Background: an optimization exercise with open tools, aiming at small area, a short achievable clock period and few clock cycles. Do not read the settings as production practice. At most, simulation tests tie the RTL to the original design; equivalence was not proved. The series may have gaps, and a smaller design here may also do less where the tests do not look. No functional check of the RTL was part of runs 2 to 10.

File: design/flow/config.mk
export PLATFORM = sky130hd
export DESIGN_NAME = day2pt2
export DESIGN_NICKNAME = day2pt2
export VERILOG_FILES = /design/flow/design.v
export SDC_FILE = /design/flow/constraint.sdc
export NUM_CORES = 4
export LEC_CHECK = 0
export CAP_MARGIN = 20
export CORE_MARGIN = 2
export CORE_UTILIZATION = 40
export SLEW_MARGIN = 20
File: design/flow/constraint.sdc
create_clock -name core_clock -period 10.0 [get_ports {clk}]
set_input_delay 2.0000 -clock core_clock [delete_from_list [all_inputs] [get_ports {clk}]]
set_output_delay 2.0000 -clock core_clock [all_outputs]
set_load 0.01 [all_outputs]
File: design/flow/design.v
`timescale 1 ps / 1 ps
module day2pt2(
  input  logic clk,
  input  logic rst,
  input logic tvalid_rx,
  output logic tready_rx,
  input logic [7:0] tdata_rx,
  input logic tlast_rx,
  output logic tvalid_tx,
  input logic tready_tx,
  output logic [31:0] tdata_tx,
  output logic tlast_tx
);
logic [31:0] acc;
logic [31:0] pow;
logic [7:0] read_val;
logic [3:0] num_shift;
logic [7:0] red_max;
logic [7:0] blue_max;
logic [7:0] green_max;
logic is_number, is_space;
assign is_number = (tdata_rx <= 8'h39 && tdata_rx >= 8'h30);
assign is_space = (tdata_rx == 8'h20);
assign num_shift = (tdata_rx - 8'h30);
logic take;
assign take = tvalid_rx & tready_rx;
typedef enum {PARSE_FRONT, READ_NUMBER_1, READ_NUMBER_2, READ_COLOUR, OUTPUT_RESULT} state_t;
state_t state;
always @(posedge clk) begin
  if(rst) begin
    state <= PARSE_FRONT;
    acc <= '0;
    pow <= '0;
    red_max <= '0;
    blue_max <= '0;
    green_max <= '0;
    read_val <= '0;
    tready_rx <= 1'b0;
    tlast_tx <= 1'b0;
    tdata_tx <= '0;
    tvalid_tx <= 1'b0;
  end else begin
    case (state)
      PARSE_FRONT: begin
        tready_rx <= 1'b1;
        red_max <= '0;
        blue_max <= '0;
        green_max <= '0;
        if(take && tdata_rx == 8'h3A) begin
          acc <= acc + pow;
          state <= READ_NUMBER_1;
        end
        if(tready_tx) begin
          acc <= acc + pow;
          state <= OUTPUT_RESULT;
        end
      end
      READ_NUMBER_1: begin
        tready_rx <= 1'b1;
        if(take && is_number) begin
          read_val <= num_shift;
          state <= READ_NUMBER_2;
        end
        if(take && tlast_rx) begin
          state <= PARSE_FRONT;
          pow <= red_max * blue_max * green_max;
        end
      end
      READ_NUMBER_2: begin
        tready_rx <= 1'b1;
        if(take) begin
          if(is_number) begin
            read_val <= (read_val * 10) + num_shift;
          end
          state <= READ_COLOUR;
        end
      end
      READ_COLOUR: begin
        tready_rx <= 1'b1;
        if(take && ~is_space) begin
          if(8'h72 == tdata_rx && read_val > red_max) begin
            red_max <= read_val;
          end
          if(8'h62 == tdata_rx && read_val > blue_max) begin
            blue_max <= read_val;
          end
          if(8'h67 == tdata_rx && read_val > green_max) begin
            green_max <= read_val;
          end
          state <= READ_NUMBER_1;
        end
      end
      OUTPUT_RESULT: begin
        tready_rx <= 1'b0;
        tvalid_tx <= 1'b1;
        tdata_tx <= acc;
        tlast_tx <= 1'b1;
      end
      default: state <= PARSE_FRONT;
    endcase
  end
end
endmodule
File: design/flow/run.sh
#!/bin/bash
# synth_recipe.tcl (not shown) runs the flow's synth.tcl, then flattens the netlist and writes it again
# the make line also repeats each setting of config.mk as NAME=value (left out here)
make -C /OpenROAD-flow-scripts/flow DESIGN_CONFIG=/design/flow/config.mk WORK_HOME=/design/flow/orfs CLKGATE_MAP_FILE= SYNTH_SCRIPT=/design/flow/synth_recipe.tcl finish
==> qor.csv, run 1 <==
metric;value;unit
Worst Hold Class;reg -> reg;
fillcell total;3288;
Slew Limit Fails;0;
Min Hold Slack;450;ps
DPL Wire Length;25100;um
CTS root buf;clkbuf_16;
post-synthesis cell count;1585;
Async SR Flop Fraction;0;%
CP endpoint kind;flop;
WL/cell;15.4;um
Tmin final;8740;ps
initial core utilization;40.3;%
Die W;185;um
Starting DRT DRC Count;496;
clk_skew;13.6;ps
Seq cells post-synth;125;
Setup Buffers After CTS;0;
gpl congestion;0.921;
PostCTS Resize Cnt;0;
Yosys warning count;1;
Startpoint Class;flop;
Seq. cell area;2500;sq um
Cell Area, Synth;13100;sq um
synthesis-to-layout area growth;10.6;%
most frequent cells in the layout;nand2_1 (210), inv_1 (186), ha_1 (138);
commonest non-fill, non-tap cell in the layout;nand2_1;
IO Count;48;
Vias/cell;5.24;
initial antenna violation count;0;
Final Net Count;1872;
GRT overflow;0;
CP dominant cell by count;fa_1;
Core Rows;66;
RSZ-0062 raised after global routing;false;
core area;32400;sq um
FMAX;114;MHz
Clock Pin Slew Worst Setup and Hold Paths;60;ps
vias in the first global route;10849;
share of cells above drive strength 1;3.60;%
Vias;10754;
Buffers on Ports;47;
DR DRC count;0;
largest net degree at the start of global routing;67;
status;timing/DRC/antenna clean;
post-route clock period utilization;87.4;%
first-pass GRT wire length;53800;um
Slew @ Worst Pin;1120;ps
CTS Buffer Depth;2;
Die ar.;34100;sq um
drt first pass iters;5;
Post-Route WL;31600;um
Worst Path Required;10330;ps
Die Span Y;185;um
setup_tns;0;ps
Post-synth EDFFs;0;
register area share after synthesis;19.2;%
area of the multi-input gates;9610;sq um
H-tree levels;4;
slew margin rel.;24.9;%
syn nets;1859;
Worst Path Arrival;9070;ps
cts hold-fix bufs;0;
Crit Path Max Fanout;17;
CTS buffer count;17;
unique cell type count in the Yosys netlist;77;
Setup CP Type;reg -> reg;
Testbench counts for the RTL of run 1, summed over its fixed seeds: cycles 53,556.
==> run 1: critical path: cells and delay by family, from the launching register on <==
kind / cells / cell delay (ps)
fa+ha+maj: 10 / 4900
simple gates: 5 / 830
compound gates: 6 / 1310
flops: 1 / 710
xor+xnor: 1 / 530
buf+inv: 7 / 350
==> run 1: cell families (layout without fill, tap and decap cells) <==
kind of cell / count (synthesis) / after routing / synth area share [%]
AND/OR/NAND/NOR: 581 / 581 / 21.5
buffers and inverters: 246 / 272 / 7.25
multiplexers: 30 / 30 / 2.34
adder cells (fa/ha/maj): 261 / 261 / 32.1
AO/OA/AOI/OAI: 296 / 296 / 14.6
XOR/XNOR: 46 / 46 / 3.09
flip-flops: 125 / 125 / 19.2
==> run 1: final cells by class <==
cell class | instances | share of cell area (%)
clock inverter | 10 | 0.624
inverter | 187 | 4.86
tap | 442 | 3.83
sequential | 125 | 17.3
clock buffer | 22 | 3.22
timing repair buffer | 53 | 3.55
multi-input combinational | 1214 | 66.6
==> run 1: routing by layer <==
| layer | GRT usage, % | wire, um |
|---|---|---|
| met5 | 0 | 0 |
| met2 | 33.2 | 15000 |
| met1 | 25.9 | 15000 |
| met4 | 6.95 | 693 |
| met3 | 2.67 | 952 |
==> run 1: flip-flops by register name, indices dropped and copies added (netlist names) <==
register	count
blue_max	8
tlast_tx	1
acc	32
red_max	8
state	3
tready_rx	1
pow	24
tdata_tx	32
green_max	8
read_val	8
==> run 1: Yosys cell counts (all sizes together) (24+ instances only) <==
| library cell | number | share of area [%] |
|---|---|---|
| o21ai | 32 | 1.2 |
| a21oi | 125 | 4.8 |
| a21o | 30 | 1.7 |
| nor2 | 132 | 3.8 |
| inv | 186 | 5.3 |
| fa | 123 | 19 |
| nand3 | 24 | 0.92 |
| mux2i | 26 | 2.0 |
| ha | 138 | 13 |
| and2 | 88 | 4.2 |
| dfxtp | 125 | 19 |
| xnor2 | 29 | 1.9 |
| nand2 | 211 | 6.1 |
| clkbuf | 52 | 1.5 |
==> run 1: path summary, 6_finish.rpt <==
path / startpoint / end / slack (ps) / depth (start not counted)
worst max-delay path: red_max[0] / pow[23] / 1260 / 29
worst min-delay path: tdata_tx[2] / tdata_tx[2] / 450 / 2
worst max register to register: red_max[0] / pow[23] / 1260 / 29
worst min register to register: tdata_tx[2] / tdata_tx[2] / 450 / 2
==> run 1: through the flow <==
stage	util, %	instance area [sq um]	instances	setup slack, ps
6_report	44.6	14400	2053	1260
3_3_place_gp	42.9	13900	2021	1430
3_5_place_dp	42.9	13900	2021	1260
4_1_cts	44.6	14400	2053	1250
5_1_grt	44.6	14400	2053	633
2_1_floorplan	-	13100	1585	1980
Figure 1. PDN straps and rails (run 1).
(2 px per um) Pins as bars on the die edge. Tap cells in gray.
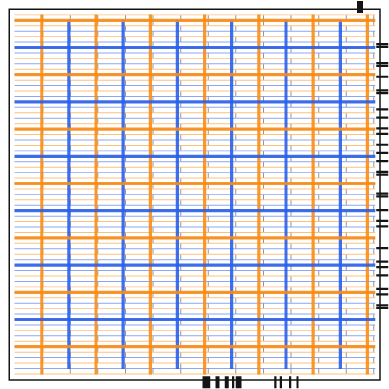
[VDD] blue
[VSS] orange
signal pins: 48
tap cells: 442
met1 rails: 67
rows: 66
met5 straps: 13

Figure 2. Placed cells, one color a class (run 1).
(3 px per um) Fill, decap, tap and diode cells in gray.
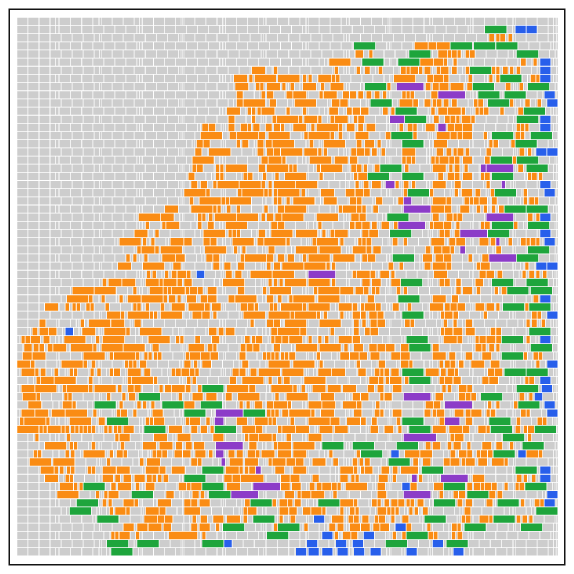
[sequential cells] green | cells: 125
[clock drivers and dummy loads] purple | cells: 32
[remaining logic cells] orange | cells: 1401
[remaining buffers and delay cells] blue | cells: 53

Figure 3. Clock distribution (run 1).
(3 px per um)
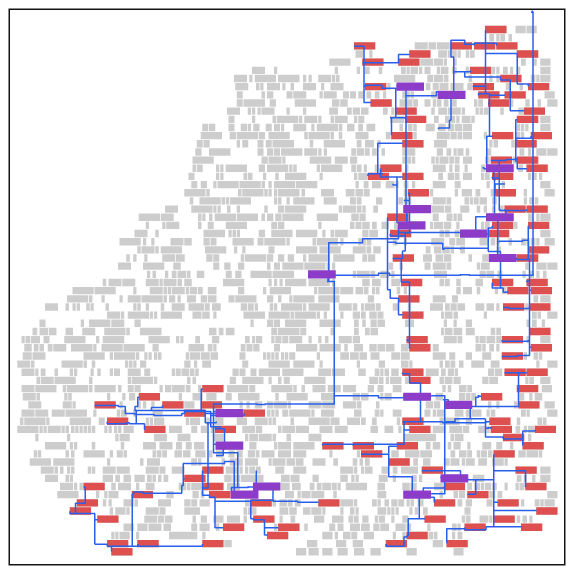
[flip-flops] red | count: 125
[clock-net drivers] purple | count: 17
[clock wires] blue | length: 2080 um
flops lie: widely spread

## Run 2: what changed since run 1
==> design/flow/design.v (replaced) <==
`timescale 1 ps / 1 ps
module day2pt2(
  input  logic clk,
  input  logic rst,
  input logic tvalid_rx,
  output logic tready_rx,
  input logic [7:0] tdata_rx,
  input logic tlast_rx,
  output logic tvalid_tx,
  input logic tready_tx,
  output logic [31:0] tdata_tx,
  output logic tlast_tx
);
logic take;
assign take = tvalid_rx & tready_rx;
logic is_digit;
assign is_digit = ~tdata_rx[6] & tdata_rx[4] & ~(tdata_rx[3] & tdata_rx[1]);
logic       prevd;       
logic       sp;          
logic [7:0] v;           
logic       pR, pG, pB;  
logic       urgent;      
logic       end_flag;    
logic [6:0] mR, mG, mB;
logic [6:0] A;
logic [3:0] ph;
logic [31:0] acc;
logic        c1, c2;
logic pending, blocked, go, s1, s2, s1_last, s2_last;
assign pending = pR | pG | pB;
assign blocked = (ph != 4'd0);
assign go      = end_flag & ~blocked & ~pending;
assign s1      = go | (ph != 4'd0 && ph <= 4'd6);
assign s1_last = (ph == 4'd6);
assign s2      = (ph >= 4'd7);
assign s2_last = (ph == 4'd13);
logic commit;
assign commit = pending & ~blocked;
logic [6:0] msel;
assign msel = pR ? mR : (pG ? mG : mB);
logic gt;
assign gt = v[6:0] > msel;
logic [6:0] vbin;
assign vbin = v[7:4] * 4'd10 + v[3:0];
logic [7:0] sum1;
assign sum1 = {1'b0, A} + (mG[0] ? mR : 7'd0);
logic [19:0] T;
assign T = {mR[5:0], A, mG};
logic [19:0] addend;
assign addend = (s2 & mB[0]) ? T : 20'd0;
logic [10:0] a0;
logic [10:0] a1;
logic [11:0] a2;
assign a0 = {1'b0, acc[9:0]} + {1'b0, addend[9:0]};
assign a1 = {1'b0, acc[19:10]} + {1'b0, addend[19:10]} + {10'd0, c1};
assign a2 = acc[31:20] + {11'd0, c2};
logic [3:0] ph_n;
always_comb begin
  if (go) ph_n = 4'd1;
  else if (s2_last) ph_n = 4'd0;
  else if (ph != 4'd0) ph_n = ph + 4'd1;
  else ph_n = 4'd0;
end
logic pR_n, pG_n, pB_n, pend_n, urgent_n, end_n;
logic newc;
assign newc = take & sp;
assign pR_n = newc ? ( tdata_rx[4])                : (pR & ~commit);
assign pG_n = newc ? (~tdata_rx[4] &  tdata_rx[0]) : (pG & ~commit);
assign pB_n = newc ? (~tdata_rx[4] & ~tdata_rx[0]) : (pB & ~commit);
assign pend_n   = pR_n | pG_n | pB_n;
assign urgent_n = pend_n & pending & (urgent | (take & ~tdata_rx[6]));
assign end_n    = (end_flag & ~go) | (take & tlast_rx);
logic stall_n;
assign stall_n = (pend_n & urgent_n & (ph_n != 4'd0)) |
                 (end_n & ((ph_n != 4'd0) | pend_n));
logic done;
assign done = tready_tx & ~end_flag & ~blocked & ~c1 & ~c2;
always @(posedge clk) begin
  if (rst) begin
    prevd <= 1'b0;
    sp <= 1'b0;
    pR <= 1'b0;
    pG <= 1'b0;
    pB <= 1'b0;
    urgent <= 1'b0;
    end_flag <= 1'b0;
    ph <= 4'd0;
    tready_rx <= 1'b0;
    tvalid_tx <= 1'b0;
  end else begin
    if (take) begin
      prevd <= is_digit;
      sp <= prevd & ~tdata_rx[4];
    end
    pR <= pR_n;
    pG <= pG_n;
    pB <= pB_n;
    urgent <= urgent_n;
    end_flag <= end_n;
    ph <= ph_n;
    tready_rx <= ~stall_n;
    tvalid_tx <= tvalid_tx | done;
  end
end
always @(posedge clk) begin
  if (take & is_digit)
    v <= prevd ? {v[3:0], tdata_rx[3:0]} : {4'd0, tdata_rx[3:0]};
  else if (take & prevd & ~tdata_rx[4])
    v <= {1'b0, vbin};
end
always @(posedge clk) begin
  if (rst) begin
    mR <= '0;
    mG <= '0;
    mB <= '0;
    A  <= '0;
  end else begin
    if (s1) begin
      A  <= sum1[7:1];
      mG <= {sum1[0], mG[6:1]};
      if (s1_last) mR <= '0;
    end else if (s2) begin
      mB <= {1'b0, mB[6:1]};
      if (s2_last) begin
        mR <= '0;
        A  <= '0;
        mG <= '0;
      end else begin
        {mR[5:0], A, mG} <= {T[18:0], 1'b0};
      end
    end else if (commit & gt) begin
      if (pR) mR <= v[6:0];
      if (pG) mG <= v[6:0];
      if (pB) mB <= v[6:0];
    end
  end
end
always @(posedge clk) begin
  if (rst) begin
    acc <= '0;
    c1 <= 1'b0;
    c2 <= 1'b0;
  end else begin
    acc <= {a2, a1[9:0], a0[9:0]};
    c1 <= a0[10];
    c2 <= a1[10];
  end
end
assign tdata_tx = acc;
assign tlast_tx = tvalid_tx;
endmodule
Figure 4. Full-chip view from the flow's report step (run 2).
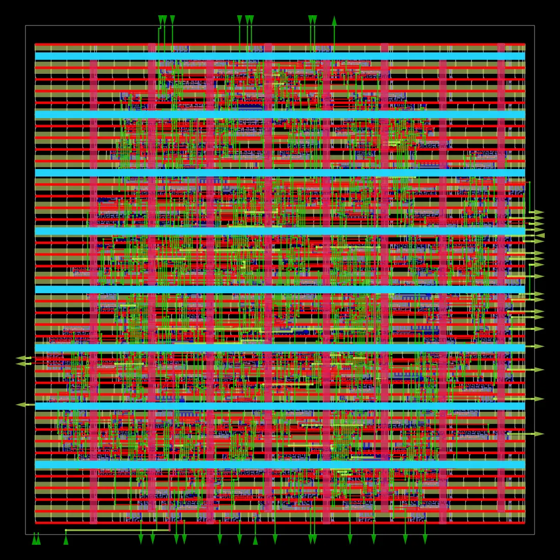
Die W: 119 um
Finished Layout Cells: 817
Die Span Y: 119 um

==> run 2 against run 1 <==
Via count decreased by 59%. Synthesized cell count decreased by 62%. Final cell count decreased by 60%. Clock skew decreased by 8.9 ps.
==> qor.csv, run 2 <==
metric;value;unit
most frequent cells in the layout;dfxtp_1 (75), nor2_1 (72), a21oi_1 (49);
Worst Setup SP;tvalid_rx;
Routed Antenna Nets;0;
max reg flops;32;
FMAX;257;MHz
register area share after synthesis;33.1;%
Slew Limit Fails;0;
Yosys warning count;1;
Die ar.;14100;sq um
Seq. cell area;1740;sq um
PostCTS Resize Cnt;0;
CTS buffer count;9;
top area cells in the synthesized netlist;dfxtp_1 (29%), ha_1 (11%), nor2_1 (5.1%);
post-synth top area share;28.6;%
Worst Path Arrival;3910;ps
CTS Sinks;83;
Post-Route WL;12100;um
WL/cell;14.9;um
CTS root buf;clkbuf_16;
DPL Wire Length;8490;um
DR DRC count;0;
IO Count;48;
initial core utilization;41.3;%
share of cells above drive strength 1;6.51;%
maxcap violations;0;
HP Start;sp;
gpl congestion;0.841;
slew margin rel.;37.7;%
H-tree levels;3;
most common cell in the synthesized netlist;dfxtp_1;
Slew @ Worst Pin;934;ps
Most flops, register;acc;
total track usage;17.9;%
GRT overflow;0;
FF-to-FF Start;ph[1];
first-pass GRT wire length;20500;um
Worst Hold Class;reg -> reg;
dominant cell type by area after synthesis;dfxtp_1;
CTS tree;yes;
vias in the first global route;4276;
Setup CP Type;in -> reg;
Async SR Flop Fraction;0;%
CTS Buffer Depth;2;
post-route clock period utilization;39.0;%
unique cell type count in the Yosys netlist;59;
Primary FF master, synth;dfxtp_1;
Setup Buffers After CTS;0;
status;timing/DRC/antenna clean;
Commonest cells post-synth;dfxtp_1 (75), nor2_1 (72), a21oi_1 (50);
drt first pass iters;5;
Startpoint Class;input port;
Post-Place Cells;801;
commonest non-fill, non-tap cell in the layout;dfxtp_1;
Tmin final;3900;ps
Skew-Pair Late Insertion Delay;340;ps
Seq cells post-synth;83;
CP endpoint kind;flop;
final core utilization;48.2;%
post-synthesis cell count;610;
Setup Viol. Count Final;0;
Buffers on Ports;45;
RSZ-0062 raised after global routing;false;
area of the multi-input gates;3260;sq um
fillcell total;1282;
Cell Area, Synth;5260;sq um
Clock Pin Slew Worst Setup and Hold Paths;60;ps
Largest regs;acc: 32 flops, v: 8 flops;
Vias;4409;
Final Hold Fails;0;
Antenna Diode Count;0;
clk_skew;4.67;ps
Avg Cell Area, Syn;8.62;sq um
Worst Path Required;10010;ps
setup_tns;0;ps
largest net degree at the start of global routing;85;
Starting DRT DRC Count;280;
Final Net Count;704;
Post-synth EDFFs;8;
syn nets;674;
initial antenna violation count;0;
Vias/cell;5.40;
cts hold-fix bufs;0;
synthesis-to-layout area growth;16.5;%
Crit Path Max Fanout;13;
Core Rows;41;
core area;12700;sq um
Figure 5. Routed metal, one color a layer (run 2).
(4 px per um) Only two layers are drawn.
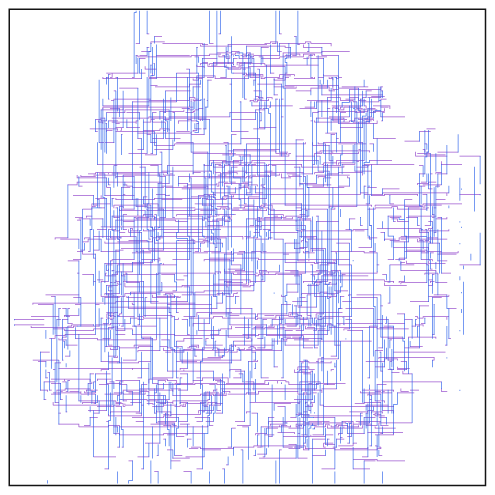
[M1] purple | wire length: 5830 um
[M2] blue | wire length: 5750 um

## run 2: changes by cell type in the layout (fill, tap and decap cells not counted), sizes merged, moves of 11 or more
cell and change:
clkbuf -11, a21o -22, dfxtp -50, and2 -79
nor2 -60, ha -93, inv -161, a31oi -16
xnor2 -16, fa -117, nand2 -175, a21oi -75
nand4 -12, mux2i -13
## run 2: area by class of cell
| class | count | share of cell area (%) |
|---|---|---|
| multi-input cells | 470 | 53.1 |
| flip-flops and latches | 83 | 28.4 |
| well taps | 172 | 3.51 |
| inverters | 26 | 1.59 |
| clock inverters | 5 | 1.65 |
| repair buffers | 50 | 7.88 |
| clock buffers | 11 | 3.80 |
## run 2: routing by layer
layer	wire length [um]	track usage, %	vias up
met5	0	0	-
met4	172	6.18	0
met3	389	3.04	12
met2	5750	30.1	80
met1	5830	23.2	2072
li1	-	-	2245
## run 2: path summary, 6_finish.rpt
| path | endpoint | slack (ps) | cells past startpoint |
|---|---|---|---|
| setup / recovery | v[1] | 6100 | 6 |
| hold / removal | sp | 460 | 2 |
| setup reg to reg | acc[18] | 6460 | 13 |
| hold reg to reg | sp | 460 | 2 |
## run 2: worst max-delay path, cell delays in order
cell and delay [ps]:
clkdlybuf4s50_1 530, nand2_1 120, nor2_1 150, nand2_1 110
a21oi_1 590, nand2b_1 410
## run 2: cells by family after synthesis
group,Yosys count,synth area share (%)
AO/OA/AOI/OAI,147,19.3
buffers and inverters,57,5.04
flip-flops,83,33.1
adder cells (fa/ha/maj),51,13.0
AND/OR/NAND/NOR,230,22.1
XOR/XNOR,27,4.50
multiplexers,15,2.90
## run 2: stage by stage
stage | setup slack [ps] | instance area, sq um | hold slack (ps)
2_1_floorplan | 6860 | 5260 | 437
3_3_place_gp | 5780 | 5790 | 444
3_5_place_dp | 5750 | 5790 | 452
4_1_cts | 6120 | 6130 | 462
5_1_grt | 5910 | 6130 | 491
6_report | 6100 | 6130 | 463
## Run 3: what changed since run 2
--- a/design/flow/design.v
+++ b/design/flow/design.v
@@ -13,2 +13,3 @@
 );
+localparam logic [31:0] CUT = 32'h0410_8420;  
 logic take;
@@ -27,4 +28,4 @@
 logic [31:0] acc;
-logic        c1, c2;
-logic pending, blocked, go, s1, s2, s1_last, s2_last;
+logic [31:0] cr;         
+logic pending, blocked, go, s1, s1_last, s2, s2_last;
 assign pending = pR | pG | pB;
@@ -39,19 +40,67 @@
 logic [6:0] msel;
-assign msel = pR ? mR : (pG ? mG : mB);
+assign msel = ({7{pR}} & mR) | ({7{pG}} & mG) | ({7{pB}} & mB);
 logic gt;
-assign gt = v[6:0] > msel;
+always_comb begin
+  logic g, e;
+  g = 1'b0; e = 1'b1;
+  for (int i = 6; i >= 0; i--) begin
+    g = g | (e & v[i] & ~msel[i]);
+    e = e & ~(v[i] ^ msel[i]);
+  end
+  gt = g;
+end
 logic [6:0] vbin;
-assign vbin = v[7:4] * 4'd10 + v[3:0];
+always_comb begin
+  logic [6:0] x, y, z, s;
+  logic c;
+  x = {v[7:4], 3'b0};
+  y = {2'b0, v[7:4], 1'b0};
+  z = {3'b0, v[3:0]};
+  c = 1'b0;
+  for (int i = 0; i < 7; i++) begin
+    s[i] = x[i] ^ y[i] ^ z[i];
+  end
+  vbin = '0;
+  begin
+    logic [6:0] cs;
+    cs[0] = 1'b0;
+    for (int i = 0; i < 6; i++) cs[i+1] = (x[i] & y[i]) | (x[i] & z[i]) | (y[i] & z[i]);
+    for (int i = 0; i < 7; i++) begin
+      vbin[i] = s[i] ^ cs[i] ^ c;
+      c = (s[i] & cs[i]) | (s[i] & c) | (cs[i] & c);
+    end
+  end
+end
 logic [7:0] sum1;
-assign sum1 = {1'b0, A} + (mG[0] ? mR : 7'd0);
+always_comb begin
+  logic c, b;
+  c = 1'b0;
+  for (int i = 0; i < 7; i++) begin
+    b = mG[0] & mR[i];
+    sum1[i] = A[i] ^ b ^ c;
+    c = (A[i] & b) | (A[i] & c) | (b & c);
+  end
+  sum1[7] = c;
+end
 logic [19:0] T;
 assign T = {mR[5:0], A, mG};
-logic [19:0] addend;
-assign addend = (s2 & mB[0]) ? T : 20'd0;
-logic [10:0] a0;
-logic [10:0] a1;
-logic [11:0] a2;
-assign a0 = {1'b0, acc[9:0]} + {1'b0, addend[9:0]};
-assign a1 = {1'b0, acc[19:10]} + {1'b0, addend[19:10]} + {10'd0, c1};
-assign a2 = acc[31:20] + {11'd0, c2};
+logic [31:0] addend;
+assign addend = {12'd0, T & {20{s2 & mB[0]}}};
+logic [31:0] accn;
+logic [31:0] crn;
+always_comb begin
+  logic c;
+  c = 1'b0;
+  crn = '0;
+  for (int i = 0; i < 32; i++) begin
+    if (CUT[i]) begin
+      crn[i] = c;
+      c = cr[i];
+    end
+    accn[i] = acc[i] ^ addend[i] ^ c;
+    c = (acc[i] & addend[i]) | (acc[i] & c) | (addend[i] & c);
+  end
+end
+logic carries;
+assign carries = |(cr & CUT);
 logic [3:0] ph_n;
@@ -76,3 +125,3 @@
 logic done;
-assign done = tready_tx & ~end_flag & ~blocked & ~c1 & ~c2;
+assign done = tready_tx & ~end_flag & ~blocked & ~carries;
 always @(posedge clk) begin
@@ -140,8 +189,6 @@
     acc <= '0;
-    c1 <= 1'b0;
-    c2 <= 1'b0;
+    cr <= '0;
   end else begin
-    acc <= {a2, a1[9:0], a0[9:0]};
-    c1 <= a0[10];
-    c2 <= a1[10];
+    acc <= accn;
+    cr <= crn & CUT;
   end
Figure 6. Routed metal, one color a layer (run 3).
(4 px per um) Only two layers are drawn.
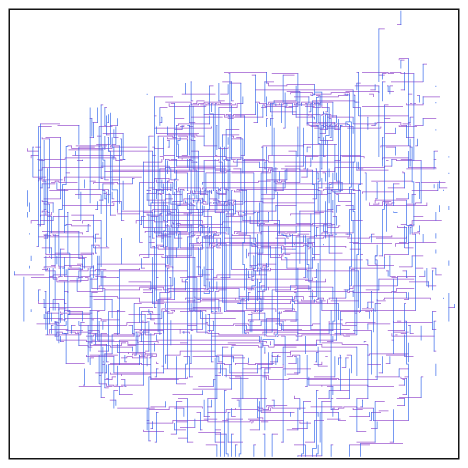
[M1] purple | wire length: 4780 um
[M2] blue | wire length: 4900 um

==> run 3 against run 2 <==
Still clean. Global-route usage is 0.52 points lower. Sequential share of layout area is 4.4 points higher. First-iteration DRC count is 8.9% lower. Die area is 11% lower. Clock-buffer cell count stayed put. Maximum frequency is 1.4% lower. Critical path type unchanged. Highest routed layer unchanged.
==> qor.csv, run 3 <==
metric;value;unit
status;timing/DRC/antenna clean;
Die ar.;12500;sq um
Post-Place Cells;648;
commonest non-fill, non-tap cell in the layout;dfxtp_1;
Primary FF master, synth;dfxtp_1;
CTS root buf;clkbuf_16;
H-tree levels;3;
syn nets;549;
post-synthesis cell count;485;
CTS Sinks;86;
Tmin final;3950;ps
top area cells in the synthesized netlist;dfxtp_1 (33%), fa_1 (12%), ha_1 (5.9%);
register area share after synthesis;38.6;%
Slew @ Worst Pin;1020;ps
most common cell in the synthesized netlist;dfxtp_1;
initial core utilization;40.8;%
Post-synth EDFFs;8;
Async SR Flop Fraction;0;%
pre-CTS setup slack;5660;ps
DP Area;5180;sq um
share of cells above drive strength 1;5.95;%
first-pass GRT wire length;17300;um
core area;11400;sq um
Routed Antenna Nets;0;
FMAX;253;MHz
Starting DRT DRC Count;255;
CTS tree;yes;
Seq cells post-synth;86;
drt first pass iters;5;
fillcell total;1105;
slew margin rel.;31.9;%
Avg Cell Area, Syn;9.61;sq um
maxcap violations;0;
gpl congestion;0.846;
Final WS setup;6050;ps
max reg flops;32;
Clock Pin Slew Worst Setup and Hold Paths;60;ps
Crit Path Max Fanout;12;
clk_skew;6.80;ps
Final Net Count;580;
cts hold-fix bufs;0;
PostCTS Resize Cnt;0;
most frequent cells in the layout;dfxtp_1 (78), nand2_1 (59), clkdlybuf4s50_1 (44);
synthesis-to-layout area growth;17.8;%
initial antenna violation count;0;
Worst Setup SP;tvalid_rx;
Vias/cell;5.34;
DR DRC count;0;
Commonest cells post-synth;dfxtp_1 (78), nand2_1 (59), nor2_1 (41);
dominant cell type by area after synthesis;dfxtp_1;
Setup Viol. Count Final;0;
unique cell type count in the Yosys netlist;57;
Post-Route WL;10400;um
Worst Path Required;10010;ps
final core utilization;48.1;%
Core Rows;39;
Antenna Diode Count;0;
post-synth top area share;33.5;%
Slew Limit Fails;0;
Design Area, Final;5490;sq um
CTS Buffer Depth;2;
Final Hold Fails;0;
IO Count;48;
FF-to-FF Start;mG[0];
Setup Buffers After CTS;0;
Most flops, register;acc;
DPL Wire Length;7290;um
WL/cell;15.7;um
post-route clock period utilization;39.5;%
Cell Area, Synth;4660;sq um
Startpoint Class;input port;
total track usage;17.4;%
vias in the first global route;3431;
CP endpoint kind;flop;
HP Start;sp;
Yosys warning count;1;
Die W;112;um
Skew-Pair Late Insertion Delay;350;ps
CTS buffer count;9;
Vias;3549;
Worst Hold Class;reg -> reg;
RSZ-0062 raised after global routing;false;
Largest regs;acc: 32 flops, v: 8 flops;
Buffers on Ports;45;
Die Span Y;112;um
Finished Layout Cells;664;
Worst Path Arrival;3960;ps
setup_tns;0;ps
GRT overflow;0;
largest net degree at the start of global routing;77;
Min Hold Slack;471;ps
Setup CP Type;in -> reg;
Figure 7. PDN straps and rails (run 3).
(4 px per um) Pins as bars on the die edge. Tap cells in gray.
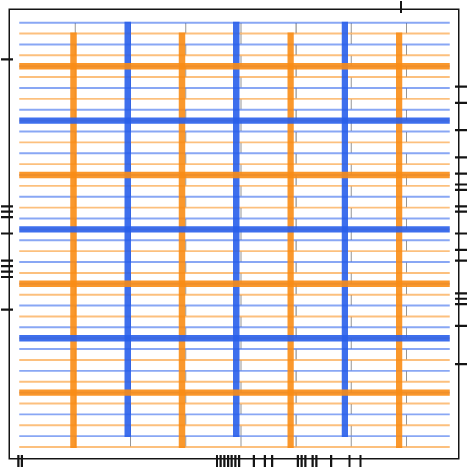
[VDD] blue
[VSS] orange
met5 straps: 7
met4 straps: 7
rows: 39
signal pins: 48

==> run 3: cell count changes after synthesis, sizes merged, moves of 10 or more <==
cell and change:
a211oi -11, a21oi -35, fa +23, ha -23
nand2 +23, nor2 -31, nor2b +12, o21ai -15
or3 -12, xnor2 -10, xor2 -11
==> run 3: kinds of logic after synthesis <==
kind of cell | Yosys count | synth area share [%]
buffers and inverters | 63 | 5.58
multiplexers | 15 | 3.27
XOR/XNOR | 6 | 1.13
flip-flops | 86 | 38.6
adder cells (fa/ha/maj) | 51 | 18.4
AND/OR/NAND/NOR | 182 | 18.8
AO/OA/AOI/OAI | 82 | 14.2
==> run 3: cell type report <==
cell class,count,area [sq um],share of cell area [%]
multi-input cells,336,2600,47.3
well taps,143,179,3.26
inverters,34,128,2.32
flip-flops and latches,86,1800,32.8
clock buffers,11,254,4.62
clock inverters,5,55.1,1.00
repair buffers,49,475,8.65
==> run 3: per-layer routing <==
layer  GRT usage [%]  share of wire, %  wire, um  up-vias
met5               0                 0         0        -
met4            6.91               2.5       265        0
met3            4.14               4.5       474       18
met2            28.2                47      4900       96
met1            22.6                46      4780     1701
li1                -                 -         -     1734
==> run 3: worst max-delay path: stages <==
cell and delay (ps):
clkdlybuf4s50_1 540, nand2_1 110, nor2_1 140, nand2_1 110
a21oi_1 630, nand2b_1 430
==> run 3: final timing paths <==
path	endpoint	slack, ps	cells past startpoint
setup / recovery	v[7]	6050	6
hold reg to reg	sp	470	2
setup reg to reg	A[5]	6440	12
hold / removal	sp	470	2
--- run 4 (changed files replaced; the others as in run 3) ---
==> design/flow/design.v <==
`timescale 1 ps / 1 ps
module day2pt2(
  input  logic clk,
  input  logic rst,
  input logic tvalid_rx,
  output logic tready_rx,
  input logic [7:0] tdata_rx,
  input logic tlast_rx,
  output logic tvalid_tx,
  input logic tready_tx,
  output logic [31:0] tdata_tx,
  output logic tlast_tx
);
localparam logic [31:0] CUT = 32'h0410_8420;  
logic       rv;          
logic       rl;          
logic [6:0] rd;          
always @(posedge clk) begin
  rv <= ~rst & tvalid_rx & tready_rx;
  rl <= tlast_rx;
  rd <= tdata_rx[6:0];
end
logic is_digit;
assign is_digit = ~rd[6] & rd[4] & ~(rd[3] & rd[1]);
logic       prevd;       
logic       sp;          
logic [7:0] v;           
logic       pR, pG, pB;  
logic       urgent;      
logic       end_flag;    
logic [6:0] mR, mG, mB;
logic [6:0] A;
logic [3:0] ph;
logic       en2;         
logic [31:0] acc;
logic [31:0] cr;         
logic pending, blocked, go, s1, s1_last, s2, s2_last;
assign pending = pR | pG | pB;
assign blocked = (ph != 4'd0);
assign go      = end_flag & ~blocked & ~pending;
assign s1      = go | (ph != 4'd0 && ph <= 4'd6);
assign s1_last = (ph == 4'd6);
assign s2      = (ph >= 4'd7);
assign s2_last = (ph == 4'd13);
logic commit;
assign commit = pending & ~blocked;
logic [6:0] msel;
assign msel = ({7{pR}} & mR) | ({7{pG}} & mG) | ({7{pB}} & mB);
logic gt;
always_comb begin
  logic g, e;
  g = 1'b0; e = 1'b1;
  for (int i = 6; i >= 0; i--) begin
    g = g | (e & v[i] & ~msel[i]);
    e = e & ~(v[i] ^ msel[i]);
  end
  gt = g;
end
logic [6:0] vbin;
always_comb begin
  logic [6:0] x, y, z, s, cs;
  logic c;
  x = {v[7:4], 3'b0};
  y = {2'b0, v[7:4], 1'b0};
  z = {3'b0, v[3:0]};
  cs[0] = 1'b0;
  for (int i = 0; i < 7; i++) s[i] = x[i] ^ y[i] ^ z[i];
  for (int i = 0; i < 6; i++) cs[i+1] = (x[i] & y[i]) | (x[i] & z[i]) | (y[i] & z[i]);
  c = 1'b0;
  for (int i = 0; i < 7; i++) begin
    vbin[i] = s[i] ^ cs[i] ^ c;
    c = (s[i] & cs[i]) | (s[i] & c) | (cs[i] & c);
  end
end
logic [7:0] sum1;
always_comb begin
  logic c, c0, c1, b;
  logic [2:0] h0, h1;
  c = 1'b0;
  for (int i = 0; i < 4; i++) begin
    b = s1 & mG[0] & mR[i];
    sum1[i] = A[i] ^ b ^ c;
    c = (A[i] & b) | (A[i] & c) | (b & c);
  end
  c0 = 1'b0; c1 = 1'b1;
  for (int i = 4; i < 7; i++) begin
    b = s1 & mG[0] & mR[i];
    h0[i-4] = A[i] ^ b ^ c0;
    h1[i-4] = A[i] ^ b ^ c1;
    c0 = (A[i] & b) | (A[i] & c0) | (b & c0);
    c1 = (A[i] & b) | (A[i] & c1) | (b & c1);
  end
  sum1[6:4] = c ? h1 : h0;
  sum1[7]   = c ? c1 : c0;
end
logic [19:0] T;
assign T = {A, mG, mR[5:0]};
logic [31:0] addend;
assign addend = {12'd0, T & {20{en2}}};
logic [31:0] accn;
logic [31:0] crn;
always_comb begin
  logic c;
  c = 1'b0;
  crn = '0;
  for (int i = 0; i < 32; i++) begin
    if (CUT[i]) begin
      crn[i] = c;
      c = cr[i];
    end
    accn[i] = acc[i] ^ addend[i] ^ c;
    c = (acc[i] & addend[i]) | (acc[i] & c) | (addend[i] & c);
  end
end
logic carries;
assign carries = |(cr & CUT);
logic [3:0] ph_n;
always_comb begin
  if (go) ph_n = 4'd1;
  else if (s2_last) ph_n = 4'd0;
  else if (ph != 4'd0) ph_n = ph + 4'd1;
  else ph_n = 4'd0;
end
logic pR_n, pG_n, pB_n, pend_n, urgent_n, end_n;
logic newc;
assign newc = rv & sp;
assign pR_n = newc ? ( rd[4])          : (pR & ~commit);
assign pG_n = newc ? (~rd[4] &  rd[0]) : (pG & ~commit);
assign pB_n = newc ? (~rd[4] & ~rd[0]) : (pB & ~commit);
assign pend_n   = pR_n | pG_n | pB_n;
assign urgent_n = pend_n & pending & (urgent | (rv & ~rd[6]));
assign end_n    = (end_flag & ~go) | (rv & rl);
logic stall_n;
assign stall_n = (pend_n & urgent_n & (ph_n != 4'd0)) |
                 (end_n & ((ph_n != 4'd0) | pend_n));
logic done;
assign done = tready_tx & ~end_flag & ~blocked & ~rv & ~carries;
always @(posedge clk) begin
  if (rst) begin
    prevd <= 1'b0;
    sp <= 1'b0;
    pR <= 1'b0;
    pG <= 1'b0;
    pB <= 1'b0;
    urgent <= 1'b0;
    end_flag <= 1'b0;
    ph <= 4'd0;
    en2 <= 1'b0;
    tready_rx <= 1'b0;
    tvalid_tx <= 1'b0;
  end else begin
    if (rv) begin
      prevd <= is_digit;
      sp <= prevd & ~rd[4];
    end
    pR <= pR_n;
    pG <= pG_n;
    pB <= pB_n;
    urgent <= urgent_n;
    end_flag <= end_n;
    ph <= ph_n;
    en2 <= (ph_n >= 4'd7) & (s2 ? mB[5] : mB[6]);
    tready_rx <= ~stall_n;
    tvalid_tx <= tvalid_tx | done;
  end
end
always @(posedge clk) begin
  if (rv & is_digit)
    v <= prevd ? {v[3:0], rd[3:0]} : {4'd0, rd[3:0]};
  else if (rv & prevd & ~rd[4])
    v <= {1'b0, vbin};
end
always @(posedge clk) begin
  if (rst) A <= '0;
  else A <= sum1[7:1];
end
always @(posedge clk) begin
  if (rst) begin
    mR <= '0;
    mG <= '0;
    mB <= '0;
  end else begin
    if (s1 | s2) begin
      if (s2_last) mG <= '0;
      else mG <= {sum1[0], mG[6:1]};
    end else if (commit & gt & pG) mG <= v[6:0];
    if (s1_last | s2_last) mR <= '0;
    else if (s2) mR <= {1'b0, mG[0], mR[5:1]};
    else if (commit & gt & pR) mR <= v[6:0];
    if (s2) mB <= {mB[5:0], 1'b0};
    else if (commit & gt & pB) mB <= v[6:0];
  end
end
always @(posedge clk) begin
  if (rst) begin
    acc <= '0;
    cr <= '0;
  end else begin
    acc <= accn;
    cr <= crn & CUT;
  end
end
assign tdata_tx = acc;
assign tlast_tx = tvalid_tx;
endmodule
Figure 8. Clock distribution (run 4).
(4 px per um)
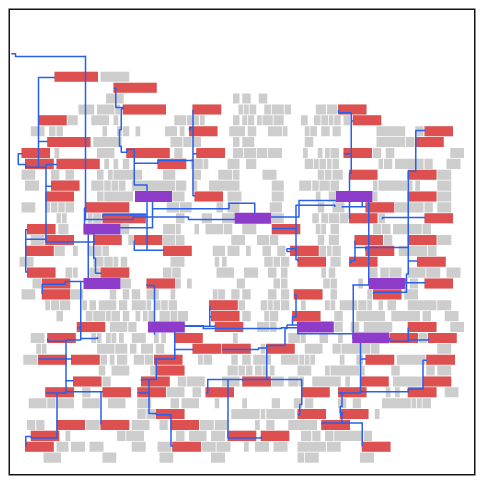
[flip-flops] red | count: 95
[clock wires] blue | length: 1110 um
[clock-net drivers] purple | count: 9
routed clock nets: 10

==> run 4 against run 3 <==
Clock skew is 0.60 ps higher. Wire length is 3.3% higher. Synthesized cell count up 9.1%. Hold slack lost 33 ps. Clock-buffer cell count decreased by 2. Non-clock buffer count is the same. Final cell count increased by 10%. Die area grew 7.3%. Flip-flop and latch count grew 9. Largest cell class unchanged. Highest routed layer unchanged.
==> qor.csv, run 4 <==
metric;value;unit
cells on worst reg2reg path;17;
Antenna Diode Count;0;
most common cell in the synthesized netlist;dfxtp_1;
Final WS setup;6230;ps
Hold Path Stages;2;
fillcell total;1201;
Starting DRT DRC Count;212;
mux cell area share after synthesis;0.424;%
FMAX;265;MHz
Routed Antenna Nets;0;
HP Start;tready_rx;
largest net degree at the start of global routing;73;
Primary FF master, synth;dfxtp_1;
Largest regs;acc: 32 flops, v: 8 flops;
Yosys warning count;1;
core area;12100;sq um
Final Hold Fails;0;
synthesis-to-layout area growth;16.6;%
Hold Path End;rv;
Die W;116;um
Skew-Pair Late Insertion Delay;340;ps
Worst Path Arrival;4030;ps
final core utilization;48.3;%
simple-gate share of the synthesized area;19.7;%
GRT overflow;0;
unique cell type count in the Yosys netlist;59;
DP Area;5560;sq um
H-tree levels;3;
area of the multi-input gates;2760;sq um
CTS tree;yes;
Buffers on Ports;45;
Compound-Gate Fraction of Synth Area;16.7;%
status;timing/DRC/antenna clean;
Worst Path Required;10260;ps
Setup Viol. Count Final;0;
Post-synth EDFFs;8;
CTS root buf;clkbuf_16;
DR DRC count;0;
Commonest cells post-synth;dfxtp_1 (87), inv_1 (35), nand2_1 (35);
WL/cell;14.7;um
Post-Route WL;10800;um
post-synthesis cell count;529;
DPL Wire Length;7880;um
Async SR Flop Fraction;0;%
IO Count;48;
Die ar.;13500;sq um
CTS Sinks;95;
max reg flops;32;
RSZ-0062 raised after global routing;false;
flop-to-flop setup slack;6230;ps
Core Rows;40;
Vias;3950;
initial core utilization;41.4;%
Setup Buffers After CTS;0;
Worst Hold Class;reg -> reg;
CTS Buffer Depth;2;
top area cells in the synthesized netlist;dfxtp_1 (35%), fa_1 (10%), ha_1 (6.5%);
total track usage;17.0;%
Clock Pin Slew Worst Setup and Hold Paths;60;ps
Cell Area, Synth;5020;sq um
slew margin rel.;45.7;%
dominant cell type by area after synthesis;dfxtp_1;
Seq cells post-synth;95;
first-pass GRT wire length;18100;um
Startpoint Class;flop;
Slew Limit Fails;0;
CTS buffer count;9;
post-route clock period utilization;37.7;%
Setup CP Type;reg -> reg;
commonest non-fill, non-tap cell in the layout;dfxtp_1;
Final Net Count;623;
syn nets;594;
FF-to-FF Start;ph[0];
Tmin final;3770;ps
post-synth top area share;34.7;%
maxcap violations;0;
register area share after synthesis;39.5;%
Figure 9. Routed metal, one color a layer (run 4).
(4 px per um) Only two layers are drawn.
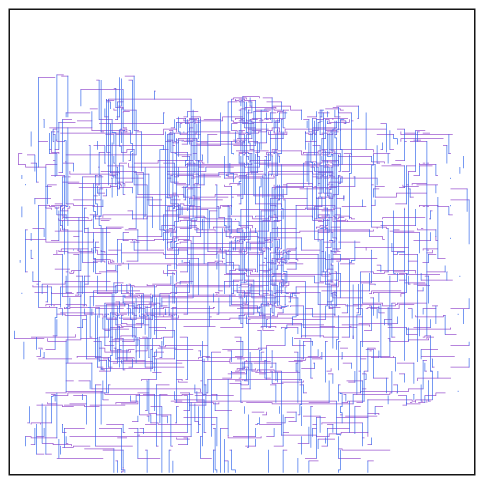
[M2] blue | wire length: 5180 um
[M1] purple | wire length: 5000 um

-- run 4: cell types whose count changed in the layout (fill, tap and decap cells not counted), moves of 12 or more --
cell and change:
nand2_1 -24, and2_1 +14, and3_1 -12, mux2i_1 -12, nand4_1 +14, o21ai_0 +22, o311ai_1 +12, a21oi_1 +14
-- run 4: stage by stage --
stage	hold WS, ps	instances
2_1_floorplan	455	529
3_3_place_gp	428	715
3_5_place_dp	424	715
4_1_cts	443	731
5_1_grt	468	731
6_report	438	731
-- run 4: cells by family after synthesis --
kind of cell / after synthesis
compound gates: 123
fa+ha+maj: 52
flops: 95
simple gates: 183
xor+xnor: 8
mux: 2
buf+inv: 66
-- run 4: final cells by class --
type	count	share of cell area (%)
Clock inverter	7	1.09
Timing Repair Buffer	49	8.13
Tap cell	168	3.59
Clock buffer	9	3.85
Multi-Input combinational cell	368	47.2
Inverter	35	2.25
Sequential cell	95	33.9
-- run 4: how the worst max path moves through the flow --
stage,end,slack [ps],cells past startpoint
2_1_floorplan,A[5],6530,16
3_3_place_gp,A[6],6340,17
3_5_place_dp,A[5],6260,17
4_1_cts,A[5],6230,17
5_1_grt,A[6],5870,17
6_report,A[5],6230,17
-- run 4: critical path, stage by stage, from the launching register on --
cell and delay, ps:
dfxtp_1 360, inv_1 160, ha_1 220, nor3b_1 200, buf_4 190, nand3_1 270
a21oi_1 430, and2_1 190, ha_1 160, fa_1 160, inv_1 50, fa_1 340
inv_1 70, fa_1 220, mux2i_1 290, a21oi_1 100, o21a_1 180, nor3_1 120
-- run 4: metal layers --
metal | part of all wire [%] | track usage [%] | wire, um | up-vias
met5 | 0 | 0 | 0 | -
met4 | 1.3 | 4.92 | 142 | 0
met3 | 4.1 | 4.13 | 439 | 12
met2 | 48 | 28.5 | 5180 | 95
met1 | 46 | 21.8 | 5000 | 1900
li1 | - | - | - | 1943
## Run 5: what changed since run 4
==> design/flow/flow/run.sh (new file) <==
#!/bin/bash
# The standard layout, with plain buffers on the ports instead of the delay
# buffers buffer_ports picks by default.  Everything else is standard.sh.
set -euo pipefail
export BUFFER_PORTS_ARGS="-buffer_cell sky130_fd_sc_hd__buf_1"
bash standard.sh > make_finish.log 2>&1
==> design/flow/standard.sh (new file) <==
#!/bin/bash
# synth_recipe.tcl (not shown) runs the flow's synth.tcl, then flattens the netlist and writes it again
# the make line also repeats each setting of config.mk as NAME=value (left out here)
make -C /OpenROAD-flow-scripts/flow DESIGN_CONFIG=/design/flow/config.mk WORK_HOME=/design/flow/orfs CLKGATE_MAP_FILE= SYNTH_SCRIPT=/design/flow/synth_recipe.tcl "${@:-finish}"
removed: design/flow/run.sh
Figure 10. Routed metal, one color a layer (run 5).
(4 px per um) Only two layers are drawn.
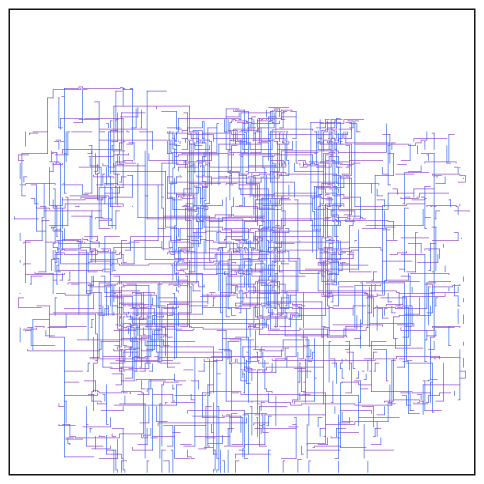
[M1] purple | wire length: 5150 um
[M2] blue | wire length: 5110 um

==> run 5 against run 4 <==
Still clean. Area after synthesis is the same. Final cell count is the same. Highest routed layer unchanged.
==> qor.csv, run 5 <==
metric;value;unit
clk_skew;5.01;ps
status;timing/DRC/antenna clean;
largest net degree at the start of global routing;73;
Yosys warning count;1;
Seq cells post-synth;95;
maxcap violations;0;
initial antenna violation count;0;
CTS tree;yes;
most common cell in the synthesized netlist;dfxtp_1;
cts hold-fix bufs;0;
Commonest cells post-synth;dfxtp_1 (87), inv_1 (35), nand2_1 (35);
DPL Wire Length;7750;um
CTS root buf;clkbuf_16;
gpl congestion;0.866;
vias in the first global route;3865;
Worst Hold Class;reg -> reg;
HP Start;tready_rx;
Setup CP Type;reg -> reg;
Post-Route WL;11000;um
Skew-Pair Late Insertion Delay;340;ps
Worst Path Required;10270;ps
Finished Layout Cells;731;
H-tree levels;3;
Post-Place Cells;715;
register area share after synthesis;39.5;%
core area;12100;sq um
unique cell type count in the Yosys netlist;59;
slew margin rel.;42.4;%
Slew @ Worst Pin;863;ps
CTS Sinks;95;
GRT overflow;0;
Antenna Diode Count;0;
cell family contributing the most delay on the critical path;adder cells;
Crit path largest cell delay;440;ps
Tmin final;3750;ps
max reg flops;32;
PostCTS Resize Cnt;0;
Die Span Y;116;um
Final Net Count;623;
post-synth top area share;34.7;%
RSZ-0062 raised after global routing;false;
Setup Buffers After CTS;0;
DP Area;5280;sq um
CTS Buffer Depth;2;
IO Count;48;
Buffers on Ports;45;
WL/cell;15.1;um
Vias/cell;5.43;
Largest regs;acc: 32 flops, v: 8 flops;
Slew Limit Fails;0;
Primary FF master, synth;dfxtp_1;
Startpoint Class;flop;
share of cells above drive strength 1;4.80;%
DR DRC count;0;
FMAX;267;MHz
Worst path slowest cell;a21oi_1;
commonest non-fill, non-tap cell in the layout;dfxtp_1;
syn nets;594;
CP endpoint kind;flop;
FF-to-FF Start;ph[0];
cells along the critical path;inv_1 -> ha_1 -> nor3b_1 -> nand3_1 -> a21oi_1 -> and2_1 -> ha_1 -> fa_1 -> inv_1 -> fa_1 -> inv_1 -> fa_1 -> mux2i_1 -> a21oi_1 -> o21a_1 -> nor3_1;
first-pass GRT wire length;18900;um
Die W;116;um
Most flops, register;acc;
most frequent cells in the layout;dfxtp_1 (87), buf_1 (44), inv_1 (35), nand2_1 (35);
Async SR Flop Fraction;0;%
initial core utilization;41.4;%
Final Hold Fails;0;
Core Rows;40;
total track usage;17.8;%
CTS buffer count;9;
post-route clock period utilization;37.5;%
drt first pass iters;8;
Worst Path Arrival;4020;ps
setup_tns;0;ps
Clock Pin Slew Worst Setup and Hold Paths;60;ps
Cell Area, Synth;5020;sq um
top area cells in the synthesized netlist;dfxtp_1 (35%), fa_1 (10%), ha_1 (6.5%);
post-synthesis cell count;529;
Post-synth EDFFs;8;
dominant cell type by area after synthesis;dfxtp_1;
Crit Path Max Fanout;7;
Routed Antenna Nets;0;
Vias;3968;
Avg Cell Area, Syn;9.48;sq um
Setup Viol. Count Final;0;
Starting DRT DRC Count;326;
Bufs and invs on worst path;3;
Design Area, Final;5550;sq um
Worst Setup SP;ph[0];
synthesis-to-layout area growth;10.7;%
Die ar.;13500;sq um
Figure 11. PDN straps and rails (run 5).
(4 px per um) Pins as bars on the die edge. Tap cells in gray.
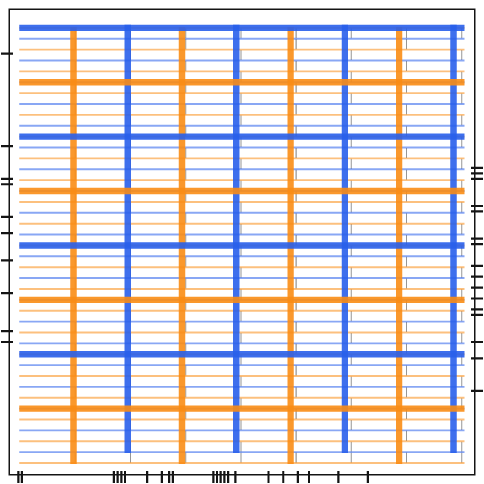
[VSS] orange
[VDD] blue
met4 straps: 8
rows: 40
signal pins: 48
met1 rails: 41

==> run 5: cell families after synthesis <==
kind of cell	share of synthesized area [%]
and+or+nand+nor	19.7
AOI/OAI and AO/OA	16.7
DFF	39.5
buffers and inverters	5.46
adders and majority gates	16.9
xor gates and xnor gates	1.40
muxes	0.424
==> run 5: worst paths after layout <==
check,end,slack [ps],cells past startpoint
min reg2reg,rv,440,2
min,rv,440,2
max,A[5],6250,16
max reg2reg,A[5],6250,16
==> run 5: tightest hold or removal path, stage by stage, from the launching register on <==
cell	delay, ps
dfxtp_1	310
nand2_1	60
nor2_1	30
==> run 5: cell type report <==
| class | instances | area [sq um] |
|---|---|---|
| fillers | 1185 | 6560 |
| multi-input cells | 368 | 2760 |
| flip-flops and latches | 95 | 1980 |
| clock buffers | 10 | 229 |
| well taps | 168 | 210 |
| repair buffers | 49 | 200 |
| inverters | 35 | 131 |
| clock inverters | 6 | 37.5 |
==> run 5: layer usage <==
layer	GRT usage [%]	wire length (um)	vias to the layer above
met5	0	0	-
met4	7.38	265	0
met3	3.61	521	25
met2	27.9	5110	108
met1	24.2	5150	1896
li1	-	-	1939
==> run 5: per-stage QoR <==
step | hold slack, ps | utilization, % | setup WS (ps)
3_3_place_gp | 422 | 43.6 | 6400
4_1_cts | 444 | 45.8 | 6260
5_1_grt | 480 | 45.8 | 5860
2_1_floorplan | 455 | - | 6530
3_5_place_dp | 430 | 43.6 | 6340
6_report | 440 | 45.8 | 6250
--- run 6 (changed files replaced; the others as in run 5) ---
removed: design/flow/flow/run.sh
removed: design/flow/standard.sh
==> design/flow/design.v <==
`timescale 1 ps / 1 ps
module day2pt2(
  input  logic clk,
  input  logic rst,
  input logic tvalid_rx,
  output logic tready_rx,
  input logic [7:0] tdata_rx,
  input logic tlast_rx,
  output logic tvalid_tx,
  input logic tready_tx,
  output logic [31:0] tdata_tx,
  output logic tlast_tx
);
localparam logic [31:0] CUT = 32'h0410_8420;  
logic       clr;         
logic       rv;          
logic       rl;          
logic [6:0] rd;          
always @(posedge clk) begin
  clr <= rst;
  rv <= ~rst & tvalid_rx & tready_rx;
  rl <= tlast_rx;
  rd <= tdata_rx[6:0];
end
logic is_digit;
assign is_digit = ~rd[6] & rd[4] & ~(rd[3] & rd[1]);
logic       prevd;       
logic       sp;          
logic [6:0] v;           
logic       pR, pG, pB;  
logic       wR, wG, wB;  
logic       urgent;      
logic       end_flag;    
logic [6:0] mR, mG, mB;
logic [6:0] A;
logic       st1, st2;    
logic [2:0] cnt;         
logic       m1;          
logic       en2;         
logic [31:0] acc;
logic [31:0] cr;         
logic busy, last, pend, go;
assign busy = st1 | st2;
assign last = (cnt == 3'd6);
assign pend = pR | pG | pB;
logic [6:0] msel;
assign msel = ({7{pR}} & mR) | ({7{pG}} & mG) | ({7{pB}} & mB);
logic gt;
always_comb begin
  logic g, e;
  g = 1'b0; e = 1'b1;
  for (int i = 6; i >= 0; i--) begin
    g = g | (e & v[i] & ~msel[i]);
    e = e & ~(v[i] ^ msel[i]);
  end
  gt = g;
end
logic [6:0] vn;
always_comb begin
  logic [6:0] x, y, z, s, cs;
  logic c;
  x = prevd ? {v[3:0], 3'b0} : 7'd0;
  y = prevd ? {v[5:0], 1'b0} : 7'd0;
  z = {3'b0, rd[3:0]};
  cs[0] = 1'b0;
  for (int i = 0; i < 7; i++) s[i] = x[i] ^ y[i] ^ z[i];
  for (int i = 0; i < 6; i++) cs[i+1] = (x[i] & y[i]) | (x[i] & z[i]) | (y[i] & z[i]);
  c = 1'b0;
  for (int i = 0; i < 7; i++) begin
    vn[i] = s[i] ^ cs[i] ^ c;
    c = (s[i] & cs[i]) | (s[i] & c) | (cs[i] & c);
  end
end
logic [7:0] sum1;
always_comb begin
  logic c, c0, c1, b;
  logic [2:0] h0, h1;
  c = 1'b0;
  for (int i = 0; i < 4; i++) begin
    b = m1 & mR[i];
    sum1[i] = A[i] ^ b ^ c;
    c = (A[i] & b) | (A[i] & c) | (b & c);
  end
  c0 = 1'b0; c1 = 1'b1;
  for (int i = 4; i < 7; i++) begin
    b = m1 & mR[i];
    h0[i-4] = A[i] ^ b ^ c0;
    h1[i-4] = A[i] ^ b ^ c1;
    c0 = (A[i] & b) | (A[i] & c0) | (b & c0);
    c1 = (A[i] & b) | (A[i] & c1) | (b & c1);
  end
  sum1[6:4] = c ? h1 : h0;
  sum1[7]   = c ? c1 : c0;
end
logic [19:0] T;
assign T = {A, mG, mR[5:0]};
logic [31:0] addend;
assign addend = {12'd0, T & {20{en2}}};
logic [31:0] accn;
logic [31:0] crn;
always_comb begin
  logic c;
  c = 1'b0;
  crn = '0;
  for (int i = 0; i < 32; i++) begin
    if (CUT[i]) begin
      crn[i] = c;
      c = cr[i];
    end
    accn[i] = acc[i] ^ addend[i] ^ c;
    c = (acc[i] & addend[i]) | (acc[i] & c) | (addend[i] & c);
  end
end
logic carries;
assign carries = |(cr & CUT);
logic end_c;             
assign end_c = end_flag | (rv & rl);
assign go = end_c & ~busy & ~pend;
logic cmp;               
assign cmp = pend & ~busy;
logic st1_n, st2_n;
assign st1_n = go | (st1 & ~last);
assign st2_n = (st1 & last) | (st2 & ~last);
logic pR_n, pG_n, pB_n, pend_n, urgent_n, end_n;
logic newc;
assign newc = rv & sp;
assign pR_n = newc ? ( rd[4])          : (pR & ~cmp);
assign pG_n = newc ? (~rd[4] &  rd[0]) : (pG & ~cmp);
assign pB_n = newc ? (~rd[4] & ~rd[0]) : (pB & ~cmp);
assign pend_n   = pR_n | pG_n | pB_n;
assign urgent_n = pend_n & pend & (urgent | (rv & ~rd[6]));
assign end_n    = end_c & ~go;
logic busy_n;
assign busy_n = st1_n | st2_n;
logic stall_n;
assign stall_n = (pend_n & urgent_n & busy_n) |
                 (end_n & (busy_n | pend_n));
logic done;
assign done = tready_tx & ~end_flag & ~busy & ~rv & ~pend & ~carries;
always @(posedge clk) begin
  tready_rx <= ~rst & ~stall_n;
  tvalid_tx <= ~rst & ~clr & (tvalid_tx | done);
end
always @(posedge clk) begin
  if (clr) begin
    prevd <= 1'b0;
    sp <= 1'b0;
    pR <= 1'b0;
    pG <= 1'b0;
    pB <= 1'b0;
    wR <= 1'b0;
    wG <= 1'b0;
    wB <= 1'b0;
    urgent <= 1'b0;
    end_flag <= 1'b0;
    st1 <= 1'b0;
    st2 <= 1'b0;
    cnt <= 3'd0;
    m1 <= 1'b0;
    en2 <= 1'b0;
  end else begin
    if (rv) begin
      prevd <= is_digit;
      sp <= prevd & ~rd[4];
    end
    pR <= pR_n;
    pG <= pG_n;
    pB <= pB_n;
    wR <= cmp & gt & pR;
    wG <= cmp & gt & pG;
    wB <= cmp & gt & pB;
    urgent <= urgent_n;
    end_flag <= end_n;
    st1 <= st1_n;
    st2 <= st2_n;
    cnt <= (busy & ~last) ? cnt + 3'd1 : 3'd0;
    m1 <= st1_n & (st1 ? mG[1] : (wG ? v[0] : mG[0]));
    en2 <= st2_n & (st2 ? mB[5] : mB[6]);
  end
end
always @(posedge clk) begin
  if (rv & is_digit) v <= vn;
end
always @(posedge clk) begin
  if (clr) A <= '0;
  else A <= sum1[7:1];
end
always @(posedge clk) begin
  if (clr) begin
    mR <= '0;
    mG <= '0;
    mB <= '0;
  end else begin
    if (busy) begin
      if (st2 & last) mG <= '0;
      else mG <= {sum1[0], mG[6:1]};
    end else if (wG) mG <= v;
    if (last) mR <= '0;
    else if (st2) mR <= {1'b0, mG[0], mR[5:1]};
    else if (wR & ~busy) mR <= v;
    if (st2) mB <= {mB[5:0], 1'b0};
    else if (wB & ~busy) mB <= v;
  end
end
always @(posedge clk) begin
  if (clr) begin
    acc <= '0;
    cr <= '0;
  end else begin
    acc <= accn;
    cr <= crn & CUT;
  end
end
assign tdata_tx = acc;
assign tlast_tx = tvalid_tx;
endmodule
==> design/flow/run.sh <==
#!/bin/bash
# synth_recipe.tcl (not shown) runs the flow's synth.tcl, then flattens the netlist and writes it again
# the make line also repeats each setting of config.mk as NAME=value (left out here)
make -C /OpenROAD-flow-scripts/flow DESIGN_CONFIG=/design/flow/config.mk WORK_HOME=/design/flow/orfs CLKGATE_MAP_FILE= SYNTH_SCRIPT=/design/flow/synth_recipe.tcl finish
Figure 12. Routed metal, one color a layer (run 6).
(4 px per um) Only two layers are drawn.
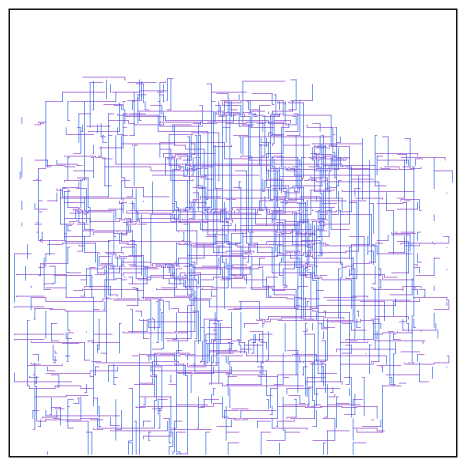
[M1] purple | wire length: 4440 um
[M2] blue | wire length: 4200 um

==> run 6 against run 5 <==
Non-clock buffer count decreased by 3. Clock skew is 1.4 ps lower. Utilization rose by 2.2 points. Still clean. First-iteration DRC count decreased by 42%. Final area is 1.6% lower. Critical endpoint is now tdata_tx[13].
==> qor.csv, run 6 <==
metric;value;unit
post-synth top area share;40.3;%
initial core utilization;40.6;%
Buffers on Ports;45;
Bufs and invs on worst path;1;
DP Area;5140;sq um
unique cell type count in the Yosys netlist;48;
Skew-Pair Late Insertion Delay;340;ps
CTS Buffer Depth;2;
drt first pass iters;6;
synthesis-to-layout area growth;18.2;%
register area share after synthesis;44.8;%
initial antenna violation count;0;
Die W;111;um
Starting DRT DRC Count;188;
Async SR Flop Fraction;0;%
Slew @ Worst Pin;987;ps
IO Count;48;
Worst Setup SP;acc[13];
Yosys warning count;1;
Worst path slowest cell;clkdlybuf4s50_1;
Antenna Diode Count;0;
RSZ-0062 raised after global routing;false;
Seq cells post-synth;100;
cts hold-fix bufs;0;
cell family contributing the most delay on the critical path;buffers and inverters;
commonest non-fill, non-tap cell in the layout;dfxtp_1;
Setup Viol. Count Final;0;
Most flops, register;acc;
Setup Buffers After CTS;0;
CTS root buf;clkbuf_16;
Die ar.;12400;sq um
Setup CP Type;reg -> out;
Worst Path Required;8000;ps
slew margin rel.;34.1;%
PostCTS Resize Cnt;0;
Vias;3247;
Clock Pin Slew Worst Setup and Hold Paths;70;ps
largest net degree at the start of global routing;48;
maxcap violations;0;
Final Net Count;554;
gpl congestion;0.879;
Worst Path Arrival;1250;ps
total track usage;15.6;%
FMAX;307;MHz
top area cells in the synthesized netlist;dfxtp_1 (40%), fa_1 (11%), ha_1 (6.8%);
core area;11400;sq um
Post-synth EDFFs;7;
Commonest cells post-synth;dfxtp_1 (93), inv_1 (34), nor2_1 (34);
Vias/cell;5.09;
Tmin final;3250;ps
CTS buffer count;9;
HP Start;tready_rx;
DR DRC count;0;
Crit path largest cell delay;550;ps
Slew Limit Fails;0;
clk_skew;3.56;ps
Crit Path Max Fanout;2;
vias in the first global route;3163;
cells along the critical path;clkdlybuf4s50_1;
syn nets;520;
Startpoint Class;flop;
H-tree levels;3;
first-pass GRT wire length;15500;um
most frequent cells in the layout;dfxtp_1 (92), clkdlybuf4s50_1 (45), nor2_1 (34), inv_1 (34), a21oi_1 (32);
setup_tns;0;ps
Cell Area, Synth;4620;sq um
CP endpoint kind;output port;
DPL Wire Length;6530;um
status;timing/DRC/antenna clean;
GRT overflow;0;
Worst Hold Class;reg -> reg;
CTS Sinks;100;
CTS tree;yes;
max reg flops;32;
share of cells above drive strength 1;4.85;%
FF-to-FF Start;en2;
Primary FF master, synth;dfxtp_1;
WL/cell;14.3;um
Final Hold Fails;0;
post-synthesis cell count;456;
Avg Cell Area, Syn;10.1;sq um
post-route clock period utilization;32.5;%
dominant cell type by area after synthesis;dfxtp_1;
most common cell in the synthesized netlist;dfxtp_1;
Routed Antenna Nets;0;
Post-Route WL;9150;um
Figure 13. Full-chip view from the flow's report step (run 6).
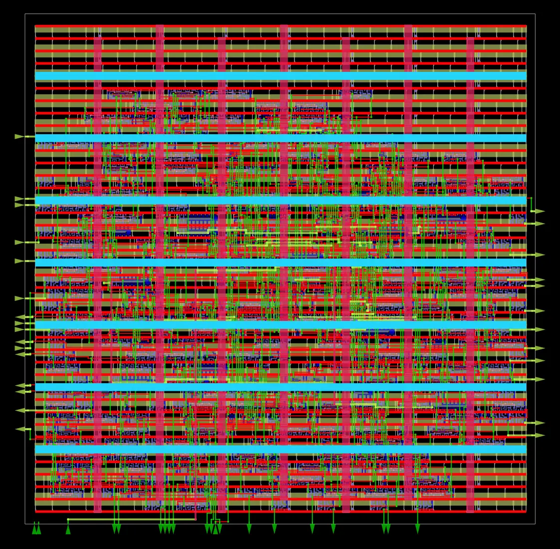
Die Span Y: 111 um
final core utilization: 48.0%
Design Area, Final: 5460 sq um
Core Rows: 39
Finished Layout Cells: 638

==> run 6: path summary, 6_finish.rpt <==
kind                   to  slack, ps  cells past startpoint
max reg2reg        acc[9]       7050                      8
min                    rv        440                      2
max          tdata_tx[13]       6750                      1
min reg2reg            rv        440                      2
==> run 6: cell type report <==
| cell class | instances | area, sq um |
|---|---|---|
| Clock buffer | 13 | 292 |
| Inverter | 34 | 128 |
| Multi-Input combinational cell | 299 | 2310 |
| Sequential cell | 100 | 2070 |
| Tap cell | 143 | 179 |
| Clock inverter | 3 | 25.0 |
| Timing Repair Buffer | 46 | 458 |
| Fill cell | 1074 | 5910 |
==> run 6: per-stage QoR <==
stage               instances  hold slack, ps  worst slack [ps]
finish                    638             441              6750
floorplan                 456             417              7300
global placement          622             426              6910
global route              638             470              6670
CTS                       638             446              6720
detailed placement        622             431              6890
==> run 6: per-layer routing <==
| layer | part of all wire (%) | vias to the layer above | routed length [um] | track usage, % |
|---|---|---|---|---|
| met4 | 1.2 | 0 | 107 | 4.61 |
| met5 | 0 | - | 0 | 0 |
| met3 | 4.4 | 8 | 400 | 4.41 |
| li1 | - | 1606 | - | - |
| met1 | 49 | 1562 | 4440 | 21.8 |
| met2 | 46 | 71 | 4200 | 23.8 |
==> run 6: logic make-up (layout without fill, tap and decap cells) <==
| logic type | after synthesis | count (layout) | synth area share (%) |
|---|---|---|---|
| fa+ha+maj | 51 | 51 | 18.0 |
| buf+inv | 57 | 96 | 5.33 |
| simple gates | 156 | 156 | 17.5 |
| flops | 100 | 100 | 44.8 |
| mux | 6 | 6 | 1.33 |
| xor+xnor | 9 | 9 | 1.71 |
| compound gates | 77 | 77 | 11.2 |
## Run 7: what changed since run 6
==> design/flow/flow/run.sh (new file) <==
#!/bin/bash
# The standard layout, with plain buffers on the ports instead of the delay
# buffers buffer_ports picks by default.  Everything else is standard.sh.
set -euo pipefail
export BUFFER_PORTS_ARGS="-buffer_cell sky130_fd_sc_hd__buf_1"
bash standard.sh > make_finish.log 2>&1
==> design/flow/standard.sh (new file) <==
#!/bin/bash
# synth_recipe.tcl (not shown) runs the flow's synth.tcl, then flattens the netlist and writes it again
# the make line also repeats each setting of config.mk as NAME=value (left out here)
make -C /OpenROAD-flow-scripts/flow DESIGN_CONFIG=/design/flow/config.mk WORK_HOME=/design/flow/orfs CLKGATE_MAP_FILE= SYNTH_SCRIPT=/design/flow/synth_recipe.tcl "${@:-finish}"
removed: design/flow/run.sh
Figure 14. PDN straps and rails (run 7).
(4 px per um) Pins as bars on the die edge. Tap cells in gray.
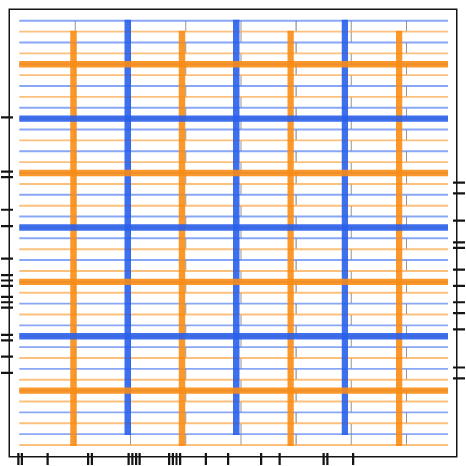
[VDD] blue
[VSS] orange
tap cells: 143
met1 rails: 40
rows: 39
met5 straps: 7

==> run 7 against run 6 <==
Global-route usage hardly changed. Maximum frequency is 12% higher. Critical path depth is 7 higher. Critical endpoint is now acc[9].
==> qor.csv, run 7 <==
metric;value;unit
clk_skew;9.05;ps
Worst Hold Class;reg -> reg;
Clock Pin Slew Worst Setup and Hold Paths;70;ps
unique cell type count in the Yosys netlist;48;
CTS Buffer Depth;2;
DR DRC count;0;
Post-Route WL;9130;um
FMAX;343;MHz
initial antenna violation count;0;
FF-to-FF Start;en2;
post-route clock period utilization;29.2;%
cells on worst reg2reg path;8;
PostCTS Resize Cnt;0;
Die Span Y;111;um
Yosys warning count;1;
cts hold-fix bufs;0;
Die W;111;um
Hold Path Stages;2;
Antenna Diode Count;0;
post-synth top area share;40.3;%
Hold Path End;rv;
Startpoint Class;flop;
Design Area, Final;5160;sq um
drt first pass iters;5;
reg2reg end;acc[9];
Final WS setup;7080;ps
Crit Path Max Fanout;20;
flop-to-flop setup slack;7080;ps
Worst Path Arrival;3200;ps
HP Start;tready_rx;
largest net degree at the start of global routing;52;
Avg Cell Area, Syn;10.1;sq um
Slew @ Worst Pin;967;ps
maxcap violations;0;
Bufs and invs on worst path;1;
cell family contributing the most delay on the critical path;adder cells;
Most flops, register;acc;
syn nets;520;
CTS buffer count;9;
Routed Antenna Nets;0;
share of cells above drive strength 1;4.84;%
Core Rows;39;
status;timing/DRC/antenna clean;
H-tree levels;3;
Primary FF master, synth;dfxtp_1;
Setup Buffers After CTS;0;
Final Net Count;555;
setup_tns;0;ps
Async SR Flop Fraction;0;%
CTS Sinks;100;
total track usage;15.6;%
Post-synth EDFFs;7;
Min Hold Slack;439;ps
most common cell in the synthesized netlist;dfxtp_1;
slew margin rel.;35.4;%
Starting DRT DRC Count;160;
post-synthesis cell count;456;
synthesis-to-layout area growth;11.8;%
CTS tree;yes;
Worst path slowest cell;dfxtp_1;
cells along the critical path;and2_1 -> fa_1 -> fa_1 -> fa_1 -> fa_1 -> inv_1 -> fa_1 -> nor2_1;
RSZ-0062 raised after global routing;false;
CP dominant cell by count;fa_1;
initial core utilization;40.6;%
max reg flops;32;
Skew-Pair Late Insertion Delay;350;ps
Die ar.;12400;sq um
CP endpoint kind;flop;
Final Hold Fails;0;
most frequent cells in the layout;dfxtp_1 (92), buf_1 (45), nor2_1 (34), inv_1 (34), a21oi_1 (32);
gpl congestion;0.871;
vias in the first global route;3162;
Vias;3262;
Slew Limit Fails;0;
Seq cells post-synth;100;
Tmin final;2920;ps
Setup Viol. Count Final;0;
Commonest cells post-synth;dfxtp_1 (93), inv_1 (34), nor2_1 (34);
register area share after synthesis;44.8;%
commonest non-fill, non-tap cell in the layout;dfxtp_1;
core area;11400;sq um
DPL Wire Length;6520;um
Crit path largest cell delay;480;ps
IO Count;48;
first-pass GRT wire length;15500;um
dominant cell type by area after synthesis;dfxtp_1;
Worst Path Required;10280;ps
CTS root buf;clkbuf_16;
Setup CP Type;reg -> reg;
GRT overflow;0;
Vias/cell;5.10;
Buffers on Ports;45;
WL/cell;14.3;um
Cell Area, Synth;4620;sq um
DP Area;4860;sq um
pre-CTS setup slack;7060;ps
top area cells in the synthesized netlist;dfxtp_1 (40%), fa_1 (11%), ha_1 (6.8%);
Figure 15. Placed cells, one color a class (run 7).
(4 px per um) Fill, decap, tap and diode cells in gray.
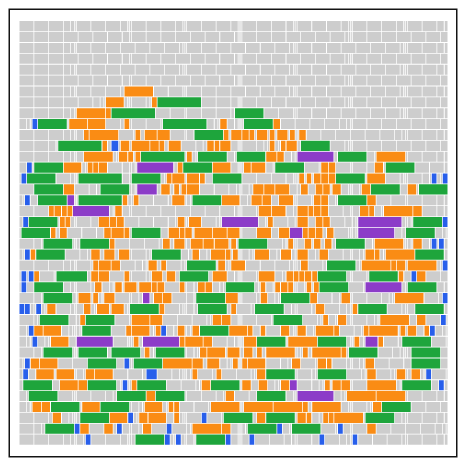
[clock drivers and dummy loads] purple | cells: 16
[remaining buffers and delay cells] blue | cells: 47
[remaining logic cells] orange | cells: 333
[sequential cells] green | cells: 100

-- run 7: cell counts after synthesis --
Identical to the previous run, type by type.
-- run 7: area by class of cell --
class,instances,area (sq um)
well taps,143,179
inverters,34,128
flip-flops and latches,100,2070
clock inverters,6,62.6
fillers,1119,6200
clock buffers,10,239
multi-input cells,299,2300
repair buffers,47,181
-- run 7: worst max path at each step --
stage / to / start / cells after the start
after floorplan: acc[9] / en2 / 9
final: acc[9] / en2 / 8
after global routing: acc[9] / en2 / 8
after global placement: acc[9] / en2 / 8
after detailed placement: acc[9] / en2 / 8
after CTS: acc[9] / en2 / 8
-- run 7: worst min-delay path: stages, from the launching register on --
cell     delay, ps
dfxtp_1        310
nand2_1         60
nor2_1          30
-- run 7: kinds of logic after synthesis --
kind of cell,Yosys count,share of synthesized area (%)
adders and majority gates,51,18.0
DFF,100,44.8
muxes,6,1.33
AOI/OAI and AO/OA,77,11.2
xor gates and xnor gates,9,1.71
buffers and inverters,57,5.33
and+or+nand+nor,156,17.5
-- run 7: routing by layer --
layer	track usage (%)	vias up	part of all wire, %	wire, um
met5	0	-	0	0
met3	3.70	16	5.1	468
met4	6.09	0	2.1	192
met2	23.4	77	44	3990
met1	21.8	1557	49	4480
li1	-	1612	-	-
-- run 7: per-stage QoR --
stage / utilization [%] / instances
floorplan: - / 456
global placement: 42.7 / 622
detailed placement: 42.8 / 623
CTS: 45.4 / 639
global route: 45.4 / 639
finish: 45.4 / 639
## Run 8: what changed since run 7
--- a/design/flow/config.mk
+++ b/design/flow/config.mk
@@ -10,2 +10,4 @@
 export CORE_UTILIZATION = 40
+export CTS_BUF_LIST = sky130_fd_sc_hd__clkbuf_8
+export CTS_CLUSTER_SIZE = 40
 export SLEW_MARGIN = 20
Figure 16. Full-chip view from the flow's report step (run 8).
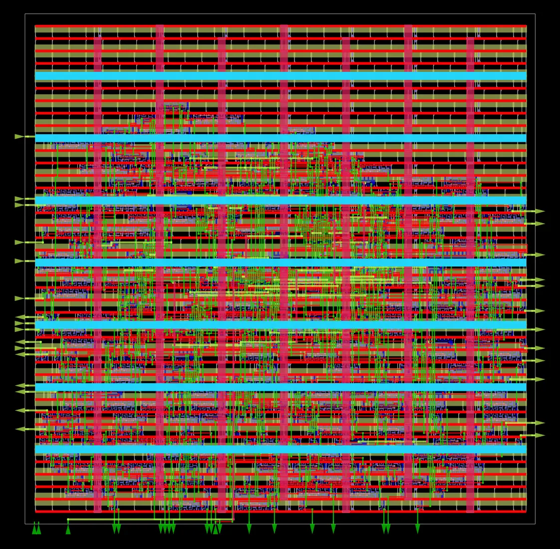
Die ar.: 12400 sq um
IO Count: 48
Finished Layout Cells: 639

==> run 8 against run 7 <==
Die area is the same. Critical path depth shrank 7. Final area shrank 2.0%. Clock skew rose by 11 ps. Final cell count unchanged. First-iteration DRC count rose by 12%. Worst setup slack worse by 9.7 ps. Hold slack is essentially flat. Area after synthesis is the same. Largest cell class unchanged.
==> qor.csv, run 8 <==
metric;value;unit
post-synth top area share;40.3;%
syn nets;520;
Clock Pin Slew Worst Setup and Hold Paths;90;ps
total track usage;15.5;%
Avg Cell Area, Syn;10.1;sq um
Startpoint Class;flop;
Cell Area, Synth;4620;sq um
largest net degree at the start of global routing;52;
PostCTS Resize Cnt;0;
Setup Viol. Count Final;0;
Setup CP Type;reg -> out;
DP Area;4860;sq um
Antenna Diode Count;0;
dominant cell type by area after synthesis;dfxtp_1;
first-pass GRT wire length;15500;um
final core utilization;44.5;%
max reg flops;32;
maxcap violations;0;
most frequent cells in the layout;dfxtp_1 (92), buf_1 (45), nor2_1 (34), inv_1 (34), a21oi_1 (32);
Die W;111;um
initial antenna violation count;0;
DR DRC count;0;
Most flops, register;acc;
Vias/cell;5.08;
Worst Path Required;8000;ps
post-route clock period utilization;29.2;%
Post-synth EDFFs;7;
Seq. cell area;2070;sq um
Design Area, Final;5060;sq um
Crit Path Max Fanout;2;
pre-CTS setup slack;7060;ps
Starting DRT DRC Count;179;
Slew Limit Fails;0;
drt first pass iters;5;
CTS Sinks;100;
Min Hold Slack;438;ps
WL/cell;14.3;um
RSZ-0062 raised after global routing;false;
Tmin final;2920;ps
gpl congestion;0.871;
Yosys warning count;1;
DPL Wire Length;6520;um
cell family contributing the most delay on the critical path;flip-flops;
Crit path largest cell delay;370;ps
CTS root buf;clkbuf_8;
CTS Buffer Depth;2;
Final WS setup;7080;ps
synthesis-to-layout area growth;9.59;%
CP endpoint kind;output port;
setup_tns;0;ps
Primary FF master, synth;dfxtp_1;
Buffers on Ports;45;
Worst Path Arrival;920;ps
Bufs and invs on worst path;1;
commonest non-fill, non-tap cell in the layout;dfxtp_1;
slew margin rel.;35.0;%
register area share after synthesis;44.8;%
Routed Antenna Nets;0;
GRT overflow;0;
Skew-Pair Late Insertion Delay;390;ps
Core Rows;39;
Die Span Y;111;um
cts hold-fix bufs;0;
vias in the first global route;3163;
clk_skew;19.7;ps
top area cells in the synthesized netlist;dfxtp_1 (40%), fa_1 (11%), ha_1 (6.8%);
Final Net Count;555;
Async SR Flop Fraction;0;%
Final Hold Fails;0;
Worst Hold Class;reg -> reg;
Seq cells post-synth;100;
initial core utilization;40.6;%
H-tree levels;3;
post-synthesis cell count;456;
unique cell type count in the Yosys netlist;48;
most common cell in the synthesized netlist;dfxtp_1;
FMAX;342;MHz
cells along the critical path;buf_1;
Slew @ Worst Pin;974;ps
share of cells above drive strength 1;4.84;%
Post-Route WL;9140;um
CTS buffer count;9;
Vias;3243;
area of the multi-input gates;2300;sq um
Setup Buffers After CTS;0;
fillcell total;1122;
Commonest cells post-synth;dfxtp_1 (93), inv_1 (34), nor2_1 (34);
status;timing/DRC/antenna clean;
core area;11400;sq um
Worst path slowest cell;dfxtp_1;
CTS tree;yes;
Figure 17. Clock distribution (run 8).
(4 px per um)
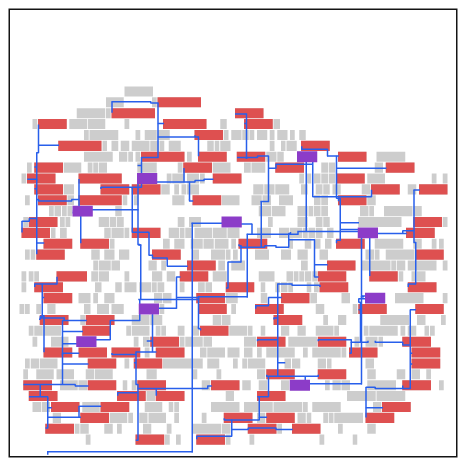
[flip-flops] red | count: 100
[clock-net drivers] purple | count: 9
[clock wires] blue | length: 1240 um
routed clock nets: 10

[run 8: cell count changes in the layout (fill, tap and decap cells not counted)]
| cell | delta |
|---|---|
| clkbuf_8 | +9 |
| clkbuf_16 | -9 |
[run 8: worst paths after layout]
kind,from,to,slack [ps],depth (start not counted)
worst min register to register,tready_rx,rv,440,2
worst max-delay path,acc[31],tdata_tx[31],7080,1
worst min-delay path,tready_rx,rv,440,2
worst max register to register,en2,acc[9],7080,8
[run 8: per-layer routing]
| layer | part of all wire [%] | track usage, % | vias to the layer above |
|---|---|---|---|
| met3 | 5.9 | 3.70 | 15 |
| met4 | 1.8 | 5.84 | 0 |
| met1 | 48 | 21.7 | 1532 |
| met5 | 0 | 0 | - |
| met2 | 44 | 23.4 | 90 |
| li1 | - | - | 1606 |
[run 8: per-stage QoR]
stage,instances
6_report,639
5_1_grt,639
4_1_cts,639
3_5_place_dp,623
3_3_place_gp,622
2_1_floorplan,456
[run 8: final cells by class]
cell class	instances	share of cell area, %
Clock inverter	6	1.24
Sequential cell	100	40.9
Inverter	34	2.52
Timing Repair Buffer	47	3.58
Tap cell	143	3.53
Multi-Input combinational cell	299	45.5
Clock buffer	10	2.72
[run 8: kinds of logic after synthesis]
logic type                 after synthesis  share of synthesized area, %
muxes                                    6                          1.33
adders and majority gates               51                          18.0
buffers and inverters                   57                          5.33
and+or+nand+nor                        156                          17.5
xor gates and xnor gates                 9                          1.71
AOI/OAI and AO/OA                       77                          11.2
DFF                                    100                          44.8
[run 8: worst min-delay path, cell delays in order, from the launching register on]
cell     delay [ps]
dfxtp_1         320
nand2_1          60
nor2_1           30
## Run 9: what changed since run 8
--- a/design/flow/design.v
+++ b/design/flow/design.v
@@ -13,3 +13,3 @@
 );
-localparam logic [31:0] CUT = 32'h0410_8420;  
+localparam logic [31:0] CUT = 32'h0411_1110;  
 logic       clr;         
@@ -62,3 +62,3 @@
   x = prevd ? {v[3:0], 3'b0} : 7'd0;
-  y = prevd ? {v[5:0], 1'b0} : 7'd0;
+  y = prevd ? {2'b0, v[3:0], 1'b0} : 7'd0;
   z = {3'b0, rd[3:0]};
==> design/flow/flow/run.sh (replaced) <==
#!/bin/bash
# The standard layout, with plain buffers on the ports instead of the delay
# buffers buffer_ports picks by default, and a smaller clock tree.
set -euo pipefail
export BUFFER_PORTS_ARGS="-buffer_cell sky130_fd_sc_hd__buf_1"
export CTS_ARGS="-sink_clustering_enable -repair_clock_nets -buf_list sky130_fd_sc_hd__clkbuf_8 -sink_clustering_size 40 -dont_use_dummy_load"
bash standard.sh > make_finish.log 2>&1
--- a/design/flow/config.mk
+++ b/design/flow/config.mk
@@ -10,4 +10,2 @@
 export CORE_UTILIZATION = 40
-export CTS_BUF_LIST = sky130_fd_sc_hd__clkbuf_8
-export CTS_CLUSTER_SIZE = 40
 export SLEW_MARGIN = 20
Figure 18. PDN straps and rails (run 9).
(4 px per um) Pins as bars on the die edge. Tap cells in gray.
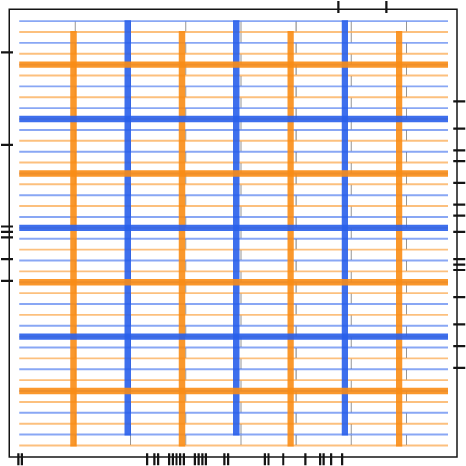
[VDD] blue
[VSS] orange
signal pins: 48
met5 straps: 7

==> run 9 against run 8 <==
Critical path depth is 4 higher. Flip-flop and latch count is 1 higher. Clock-buffer cell count is 1 lower. Die area is 0.18% higher. Non-clock buffer count stayed put. Sequential share of layout area is 0.86 points higher. Area after synthesis is 0.19% higher. Critical endpoint is now tvalid_tx. Highest routed layer unchanged.
==> qor.csv, run 9 <==
metric;value;unit
status;timing/DRC/antenna clean;
post-route clock period utilization;29.7;%
RSZ-0062 raised after global routing;false;
Setup Viol. Count Final;0;
Slew Limit Fails;0;
total track usage;16.1;%
cts hold-fix bufs;0;
Primary FF master, synth;dfxtp_1;
gpl congestion;0.873;
Core Rows;39;
clk_skew;19.2;ps
WL/cell;14.4;um
Final Net Count;562;
vias in the first global route;3291;
largest family of logic cells by synthesized area;adder cells;
Startpoint Class;input port;
setup_tns;0;ps
DPL Wire Length;6670;um
CTS buffer count;9;
Vias/cell;5.05;
GRT overflow;0;
simple-gate share of the synthesized area;16.5;%
Worst Path Required;10290;ps
Avg Cell Area, Syn;9.96;sq um
Yosys warning count;1;
Cell Area, Synth;4630;sq um
unique cell type count in the Yosys netlist;49;
Vias;3237;
Post-Route WL;9260;um
commonest non-fill, non-tap cell in the layout;dfxtp_1;
Starting DRT DRC Count;222;
Worst Path Arrival;3260;ps
routed wl met2;4280;um
flop-to-flop setup slack;7290;ps
CTS root buf;clkbuf_8;
Synth Area in XOR/XNOR;1.70;%
Clock Pin Slew Worst Setup and Hold Paths;90;ps
DR DRC count;0;
CP dominant cell by count;nor3_1;
Most flops, register;acc;
met3 routed WL;482;um
Async SR Flop Fraction;0;%
Seq. cell area;2090;sq um
Crit path largest cell delay;590;ps
mux cell area share after synthesis;2.19;%
syn nets;527;
Die Span Y;112;um
initial antenna violation count;0;
Final WS setup;7030;ps
post-synthesis cell count;465;
Final Hold Fails;0;
CTS Sinks;101;
CP endpoint kind;flop;
pre-CTS setup slack;6640;ps
core area;11400;sq um
Seq cells post-synth;101;
Post-synth EDFFs;7;
area of the multi-input gates;2270;sq um
Commonest cells post-synth;dfxtp_1 (94), nor2_1 (43), inv_1 (41), nand2_1 (41), nor2b_1 (26);
first-pass GRT wire length;16100;um
IO Count;48;
Metal-1 WL;4360;um
maxcap violations;0;
initial core utilization;40.7;%
synthesis-to-layout area growth;8.16;%
Slew @ Worst Pin;990;ps
CTS tree;yes;
Crit Path Max Fanout;1;
share of cells above drive strength 1;3.61;%
slew margin rel.;33.8;%
Worst Hold Class;reg -> reg;
Bufs and invs on worst path;1;
Setup CP Type;in -> reg;
Setup Buffers After CTS;0;
FMAX;337;MHz
register area share after synthesis;45.2;%
Buffers on Ports;45;
drt first pass iters;7;
largest net degree at the start of global routing;71;
Routed Antenna Nets;0;
fillcell total;1120;
dominant cell type by area after synthesis;dfxtp_1;
Die ar.;12500;sq um
most common cell in the synthesized netlist;dfxtp_1;
max reg flops;32;
Worst path slowest cell;or4b_2;
Antenna Diode Count;0;
CTS Buffer Depth;2;
post-synth top area share;40.6;%
Skew-Pair Late Insertion Delay;360;ps
most frequent cells in the layout;dfxtp_1 (93), buf_1 (45), nor2_1 (43);
Post-Synth Adder-Cell Area;17.3;%
Compound-Gate Fraction of Synth Area;11.4;%
Die W;112;um
PostCTS Resize Cnt;0;
cells along the critical path;buf_1 -> or4b_2 -> nor3_1 -> a41oi_1 -> nor3_1;
highest metal used;met4;
Tmin final;2970;ps
Figure 19. Placed cells, one color a class (run 9).
(4 px per um) Fill, decap, tap and diode cells in gray.
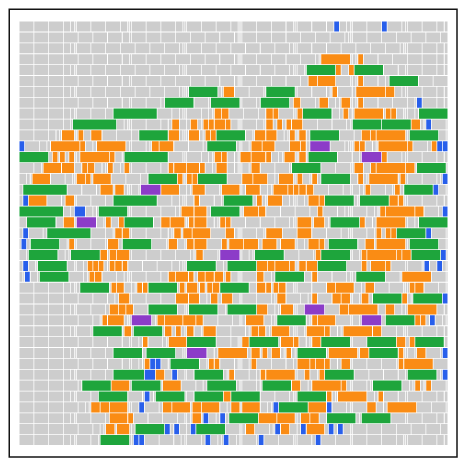
[remaining logic cells] orange | cells: 341
[clock-net drivers] purple | cells: 9
[remaining buffers and delay cells] blue | cells: 47
[sequential cells] green | cells: 101

==> run 9: changes by cell type after synthesis, moves of 4 or more <==
cell | before | now
clkbuf_1 | 16 | 11
nand2_1 | 31 | 41
mux2i_1 | 5 | 9
nor2_1 | 34 | 43
inv_1 | 34 | 41
nor2b_1 | 30 | 26
and2_1 | 25 | 19
nor3_1 | 20 | 15
a21oi_1 | 32 | 24
a211oi_1 | 1 | 5
==> run 9: worst paths after layout <==
check | cells past startpoint | startpoint | end
hold reg to reg | 2 | tready_rx | rv
hold / removal | 2 | tready_rx | rv
setup reg to reg | 9 | mR[0] | A[6]
setup / recovery | 5 | tready_tx | tvalid_tx
==> run 9: area by class of cell <==
cell class	instances	share of cell area (%)
well taps	143	3.57
inverters	41	3.07
multi-input cells	300	45.4
flip-flops and latches	101	41.8
repair buffers	47	3.67
clock buffers	9	2.47
==> run 9: cells by family (layout without fill, tap and decap cells) <==
group                    Yosys count  count (layout)
flip-flops                       101             101
adder cells (fa/ha/maj)           49              49
buffers and inverters             64              97
multiplexers                      10              10
XOR/XNOR                           9               9
AO/OA/AOI/OAI                     76              76
AND/OR/NAND/NOR                  156             156
==> run 9: metal layers <==
layer / GRT usage [%] / vias up
li1: - / 1613
met1: 21.7 / 1523
met2: 25.5 / 90
met3: 3.59 / 11
met4: 5.93 / 0
met5: 0 / -
==> run 9: metrics by stage <==
| stage | instance area [sq um] | std cells | util (%) | hold WS [ps] |
|---|---|---|---|---|
| floorplan | 4630 | 465 | - | 423 |
| global placement | 4880 | 632 | 43.0 | 434 |
| detailed placement | 4880 | 632 | 43.0 | 432 |
| CTS | 5010 | 641 | 44.0 | 434 |
| global route | 5010 | 641 | 44.0 | 463 |
| finish | 5010 | 641 | 44.0 | 425 |
==> run 9: worst min-delay path, cell delays in order, from the launching register on <==
cell and delay (ps):
dfxtp_1 310, nand2_1 60, nor2_1 30
## Run 10: what changed since run 9
==> design/flow/flow/run.sh (replaced) <==
#!/bin/bash
# The standard layout, with plain buffers on the ports instead of the delay
# buffers buffer_ports picks by default, and a smaller clock tree.
set -euo pipefail
export BUFFER_PORTS_ARGS="-buffer_cell sky130_fd_sc_hd__buf_1"
export CTS_ARGS="-sink_clustering_enable -repair_clock_nets -buf_list sky130_fd_sc_hd__clkbuf_8 -sink_clustering_size 100 -sink_clustering_max_diameter 300 -dont_use_dummy_load"
bash standard.sh > make_finish.log 2>&1
Figure 20. Clock distribution (run 10).
(4 px per um)
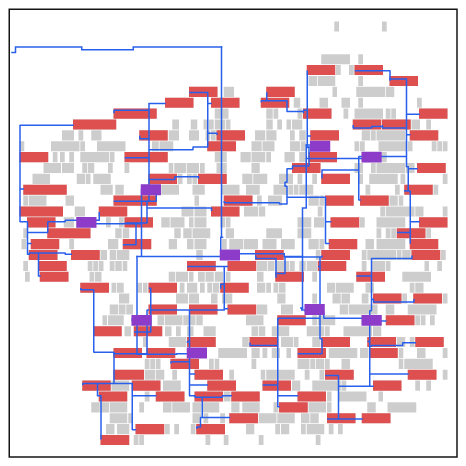
[flip-flops] red | count: 101
[clock-net drivers] purple | count: 9
[clock wires] blue | length: 1210 um
flops lie: widely spread
routed clock nets: 10

==> run 10 against run 9 <==
Still clean. Clock-buffer cell count is the same. Register-to-register slack barely moved. First-iteration DRC count did not move. Hold slack is the same. Critical endpoint unchanged. Highest routed layer unchanged.
==> qor.csv, run 10 <==
metric;value;unit
status;timing/DRC/antenna clean;
cts hold-fix bufs;0;
Avg Cell Area, Syn;9.96;sq um
Skew-Pair Late Insertion Delay;360;ps
Crit Path Max Fanout;1;
slew margin rel.;33.8;%
Bufs and invs on worst path;1;
largest net degree at the start of global routing;71;
WL/cell;14.4;um
fillcell total;1120;
syn nets;527;
pre-CTS setup slack;6640;ps
post-synth top area share;40.6;%
Slew Limit Fails;0;
total track usage;16.1;%
Yosys warning count;1;
met1 GRT Util;21.7;%
CTS buffer count;9;
GR peak layer;met2;
Worst path slowest cell;or4b_2;
CP endpoint kind;flop;
gpl congestion;0.873;
Startpoint Class;input port;
most frequent cells in the layout;dfxtp_1 (93), buf_1 (45), nor2_1 (43);
DPL Wire Length;6670;um
Worst Hold Class;reg -> reg;
PostCTS Resize Cnt;0;
Final WS setup;7030;ps
DP Area;4880;sq um
Slew @ Worst Pin;990;ps
Worst Path Arrival;3260;ps
GRT overflow;0;
IO Count;48;
top area cells in the synthesized netlist;dfxtp_1 (41%), fa_1 (11%), ha_1 (6.5%);
vias in the first global route;3291;
Seq cells post-synth;101;
CTS Buffer Depth;2;
cell family contributing the most delay on the critical path;simple AND/OR/NAND/NOR gates;
share of cells above drive strength 1;3.61;%
initial core utilization;40.7;%
commonest non-fill, non-tap cell in the layout;dfxtp_1;
core area;11400;sq um
post-route clock period utilization;29.7;%
Setup Buffers After CTS;0;
Clock Pin Slew Worst Setup and Hold Paths;90;ps
Vias/cell;5.05;
cells along the critical path;buf_1 -> or4b_2 -> nor3_1 -> a41oi_1 -> nor3_1;
Primary FF master, synth;dfxtp_1;
dominant cell type by area after synthesis;dfxtp_1;
Async SR Flop Fraction;0;%
Routed Antenna Nets;0;
CTS tree;yes;
Tmin final;2970;ps
CTS Sinks;101;
DR DRC count;0;
CTS root buf;clkbuf_8;
max reg flops;32;
M2 GR Usage;25.5;%
synthesis-to-layout area growth;8.16;%
Core Rows;39;
maxcap violations;0;
Setup Viol. Count Final;0;
clk_skew;19.2;ps
Commonest cells post-synth;dfxtp_1 (94), nor2_1 (43), inv_1 (41), nand2_1 (41), nor2b_1 (26);
Crit path largest cell delay;590;ps
Setup CP Type;in -> reg;
Buffers on Ports;45;
Vias;3237;
unique cell type count in the Yosys netlist;49;
first-pass GRT wire length;16100;um
register area share after synthesis;45.2;%
initial antenna violation count;0;
final core utilization;44.0;%
Antenna Diode Count;0;
Final Hold Fails;0;
Most flops, register;acc;
most common cell in the synthesized netlist;dfxtp_1;
Final Net Count;562;
Cell Area, Synth;4630;sq um
CP dominant cell by count;nor3_1;
H-tree levels;3;
Post-synth EDFFs;7;
drt first pass iters;7;
Worst Path Required;10290;ps
setup_tns;0;ps
FMAX;337;MHz
Min Hold Slack;425;ps
Starting DRT DRC Count;222;
RSZ-0062 raised after global routing;false;
GR Layer Usage met3;3.59;%
post-synthesis cell count;465;
Figure 21. Full-chip view from the flow's report step (run 10).
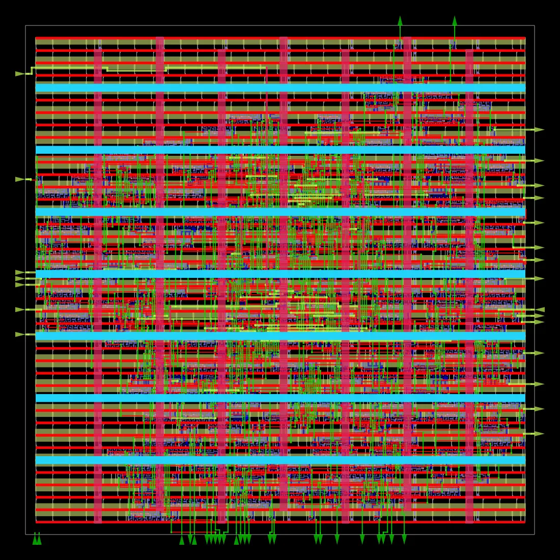
Post-Route WL: 9260 um
Die ar.: 12500 sq um
Design Area, Final: 5010 sq um
Die W: 112 um

==> run 10: cell counts after synthesis <==
No cell type changed its count.
==> run 10: per-layer routing <==
layer  vias to the layer above  part of all wire (%)
met5                         -                     0
met2                        90                    46
met4                         0                   1.5
li1                       1613                     -
met3                        11                   5.2
met1                      1523                    47
==> run 10: area by class of cell <==
type                            count  area, sq um  area share, %
Multi-Input combinational cell    300         2270           45.4
Timing Repair Buffer               47          184           3.67
Inverter                           41          154           3.07
Sequential cell                   101         2090           41.8
Tap cell                          143          179           3.57
Clock buffer                        9          124           2.47
==> run 10: logic make-up (layout without fill, tap and decap cells) <==
group,Yosys count,count (layout),synth area share [%]
xor+xnor,9,9,1.70
buf+inv,64,97,5.70
fa+ha+maj,49,49,17.3
flops,101,101,45.2
simple gates,156,156,16.5
compound gates,76,76,11.4
mux,10,10,2.19
==> run 10: worst paths after layout <==
| kind | end | startpoint | depth (start not counted) | slack [ps] |
|---|---|---|---|---|
| worst max-delay path | tvalid_tx | tready_tx | 5 | 7030 |
| worst min-delay path | rv | tready_rx | 2 | 430 |
| worst max register to register | A[6] | mR[0] | 9 | 7290 |
| worst min register to register | rv | tready_rx | 2 | 430 |
==> run 10: metrics by stage <==
stage          cells
6_report         641
5_1_grt          641
4_1_cts          641
3_5_place_dp     632
3_3_place_gp     632
2_1_floorplan    465
==> run 10: worst register-to-register path, stage by stage (launching register included) <==
cell and delay, ps:
dfxtp_1 370, and2_1 160, ha_1 190, fa_1 380
fa_1 390, fa_1 420, nand2b_1 190, a2bb2oi_1 260
o22ai_1 140, a21oi_1 150
## Run 11: what changed since run 10
--- a/design/flow/design.v
+++ b/design/flow/design.v
@@ -137,7 +137,7 @@
                  (end_n & (busy_n | pend_n));
-logic done;
-assign done = tready_tx & ~end_flag & ~busy & ~rv & ~pend & ~carries;
-always @(posedge clk) begin
+logic idle_r;
+always @(posedge clk) begin
+  idle_r <= ~end_flag & ~busy & ~rv & ~pend & ~carries & ~(tvalid_rx & tready_rx);
   tready_rx <= ~rst & ~stall_n;
-  tvalid_tx <= ~rst & ~clr & (tvalid_tx | done);
+  tvalid_tx <= ~rst & ~clr & (tvalid_tx | (tready_tx & idle_r));
 end
==> design/flow/flow/run.sh (replaced) <==
#!/bin/bash
# The standard layout, with plain buffers on the ports instead of the delay
# buffers buffer_ports picks by default, and a smaller clock tree.
set -euo pipefail
export BUFFER_PORTS_ARGS="-buffer_cell sky130_fd_sc_hd__buf_1"
export CTS_ARGS="-sink_clustering_enable -repair_clock_nets -root_buf sky130_fd_sc_hd__clkbuf_16 -buf_list sky130_fd_sc_hd__clkbuf_16 -sink_clustering_size 100 -sink_clustering_max_diameter 500 -dont_use_dummy_load"
bash standard.sh > make_finish.log 2>&1
Figure 22. Clock distribution (run 11).
(4 px per um)
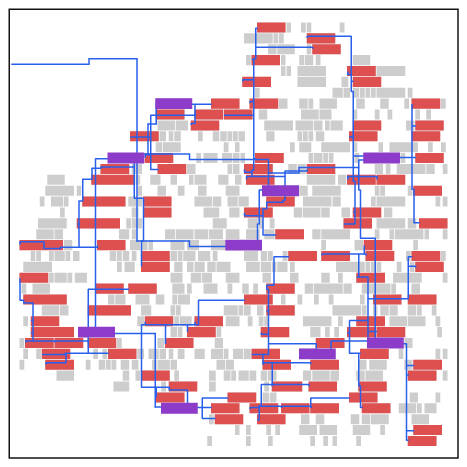
[flip-flops] red | count: 102
[clock-net drivers] purple | count: 9
[clock wires] blue | length: 1180 um
flops lie: widely spread
routed clock nets: 10

==> run 11 against run 10 <==
Still clean. Highest routed layer unchanged. Clock skew rose by 9.2 ps. Critical path type is now reg -> out. Final area grew 2.6%.
==> qor.csv, run 11 <==
metric;value;unit
status;timing/DRC/antenna clean;
Post-Place Cells;634;
Antenna Diode Count;0;
register area share after synthesis;45.4;%
Buffers on Ports;45;
RSZ-0062 raised after global routing;false;
Seq cells post-synth;102;
top area cells in the synthesized netlist;dfxtp_1 (41%), fa_1 (11%), ha_1 (6.5%);
CTS Sinks;102;
Worst path slowest cell;dfxtp_1;
Final Net Count;564;
cts hold-fix bufs;0;
Yosys warning count;1;
maxcap violations;0;
Crit path largest cell delay;370;ps
DR DRC count;0;
fillcell total;1111;
Final WS setup;7100;ps
Vias;3211;
CTS Buffer Depth;2;
Starting DRT DRC Count;321;
Commonest cells post-synth;dfxtp_1 (95), nor2_1 (42), inv_1 (40), nand2_1 (40), nor2b_1 (27);
Setup Buffers After CTS;0;
Vias/cell;4.99;
slew margin rel.;35.0;%
first-pass GRT wire length;15400;um
Final Hold Fails;0;
HP Start;cnt[0];
commonest non-fill, non-tap cell in the layout;dfxtp_1;
Async SR Flop Fraction;0;%
CTS root buf;clkbuf_16;
Avg Cell Area, Syn;9.96;sq um
Die W;112;um
max reg flops;32;
Hold Path End;cnt[0];
flop-to-flop setup slack;7340;ps
unique cell type count in the Yosys netlist;46;
IO Count;48;
Setup CP Type;reg -> out;
H-tree levels;3;
GRT overflow;0;
Die Span Y;112;um
Slew @ Worst Pin;972;ps
synthesis-to-layout area growth;10.5;%
CP endpoint kind;output port;
Crit Path Max Fanout;2;
Routed Antenna Nets;0;
PostCTS Resize Cnt;0;
Cell Area, Synth;4650;sq um
CTS tree;yes;
share of cells above drive strength 1;3.40;%
most common cell in the synthesized netlist;dfxtp_1;
gpl congestion;0.906;
vias in the first global route;3197;
initial core utilization;40.9;%
Skew-Pair Late Insertion Delay;350;ps
Worst Path Required;8000;ps
syn nets;529;
Worst Setup SP;acc[10];
Design Area, Final;5140;sq um
Tmin final;2900;ps
Bufs and invs on worst path;1;
DP Area;4910;sq um
Worst Hold Class;reg -> reg;
cells along the critical path;buf_1;
FF-to-FF Start;v[1];
setup_tns;0;ps
Most flops, register;acc;
drt first pass iters;5;
post-route clock period utilization;29.0;%
WL/cell;14.1;um
clk_skew;28.3;ps
CTS buffer count;9;
post-synthesis cell count;467;
initial antenna violation count;0;
Die ar.;12500;sq um
Startpoint Class;flop;
final core utilization;45.2;%
Primary FF master, synth;dfxtp_1;
dominant cell type by area after synthesis;dfxtp_1;
Post-Route WL;9060;um
total track usage;15.6;%
cell family contributing the most delay on the critical path;flip-flops;
FMAX;344;MHz
Post-synth EDFFs;7;
cells on worst reg2reg path;10;
reg2reg end;v[6];
Slew Limit Fails;0;
Worst Path Arrival;900;ps
Testbench counts for the RTL of run 11, summed over its fixed seeds: cycles 53,690.
Figure 23. Placed cells, one color a class (run 11).
(4 px per um) Fill, decap, tap and diode cells in gray.
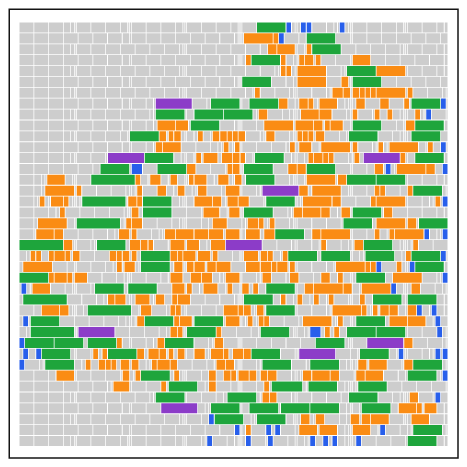
[clock-net drivers] purple | cells: 9
[remaining buffers and delay cells] blue | cells: 47
[remaining logic cells] orange | cells: 342
[sequential cells] green | cells: 102

## run 11: cell types whose count changed after synthesis, moves of 2 or more
cell	delta
buf_1	-2
nor4_1	+3
nand2b_1	+2
nor3_1	-2
clkbuf_1	+3
## run 11: cell families after synthesis
| group | Yosys count | synth area share (%) |
|---|---|---|
| flip-flops | 102 | 45.4 |
| multiplexers | 11 | 2.40 |
| AND/OR/NAND/NOR | 159 | 16.8 |
| XOR/XNOR | 9 | 1.70 |
| AO/OA/AOI/OAI | 74 | 11.0 |
| buffers and inverters | 63 | 5.49 |
| adder cells (fa/ha/maj) | 49 | 17.2 |
## run 11: routing by layer
metal,GRT usage (%),vias to the layer above,wire length (um)
li1,-,1623,-
met3,4.74,16,478
met2,25.3,96,4290
met4,6.75,0,204
met1,19.3,1476,4090
met5,0,-,0
## run 11: stage by stage
step	hold WS [ps]
finish	459
CTS	455
floorplan	423
detailed placement	449
global placement	442
global route	464
## run 11: worst max path at each step
stage | to | cells past startpoint
2_1_floorplan | tvalid_tx | 1
3_3_place_gp | A[6] | 9
3_5_place_dp | v[6] | 10
4_1_cts | tdata_tx[10] | 1
5_1_grt | tdata_tx[6] | 1
6_report | tdata_tx[10] | 1
## run 11: cell type report
cell class                 instances  area (sq um)  share of cell area, %
clock buffer                       9           225                   4.38
inverter                          40           150                   2.92
multi-input combinational        302          2290                   44.5
sequential                       102          2110                   41.1
tap                              143           179                   3.48
timing repair buffer              47           184                   3.58
## Run 12: what changed since run 11
==> design/flow/flow/run.sh (replaced) <==
#!/bin/bash
# The standard layout, with plain buffers on the ports instead of the delay
# buffers buffer_ports picks by default, and a smaller clock tree.
set -euo pipefail
export BUFFER_PORTS_ARGS="-buffer_cell sky130_fd_sc_hd__buf_1"
export CTS_ARGS="-sink_clustering_enable -repair_clock_nets -buf_list sky130_fd_sc_hd__clkbuf_8 -sink_clustering_size 40 -dont_use_dummy_load"
bash standard.sh > make_finish.log 2>&1
Figure 24. Placed cells, one color a class (run 12).
(4 px per um) Fill, decap, tap and diode cells in gray.
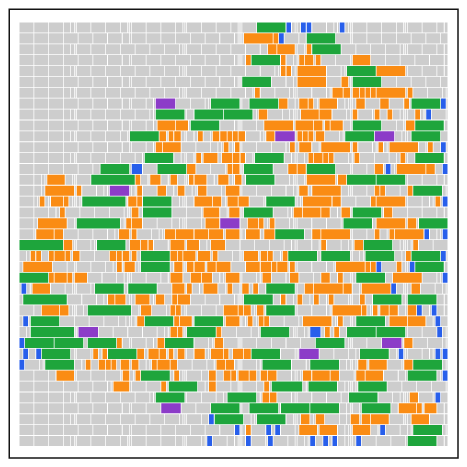
[remaining buffers and delay cells] blue | cells: 47
[sequential cells] green | cells: 102
[remaining logic cells] orange | cells: 342
[clock-net drivers] purple | cells: 9

==> run 12 against run 11 <==
Critical path depth did not move. Register-to-register slack about the same. Global-route usage grew 0.18 points. Critical endpoint unchanged. Largest cell class unchanged. Highest routed layer unchanged.
==> qor.csv, run 12 <==
metric;value;unit
Bufs and invs on worst path;1;
Antenna Diode Count;0;
Crit Path Max Fanout;2;
Commonest cells post-synth;dfxtp_1 (95), nor2_1 (42), inv_1 (40), nand2_1 (40), nor2b_1 (27);
post-route clock period utilization;29.5;%
CTS buffer count;9;
syn nets;529;
Worst Hold Class;reg -> reg;
pre-CTS setup slack;7340;ps
DR DRC count;0;
Slew Limit Fails;0;
final core utilization;44.3;%
Core Rows;39;
Post-synth EDFFs;7;
Yosys warning count;1;
max reg flops;32;
FMAX;339;MHz
Avg Cell Area, Syn;9.96;sq um
first-pass GRT wire length;15500;um
CTS Sinks;102;
Die W;112;um
synthesis-to-layout area growth;8.34;%
cts hold-fix bufs;0;
total track usage;15.8;%
setup_tns;0;ps
Most flops, register;acc;
most common cell in the synthesized netlist;dfxtp_1;
post-synth top area share;40.9;%
share of cells above drive strength 1;3.40;%
clk_skew;41.2;ps
Design Area, Final;5040;sq um
Seq cells post-synth;102;
RSZ-0062 raised after global routing;false;
GRT overflow;0;
CTS root buf;clkbuf_8;
Final Net Count;564;
cell family contributing the most delay on the critical path;flip-flops;
initial core utilization;40.9;%
Die ar.;12500;sq um
gpl congestion;0.906;
Async SR Flop Fraction;0;%
Crit path largest cell delay;380;ps
dominant cell type by area after synthesis;dfxtp_1;
Worst Path Required;8000;ps
status;timing/DRC/antenna clean;
Vias/cell;5.00;
maxcap violations;0;
Primary FF master, synth;dfxtp_1;
PostCTS Resize Cnt;0;
Setup CP Type;reg -> out;
slew margin rel.;35.4;%
register area share after synthesis;45.4;%
Vias;3214;
cells along the critical path;buf_1;
largest net degree at the start of global routing;40;
Final Hold Fails;0;
Tmin final;2950;ps
Starting DRT DRC Count;359;
Clock Pin Slew Worst Setup and Hold Paths;100;ps
Worst path slowest cell;dfxtp_1;
Skew-Pair Late Insertion Delay;390;ps
Post-Route WL;9000;um
top area cells in the synthesized netlist;dfxtp_1 (41%), fa_1 (11%), ha_1 (6.5%);
drt first pass iters;6;
Slew @ Worst Pin;965;ps
Buffers on Ports;45;
vias in the first global route;3192;
Setup Buffers After CTS;0;
DP Area;4910;sq um
H-tree levels;3;
CP endpoint kind;output port;
CTS tree;yes;
Setup Viol. Count Final;0;
Final WS setup;7050;ps
unique cell type count in the Yosys netlist;46;
Routed Antenna Nets;0;
Startpoint Class;flop;
commonest non-fill, non-tap cell in the layout;dfxtp_1;
CTS Buffer Depth;2;
DPL Wire Length;6760;um
IO Count;48;
initial antenna violation count;0;
post-synthesis cell count;467;
Die Span Y;112;um
Worst Path Arrival;950;ps
WL/cell;14.0;um
most frequent cells in the layout;dfxtp_1 (94), buf_1 (45), nor2_1 (42);
Cell Area, Synth;4650;sq um
core area;11400;sq um
Figure 25. Routed metal, one color a layer (run 12).
(4 px per um) Only two layers are drawn.
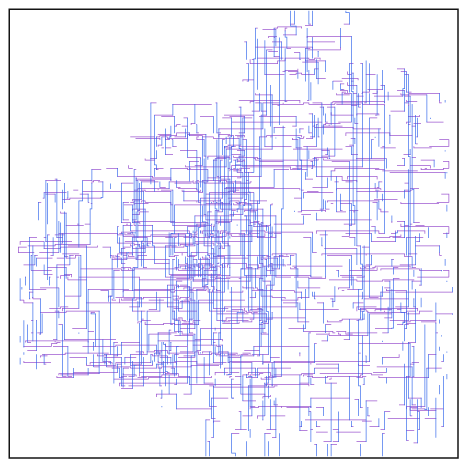
[M2] blue | wire length: 4170 um
[M1] purple | wire length: 4100 um

## run 12: stage by stage
| step | cells | hold WS [ps] |
|---|---|---|
| finish | 643 | 460 |
| global route | 643 | 466 |
| CTS | 643 | 456 |
| detailed placement | 634 | 449 |
| global placement | 634 | 442 |
| floorplan | 467 | 423 |
## run 12: path summary, 6_finish.rpt
check	slack (ps)	endpoint	cells after the start	start
setup reg to reg	7340	v[6]	10	v[1]
hold / removal	460	cnt[0]	1	cnt[0]
hold reg to reg	460	cnt[0]	1	cnt[0]
setup / recovery	7050	tdata_tx[10]	1	acc[10]
## run 12: layout make-up
| type | count | area [sq um] |
|---|---|---|
| sequential | 102 | 2110 |
| timing repair buffer | 47 | 184 |
| fill | 1121 | 6330 |
| inverter | 40 | 150 |
| clock buffer | 9 | 124 |
| multi-input combinational | 302 | 2290 |
| tap | 143 | 179 |
## run 12: per-layer routing
| layer | routed length, um | track usage (%) |
|---|---|---|
| met5 | 0 | 0 |
| met4 | 242 | 6.26 |
| met3 | 493 | 5.61 |
| met2 | 4170 | 25.4 |
| met1 | 4100 | 19.5 |
## run 12: cells by family after synthesis
kind of cell | Yosys count | share of synthesized area (%)
AOI/OAI and AO/OA | 74 | 11.0
xor gates and xnor gates | 9 | 1.70
adders and majority gates | 49 | 17.2
buffers and inverters | 63 | 5.49
DFF | 102 | 45.4
muxes | 11 | 2.40
and+or+nand+nor | 159 | 16.8
## Run 13: what changed since run 12
==> design/flow/flow/run.sh (replaced) <==
#!/bin/bash
# The standard layout, with plain buffers on the ports instead of the delay
# buffers buffer_ports picks by default, a smaller clock tree, and timing
# repair aimed at a shorter period than the clock's.
set -euo pipefail
export BUFFER_PORTS_ARGS="-buffer_cell sky130_fd_sc_hd__buf_1"
export CTS_ARGS="-sink_clustering_enable -repair_clock_nets -buf_list sky130_fd_sc_hd__clkbuf_8 -sink_clustering_size 40 -dont_use_dummy_load"
export SETUP_SLACK_MARGIN=7.25
bash standard.sh > make_finish.log 2>&1
Figure 26. Placed cells, one color a class (run 13).
(4 px per um) Fill, decap, tap and diode cells in gray.
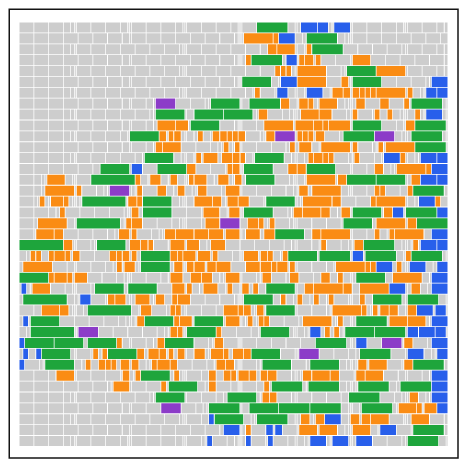
[remaining logic cells] orange | cells: 342
[sequential cells] green | cells: 102
[clock-net drivers] purple | cells: 9
[remaining buffers and delay cells] blue | cells: 66

==> run 13 against run 12 <==
Via count grew 3.1%. Sequential share of layout area shrank 2.6 points. Clock-buffer cell count unchanged. Register-to-register slack gained 90 ps. Synthesized cell count unchanged. Area after synthesis did not move. Worst setup slack improved by 110 ps.
==> qor.csv, run 13 <==
metric;value;unit
Hold Path Stages;1;
H-tree levels;3;
unique cell type count in the Yosys netlist;46;
Startpoint Class;flop;
first-pass GRT wire length;15900;um
pre-CTS setup slack;7340;ps
Buffers on Ports;45;
CTS Buffer Depth;2;
most frequent cells in the layout;dfxtp_1 (60), nor2_1 (42), nand2_1 (40), inv_1 (40), dfxtp_2 (35);
Vias/cell;5.00;
Setup CP Type;reg -> out;
setup_tns;0;ps
cells on worst reg2reg path;9;
Post-Synth Adder-Cell Area;17.2;%
Synth Area in XOR/XNOR;1.70;%
core area;11400;sq um
simple-gate share of the synthesized area;16.8;%
Hold Path End;cnt[0];
syn nets;529;
Routed Antenna Nets;0;
cts hold-fix bufs;0;
CTS buffer count;9;
synthesis-to-layout area growth;17.8;%
share of cells above drive strength 1;20.4;%
cells along the critical path;buf_6;
Post-Route WL;9330;um
DPL Wire Length;6760;um
post-synthesis cell count;467;
Worst path slowest cell;dfxtp_2;
Starting DRT DRC Count;269;
IO Count;48;
RSZ-0062 raised after global routing;true;
status;timing/DRC/antenna clean;
vias in the first global route;3321;
Avg Cell Area, Syn;9.96;sq um
FF-to-FF Start;m1;
final core utilization;48.2;%
Die W;112;um
fillcell total;1062;
Worst Path Required;8000;ps
register area share after synthesis;45.4;%
Worst Path Arrival;840;ps
Post-Place Cells;634;
Primary FF master, synth;dfxtp_1;
Cell Area, Synth;4650;sq um
WL/cell;14.1;um
DR DRC count;0;
drt first pass iters;6;
initial antenna violation count;0;
Slew @ Worst Pin;974;ps
Final Hold Fails;0;
maxcap violations;0;
HP Start;cnt[0];
Commonest cells post-synth;dfxtp_1 (95), nor2_1 (42), inv_1 (40), nand2_1 (40), nor2b_1 (27);
gpl congestion;0.906;
Finished Layout Cells;662;
Worst Hold Class;reg -> reg;
Die Span Y;112;um
Antenna Diode Count;0;
area of the multi-input gates;2290;sq um
most common cell in the synthesized netlist;dfxtp_1;
flop-to-flop setup slack;7430;ps
mux cell area share after synthesis;2.40;%
FMAX;352;MHz
initial core utilization;40.9;%
Skew-Pair Late Insertion Delay;390;ps
Die ar.;12500;sq um
Final Net Count;583;
GRT overflow;0;
Core Rows;39;
largest net degree at the start of global routing;40;
Most flops, register;acc;
largest family of logic cells by synthesized area;adder cells;
clk_skew;43.8;ps
cell family contributing the most delay on the critical path;flip-flops;
Final WS setup;7160;ps
CTS Sinks;102;
slew margin rel.;34.9;%
top area cells in the synthesized netlist;dfxtp_1 (41%), fa_1 (11%), ha_1 (6.5%);
Async SR Flop Fraction;0;%
Clock Pin Slew Worst Setup and Hold Paths;100;ps
total track usage;16.2;%
Bufs and invs on worst path;1;
CTS root buf;clkbuf_8;
WP depth;1;
CP endpoint kind;output port;
Yosys warning count;1;
commonest non-fill, non-tap cell in the layout;dfxtp_1;
Crit path largest cell delay;340;ps
Tmin final;2840;ps
post-route clock period utilization;28.4;%
Seq. cell area;2160;sq um
post-synth top area share;40.9;%
Compound-Gate Fraction of Synth Area;11.0;%
Post-synth EDFFs;7;
Vias;3313;
Seq cells post-synth;102;
dominant cell type by area after synthesis;dfxtp_1;
reg2reg end;A[6];
max reg flops;32;
Setup Viol. Count Final;0;
CTS tree;yes;
Slew Limit Fails;0;
Crit Path Max Fanout;2;
Figure 27. Clock distribution (run 13).
(4 px per um)
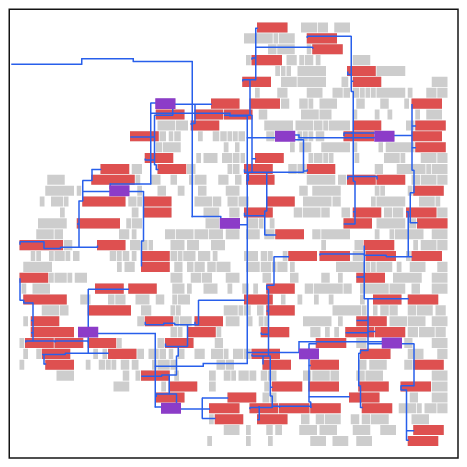
[clock-net drivers] purple | count: 9
[clock wires] blue | length: 1160 um
[flip-flops] red | count: 102
flops lie: widely spread

run 13: cell count changes in the layout (fill, tap and decap cells not counted), sizes merged:
cell,delta
buf,+19
run 13: cell type report:
class,instances,area share [%]
timing repair buffer,66,10.5
clock buffer,9,2.26
multi-input combinational,302,41.9
sequential,102,39.3
inverter,40,2.74
tap,143,3.27
run 13: repair_timing:
action	CTS	global route
gates resized for setup	102	1
endpoints found under the hold margin	0	0
setup endpoints to repair	35	38
buffers inserted	16	3
pin swaps	0	0
run 13: cells by family after synthesis:
kind of cell             after synthesis
AND/OR/NAND/NOR                      159
flip-flops                           102
AO/OA/AOI/OAI                         74
buffers and inverters                 63
adder cells (fa/ha/maj)               49
multiplexers                          11
XOR/XNOR                               9
run 13: routing by layer:
layer  track usage [%]  vias up  routed length, um
li1                  -     1657                  -
met5                 0        -                  0
met2              26.5       89               4370
met4              6.26        0                280
met1              19.6     1541               4220
met3              5.66       26                462
run 13: how the worst max path moves through the flow:
stage	to	slack, ps	start
floorplan	tvalid_tx	7490	tvalid_tx
global placement	A[6]	7390	mR[0]
detailed placement	v[6]	7340	v[1]
CTS	tdata_tx[24]	7120	acc[24]
global route	tvalid_tx	7100	tvalid_tx
finish	tdata_tx[6]	7160	acc[6]
run 13: through the flow:
stage               cell area (sq um)  hold slack (ps)
floorplan                        4650              423
global placement                 4910              442
detailed placement               4910              449
CTS                              5450              456
global route                     5480              466
finish                           5480              460

==> layout pictures side by side <==
Clock distribution.
(4 px per um)
Plate I
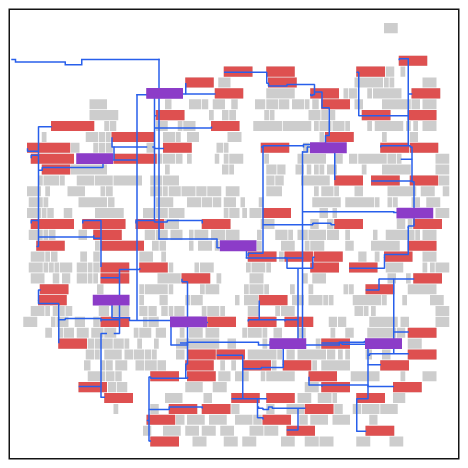
Plate II
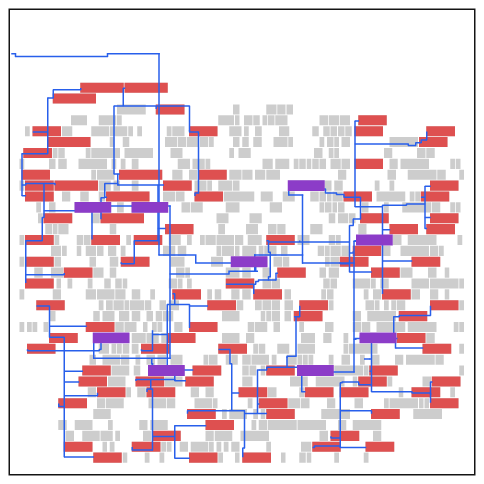
Plate III
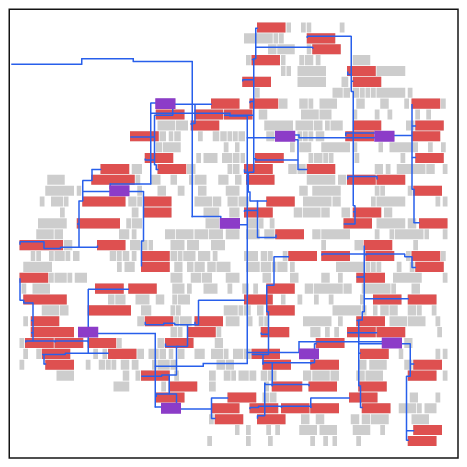
Plate IV
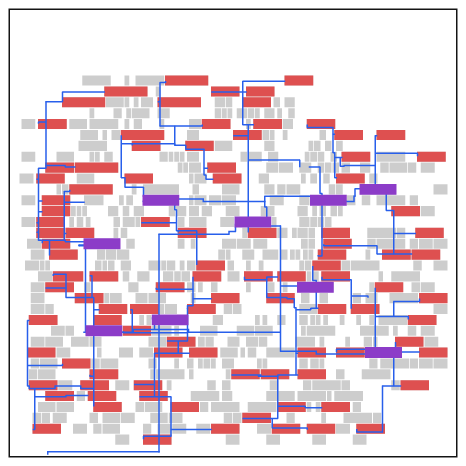
Plate V
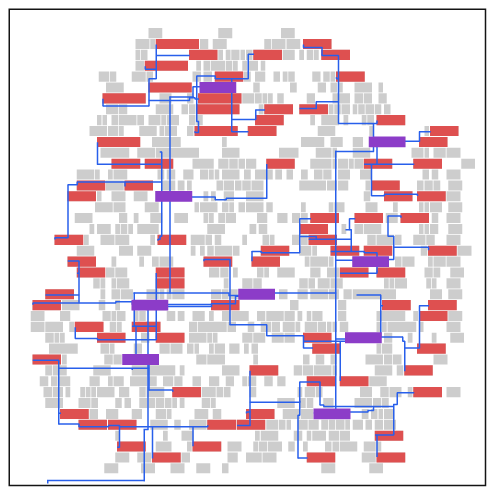
Plate II: run 5
Plate IV: run 6
Plate III: run 12
Plate I: run 3
Plate V: run 2

Key to Plate V:
[clock-net drivers] purple | count: 9
[flip-flops] red | count: 83
[clock wires] blue | length: 1240 um
routed clock nets: 10


==> gallery <==
Routed metal, one color a layer.
picture 1
(2 px per um) Only two layers are drawn.
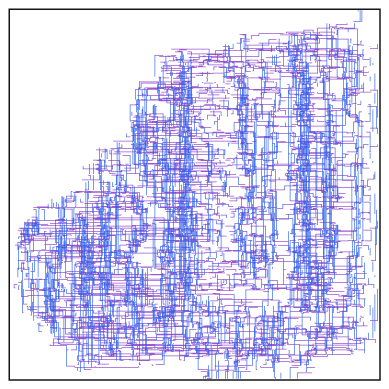
picture 2
(4 px per um) Only two layers are drawn.
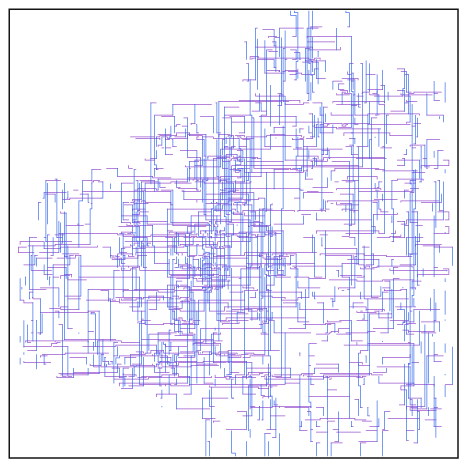
picture 3
(4 px per um) Only two layers are drawn.
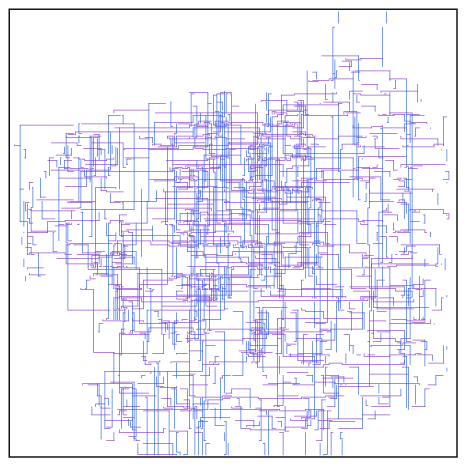
picture 4
(4 px per um) Only two layers are drawn.
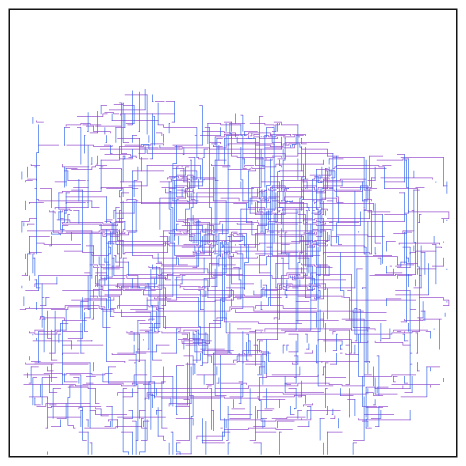
| from | picture |
|---|---|
| run 7 | picture 4 |
| run 13 | picture 2 |
| run 1 | picture 1 |
| run 10 | picture 3 |

==> separate check: timing with driven ports <==
The results above use ideal ports. As a check the final layouts listed here were re-extracted and re-timed, cells and wires unchanged.
Step 1 assumes that a clkbuf_16 drives the clock port and a buf_2 every other input.
Step 2 adds t to the input delays and takes it off the output delays; t is the mean of the earliest and latest rising clock arrival at the registers after step 1. Input paths then give back, and output paths get back, about the clock's delay inside the block.
Three values: no drivers, after step 1, after step 2; two values: the first two.
run	t (ns)	setup slack, ns	worst data-port slew with drivers (ns)
run 1	0.479	1.264 / 1.264 / 1.264	0.03
run 2	0.378	6.105 / 6.117 / 5.739	0.03
run 3	0.383	6.049 / 6.060 / 5.678	0.04
run 4	0.372	6.232 / 6.232 / 6.232	0.03
run 5	0.382	6.251 / 6.251 / 6.251	0.03
run 6	0.380	6.746 / 6.708 / 6.870	0.05
run 7	0.383	7.085 / 7.073 / 7.085	0.05
run 8	0.410	7.075 / 7.040 / 7.082	0.05
run 9	0.389	7.033 / 7.041 / 6.652	0.04
run 10	0.389	7.033 / 7.041 / 6.652	0.04
run 11	0.377	7.095 / 7.054 / 7.337	0.03
run 12	0.397	7.049 / 7.017 / 7.343	0.03
run 13	0.398	7.155 / 7.123 / 7.431	0.03
After both steps setup and hold are still met in every run listed.
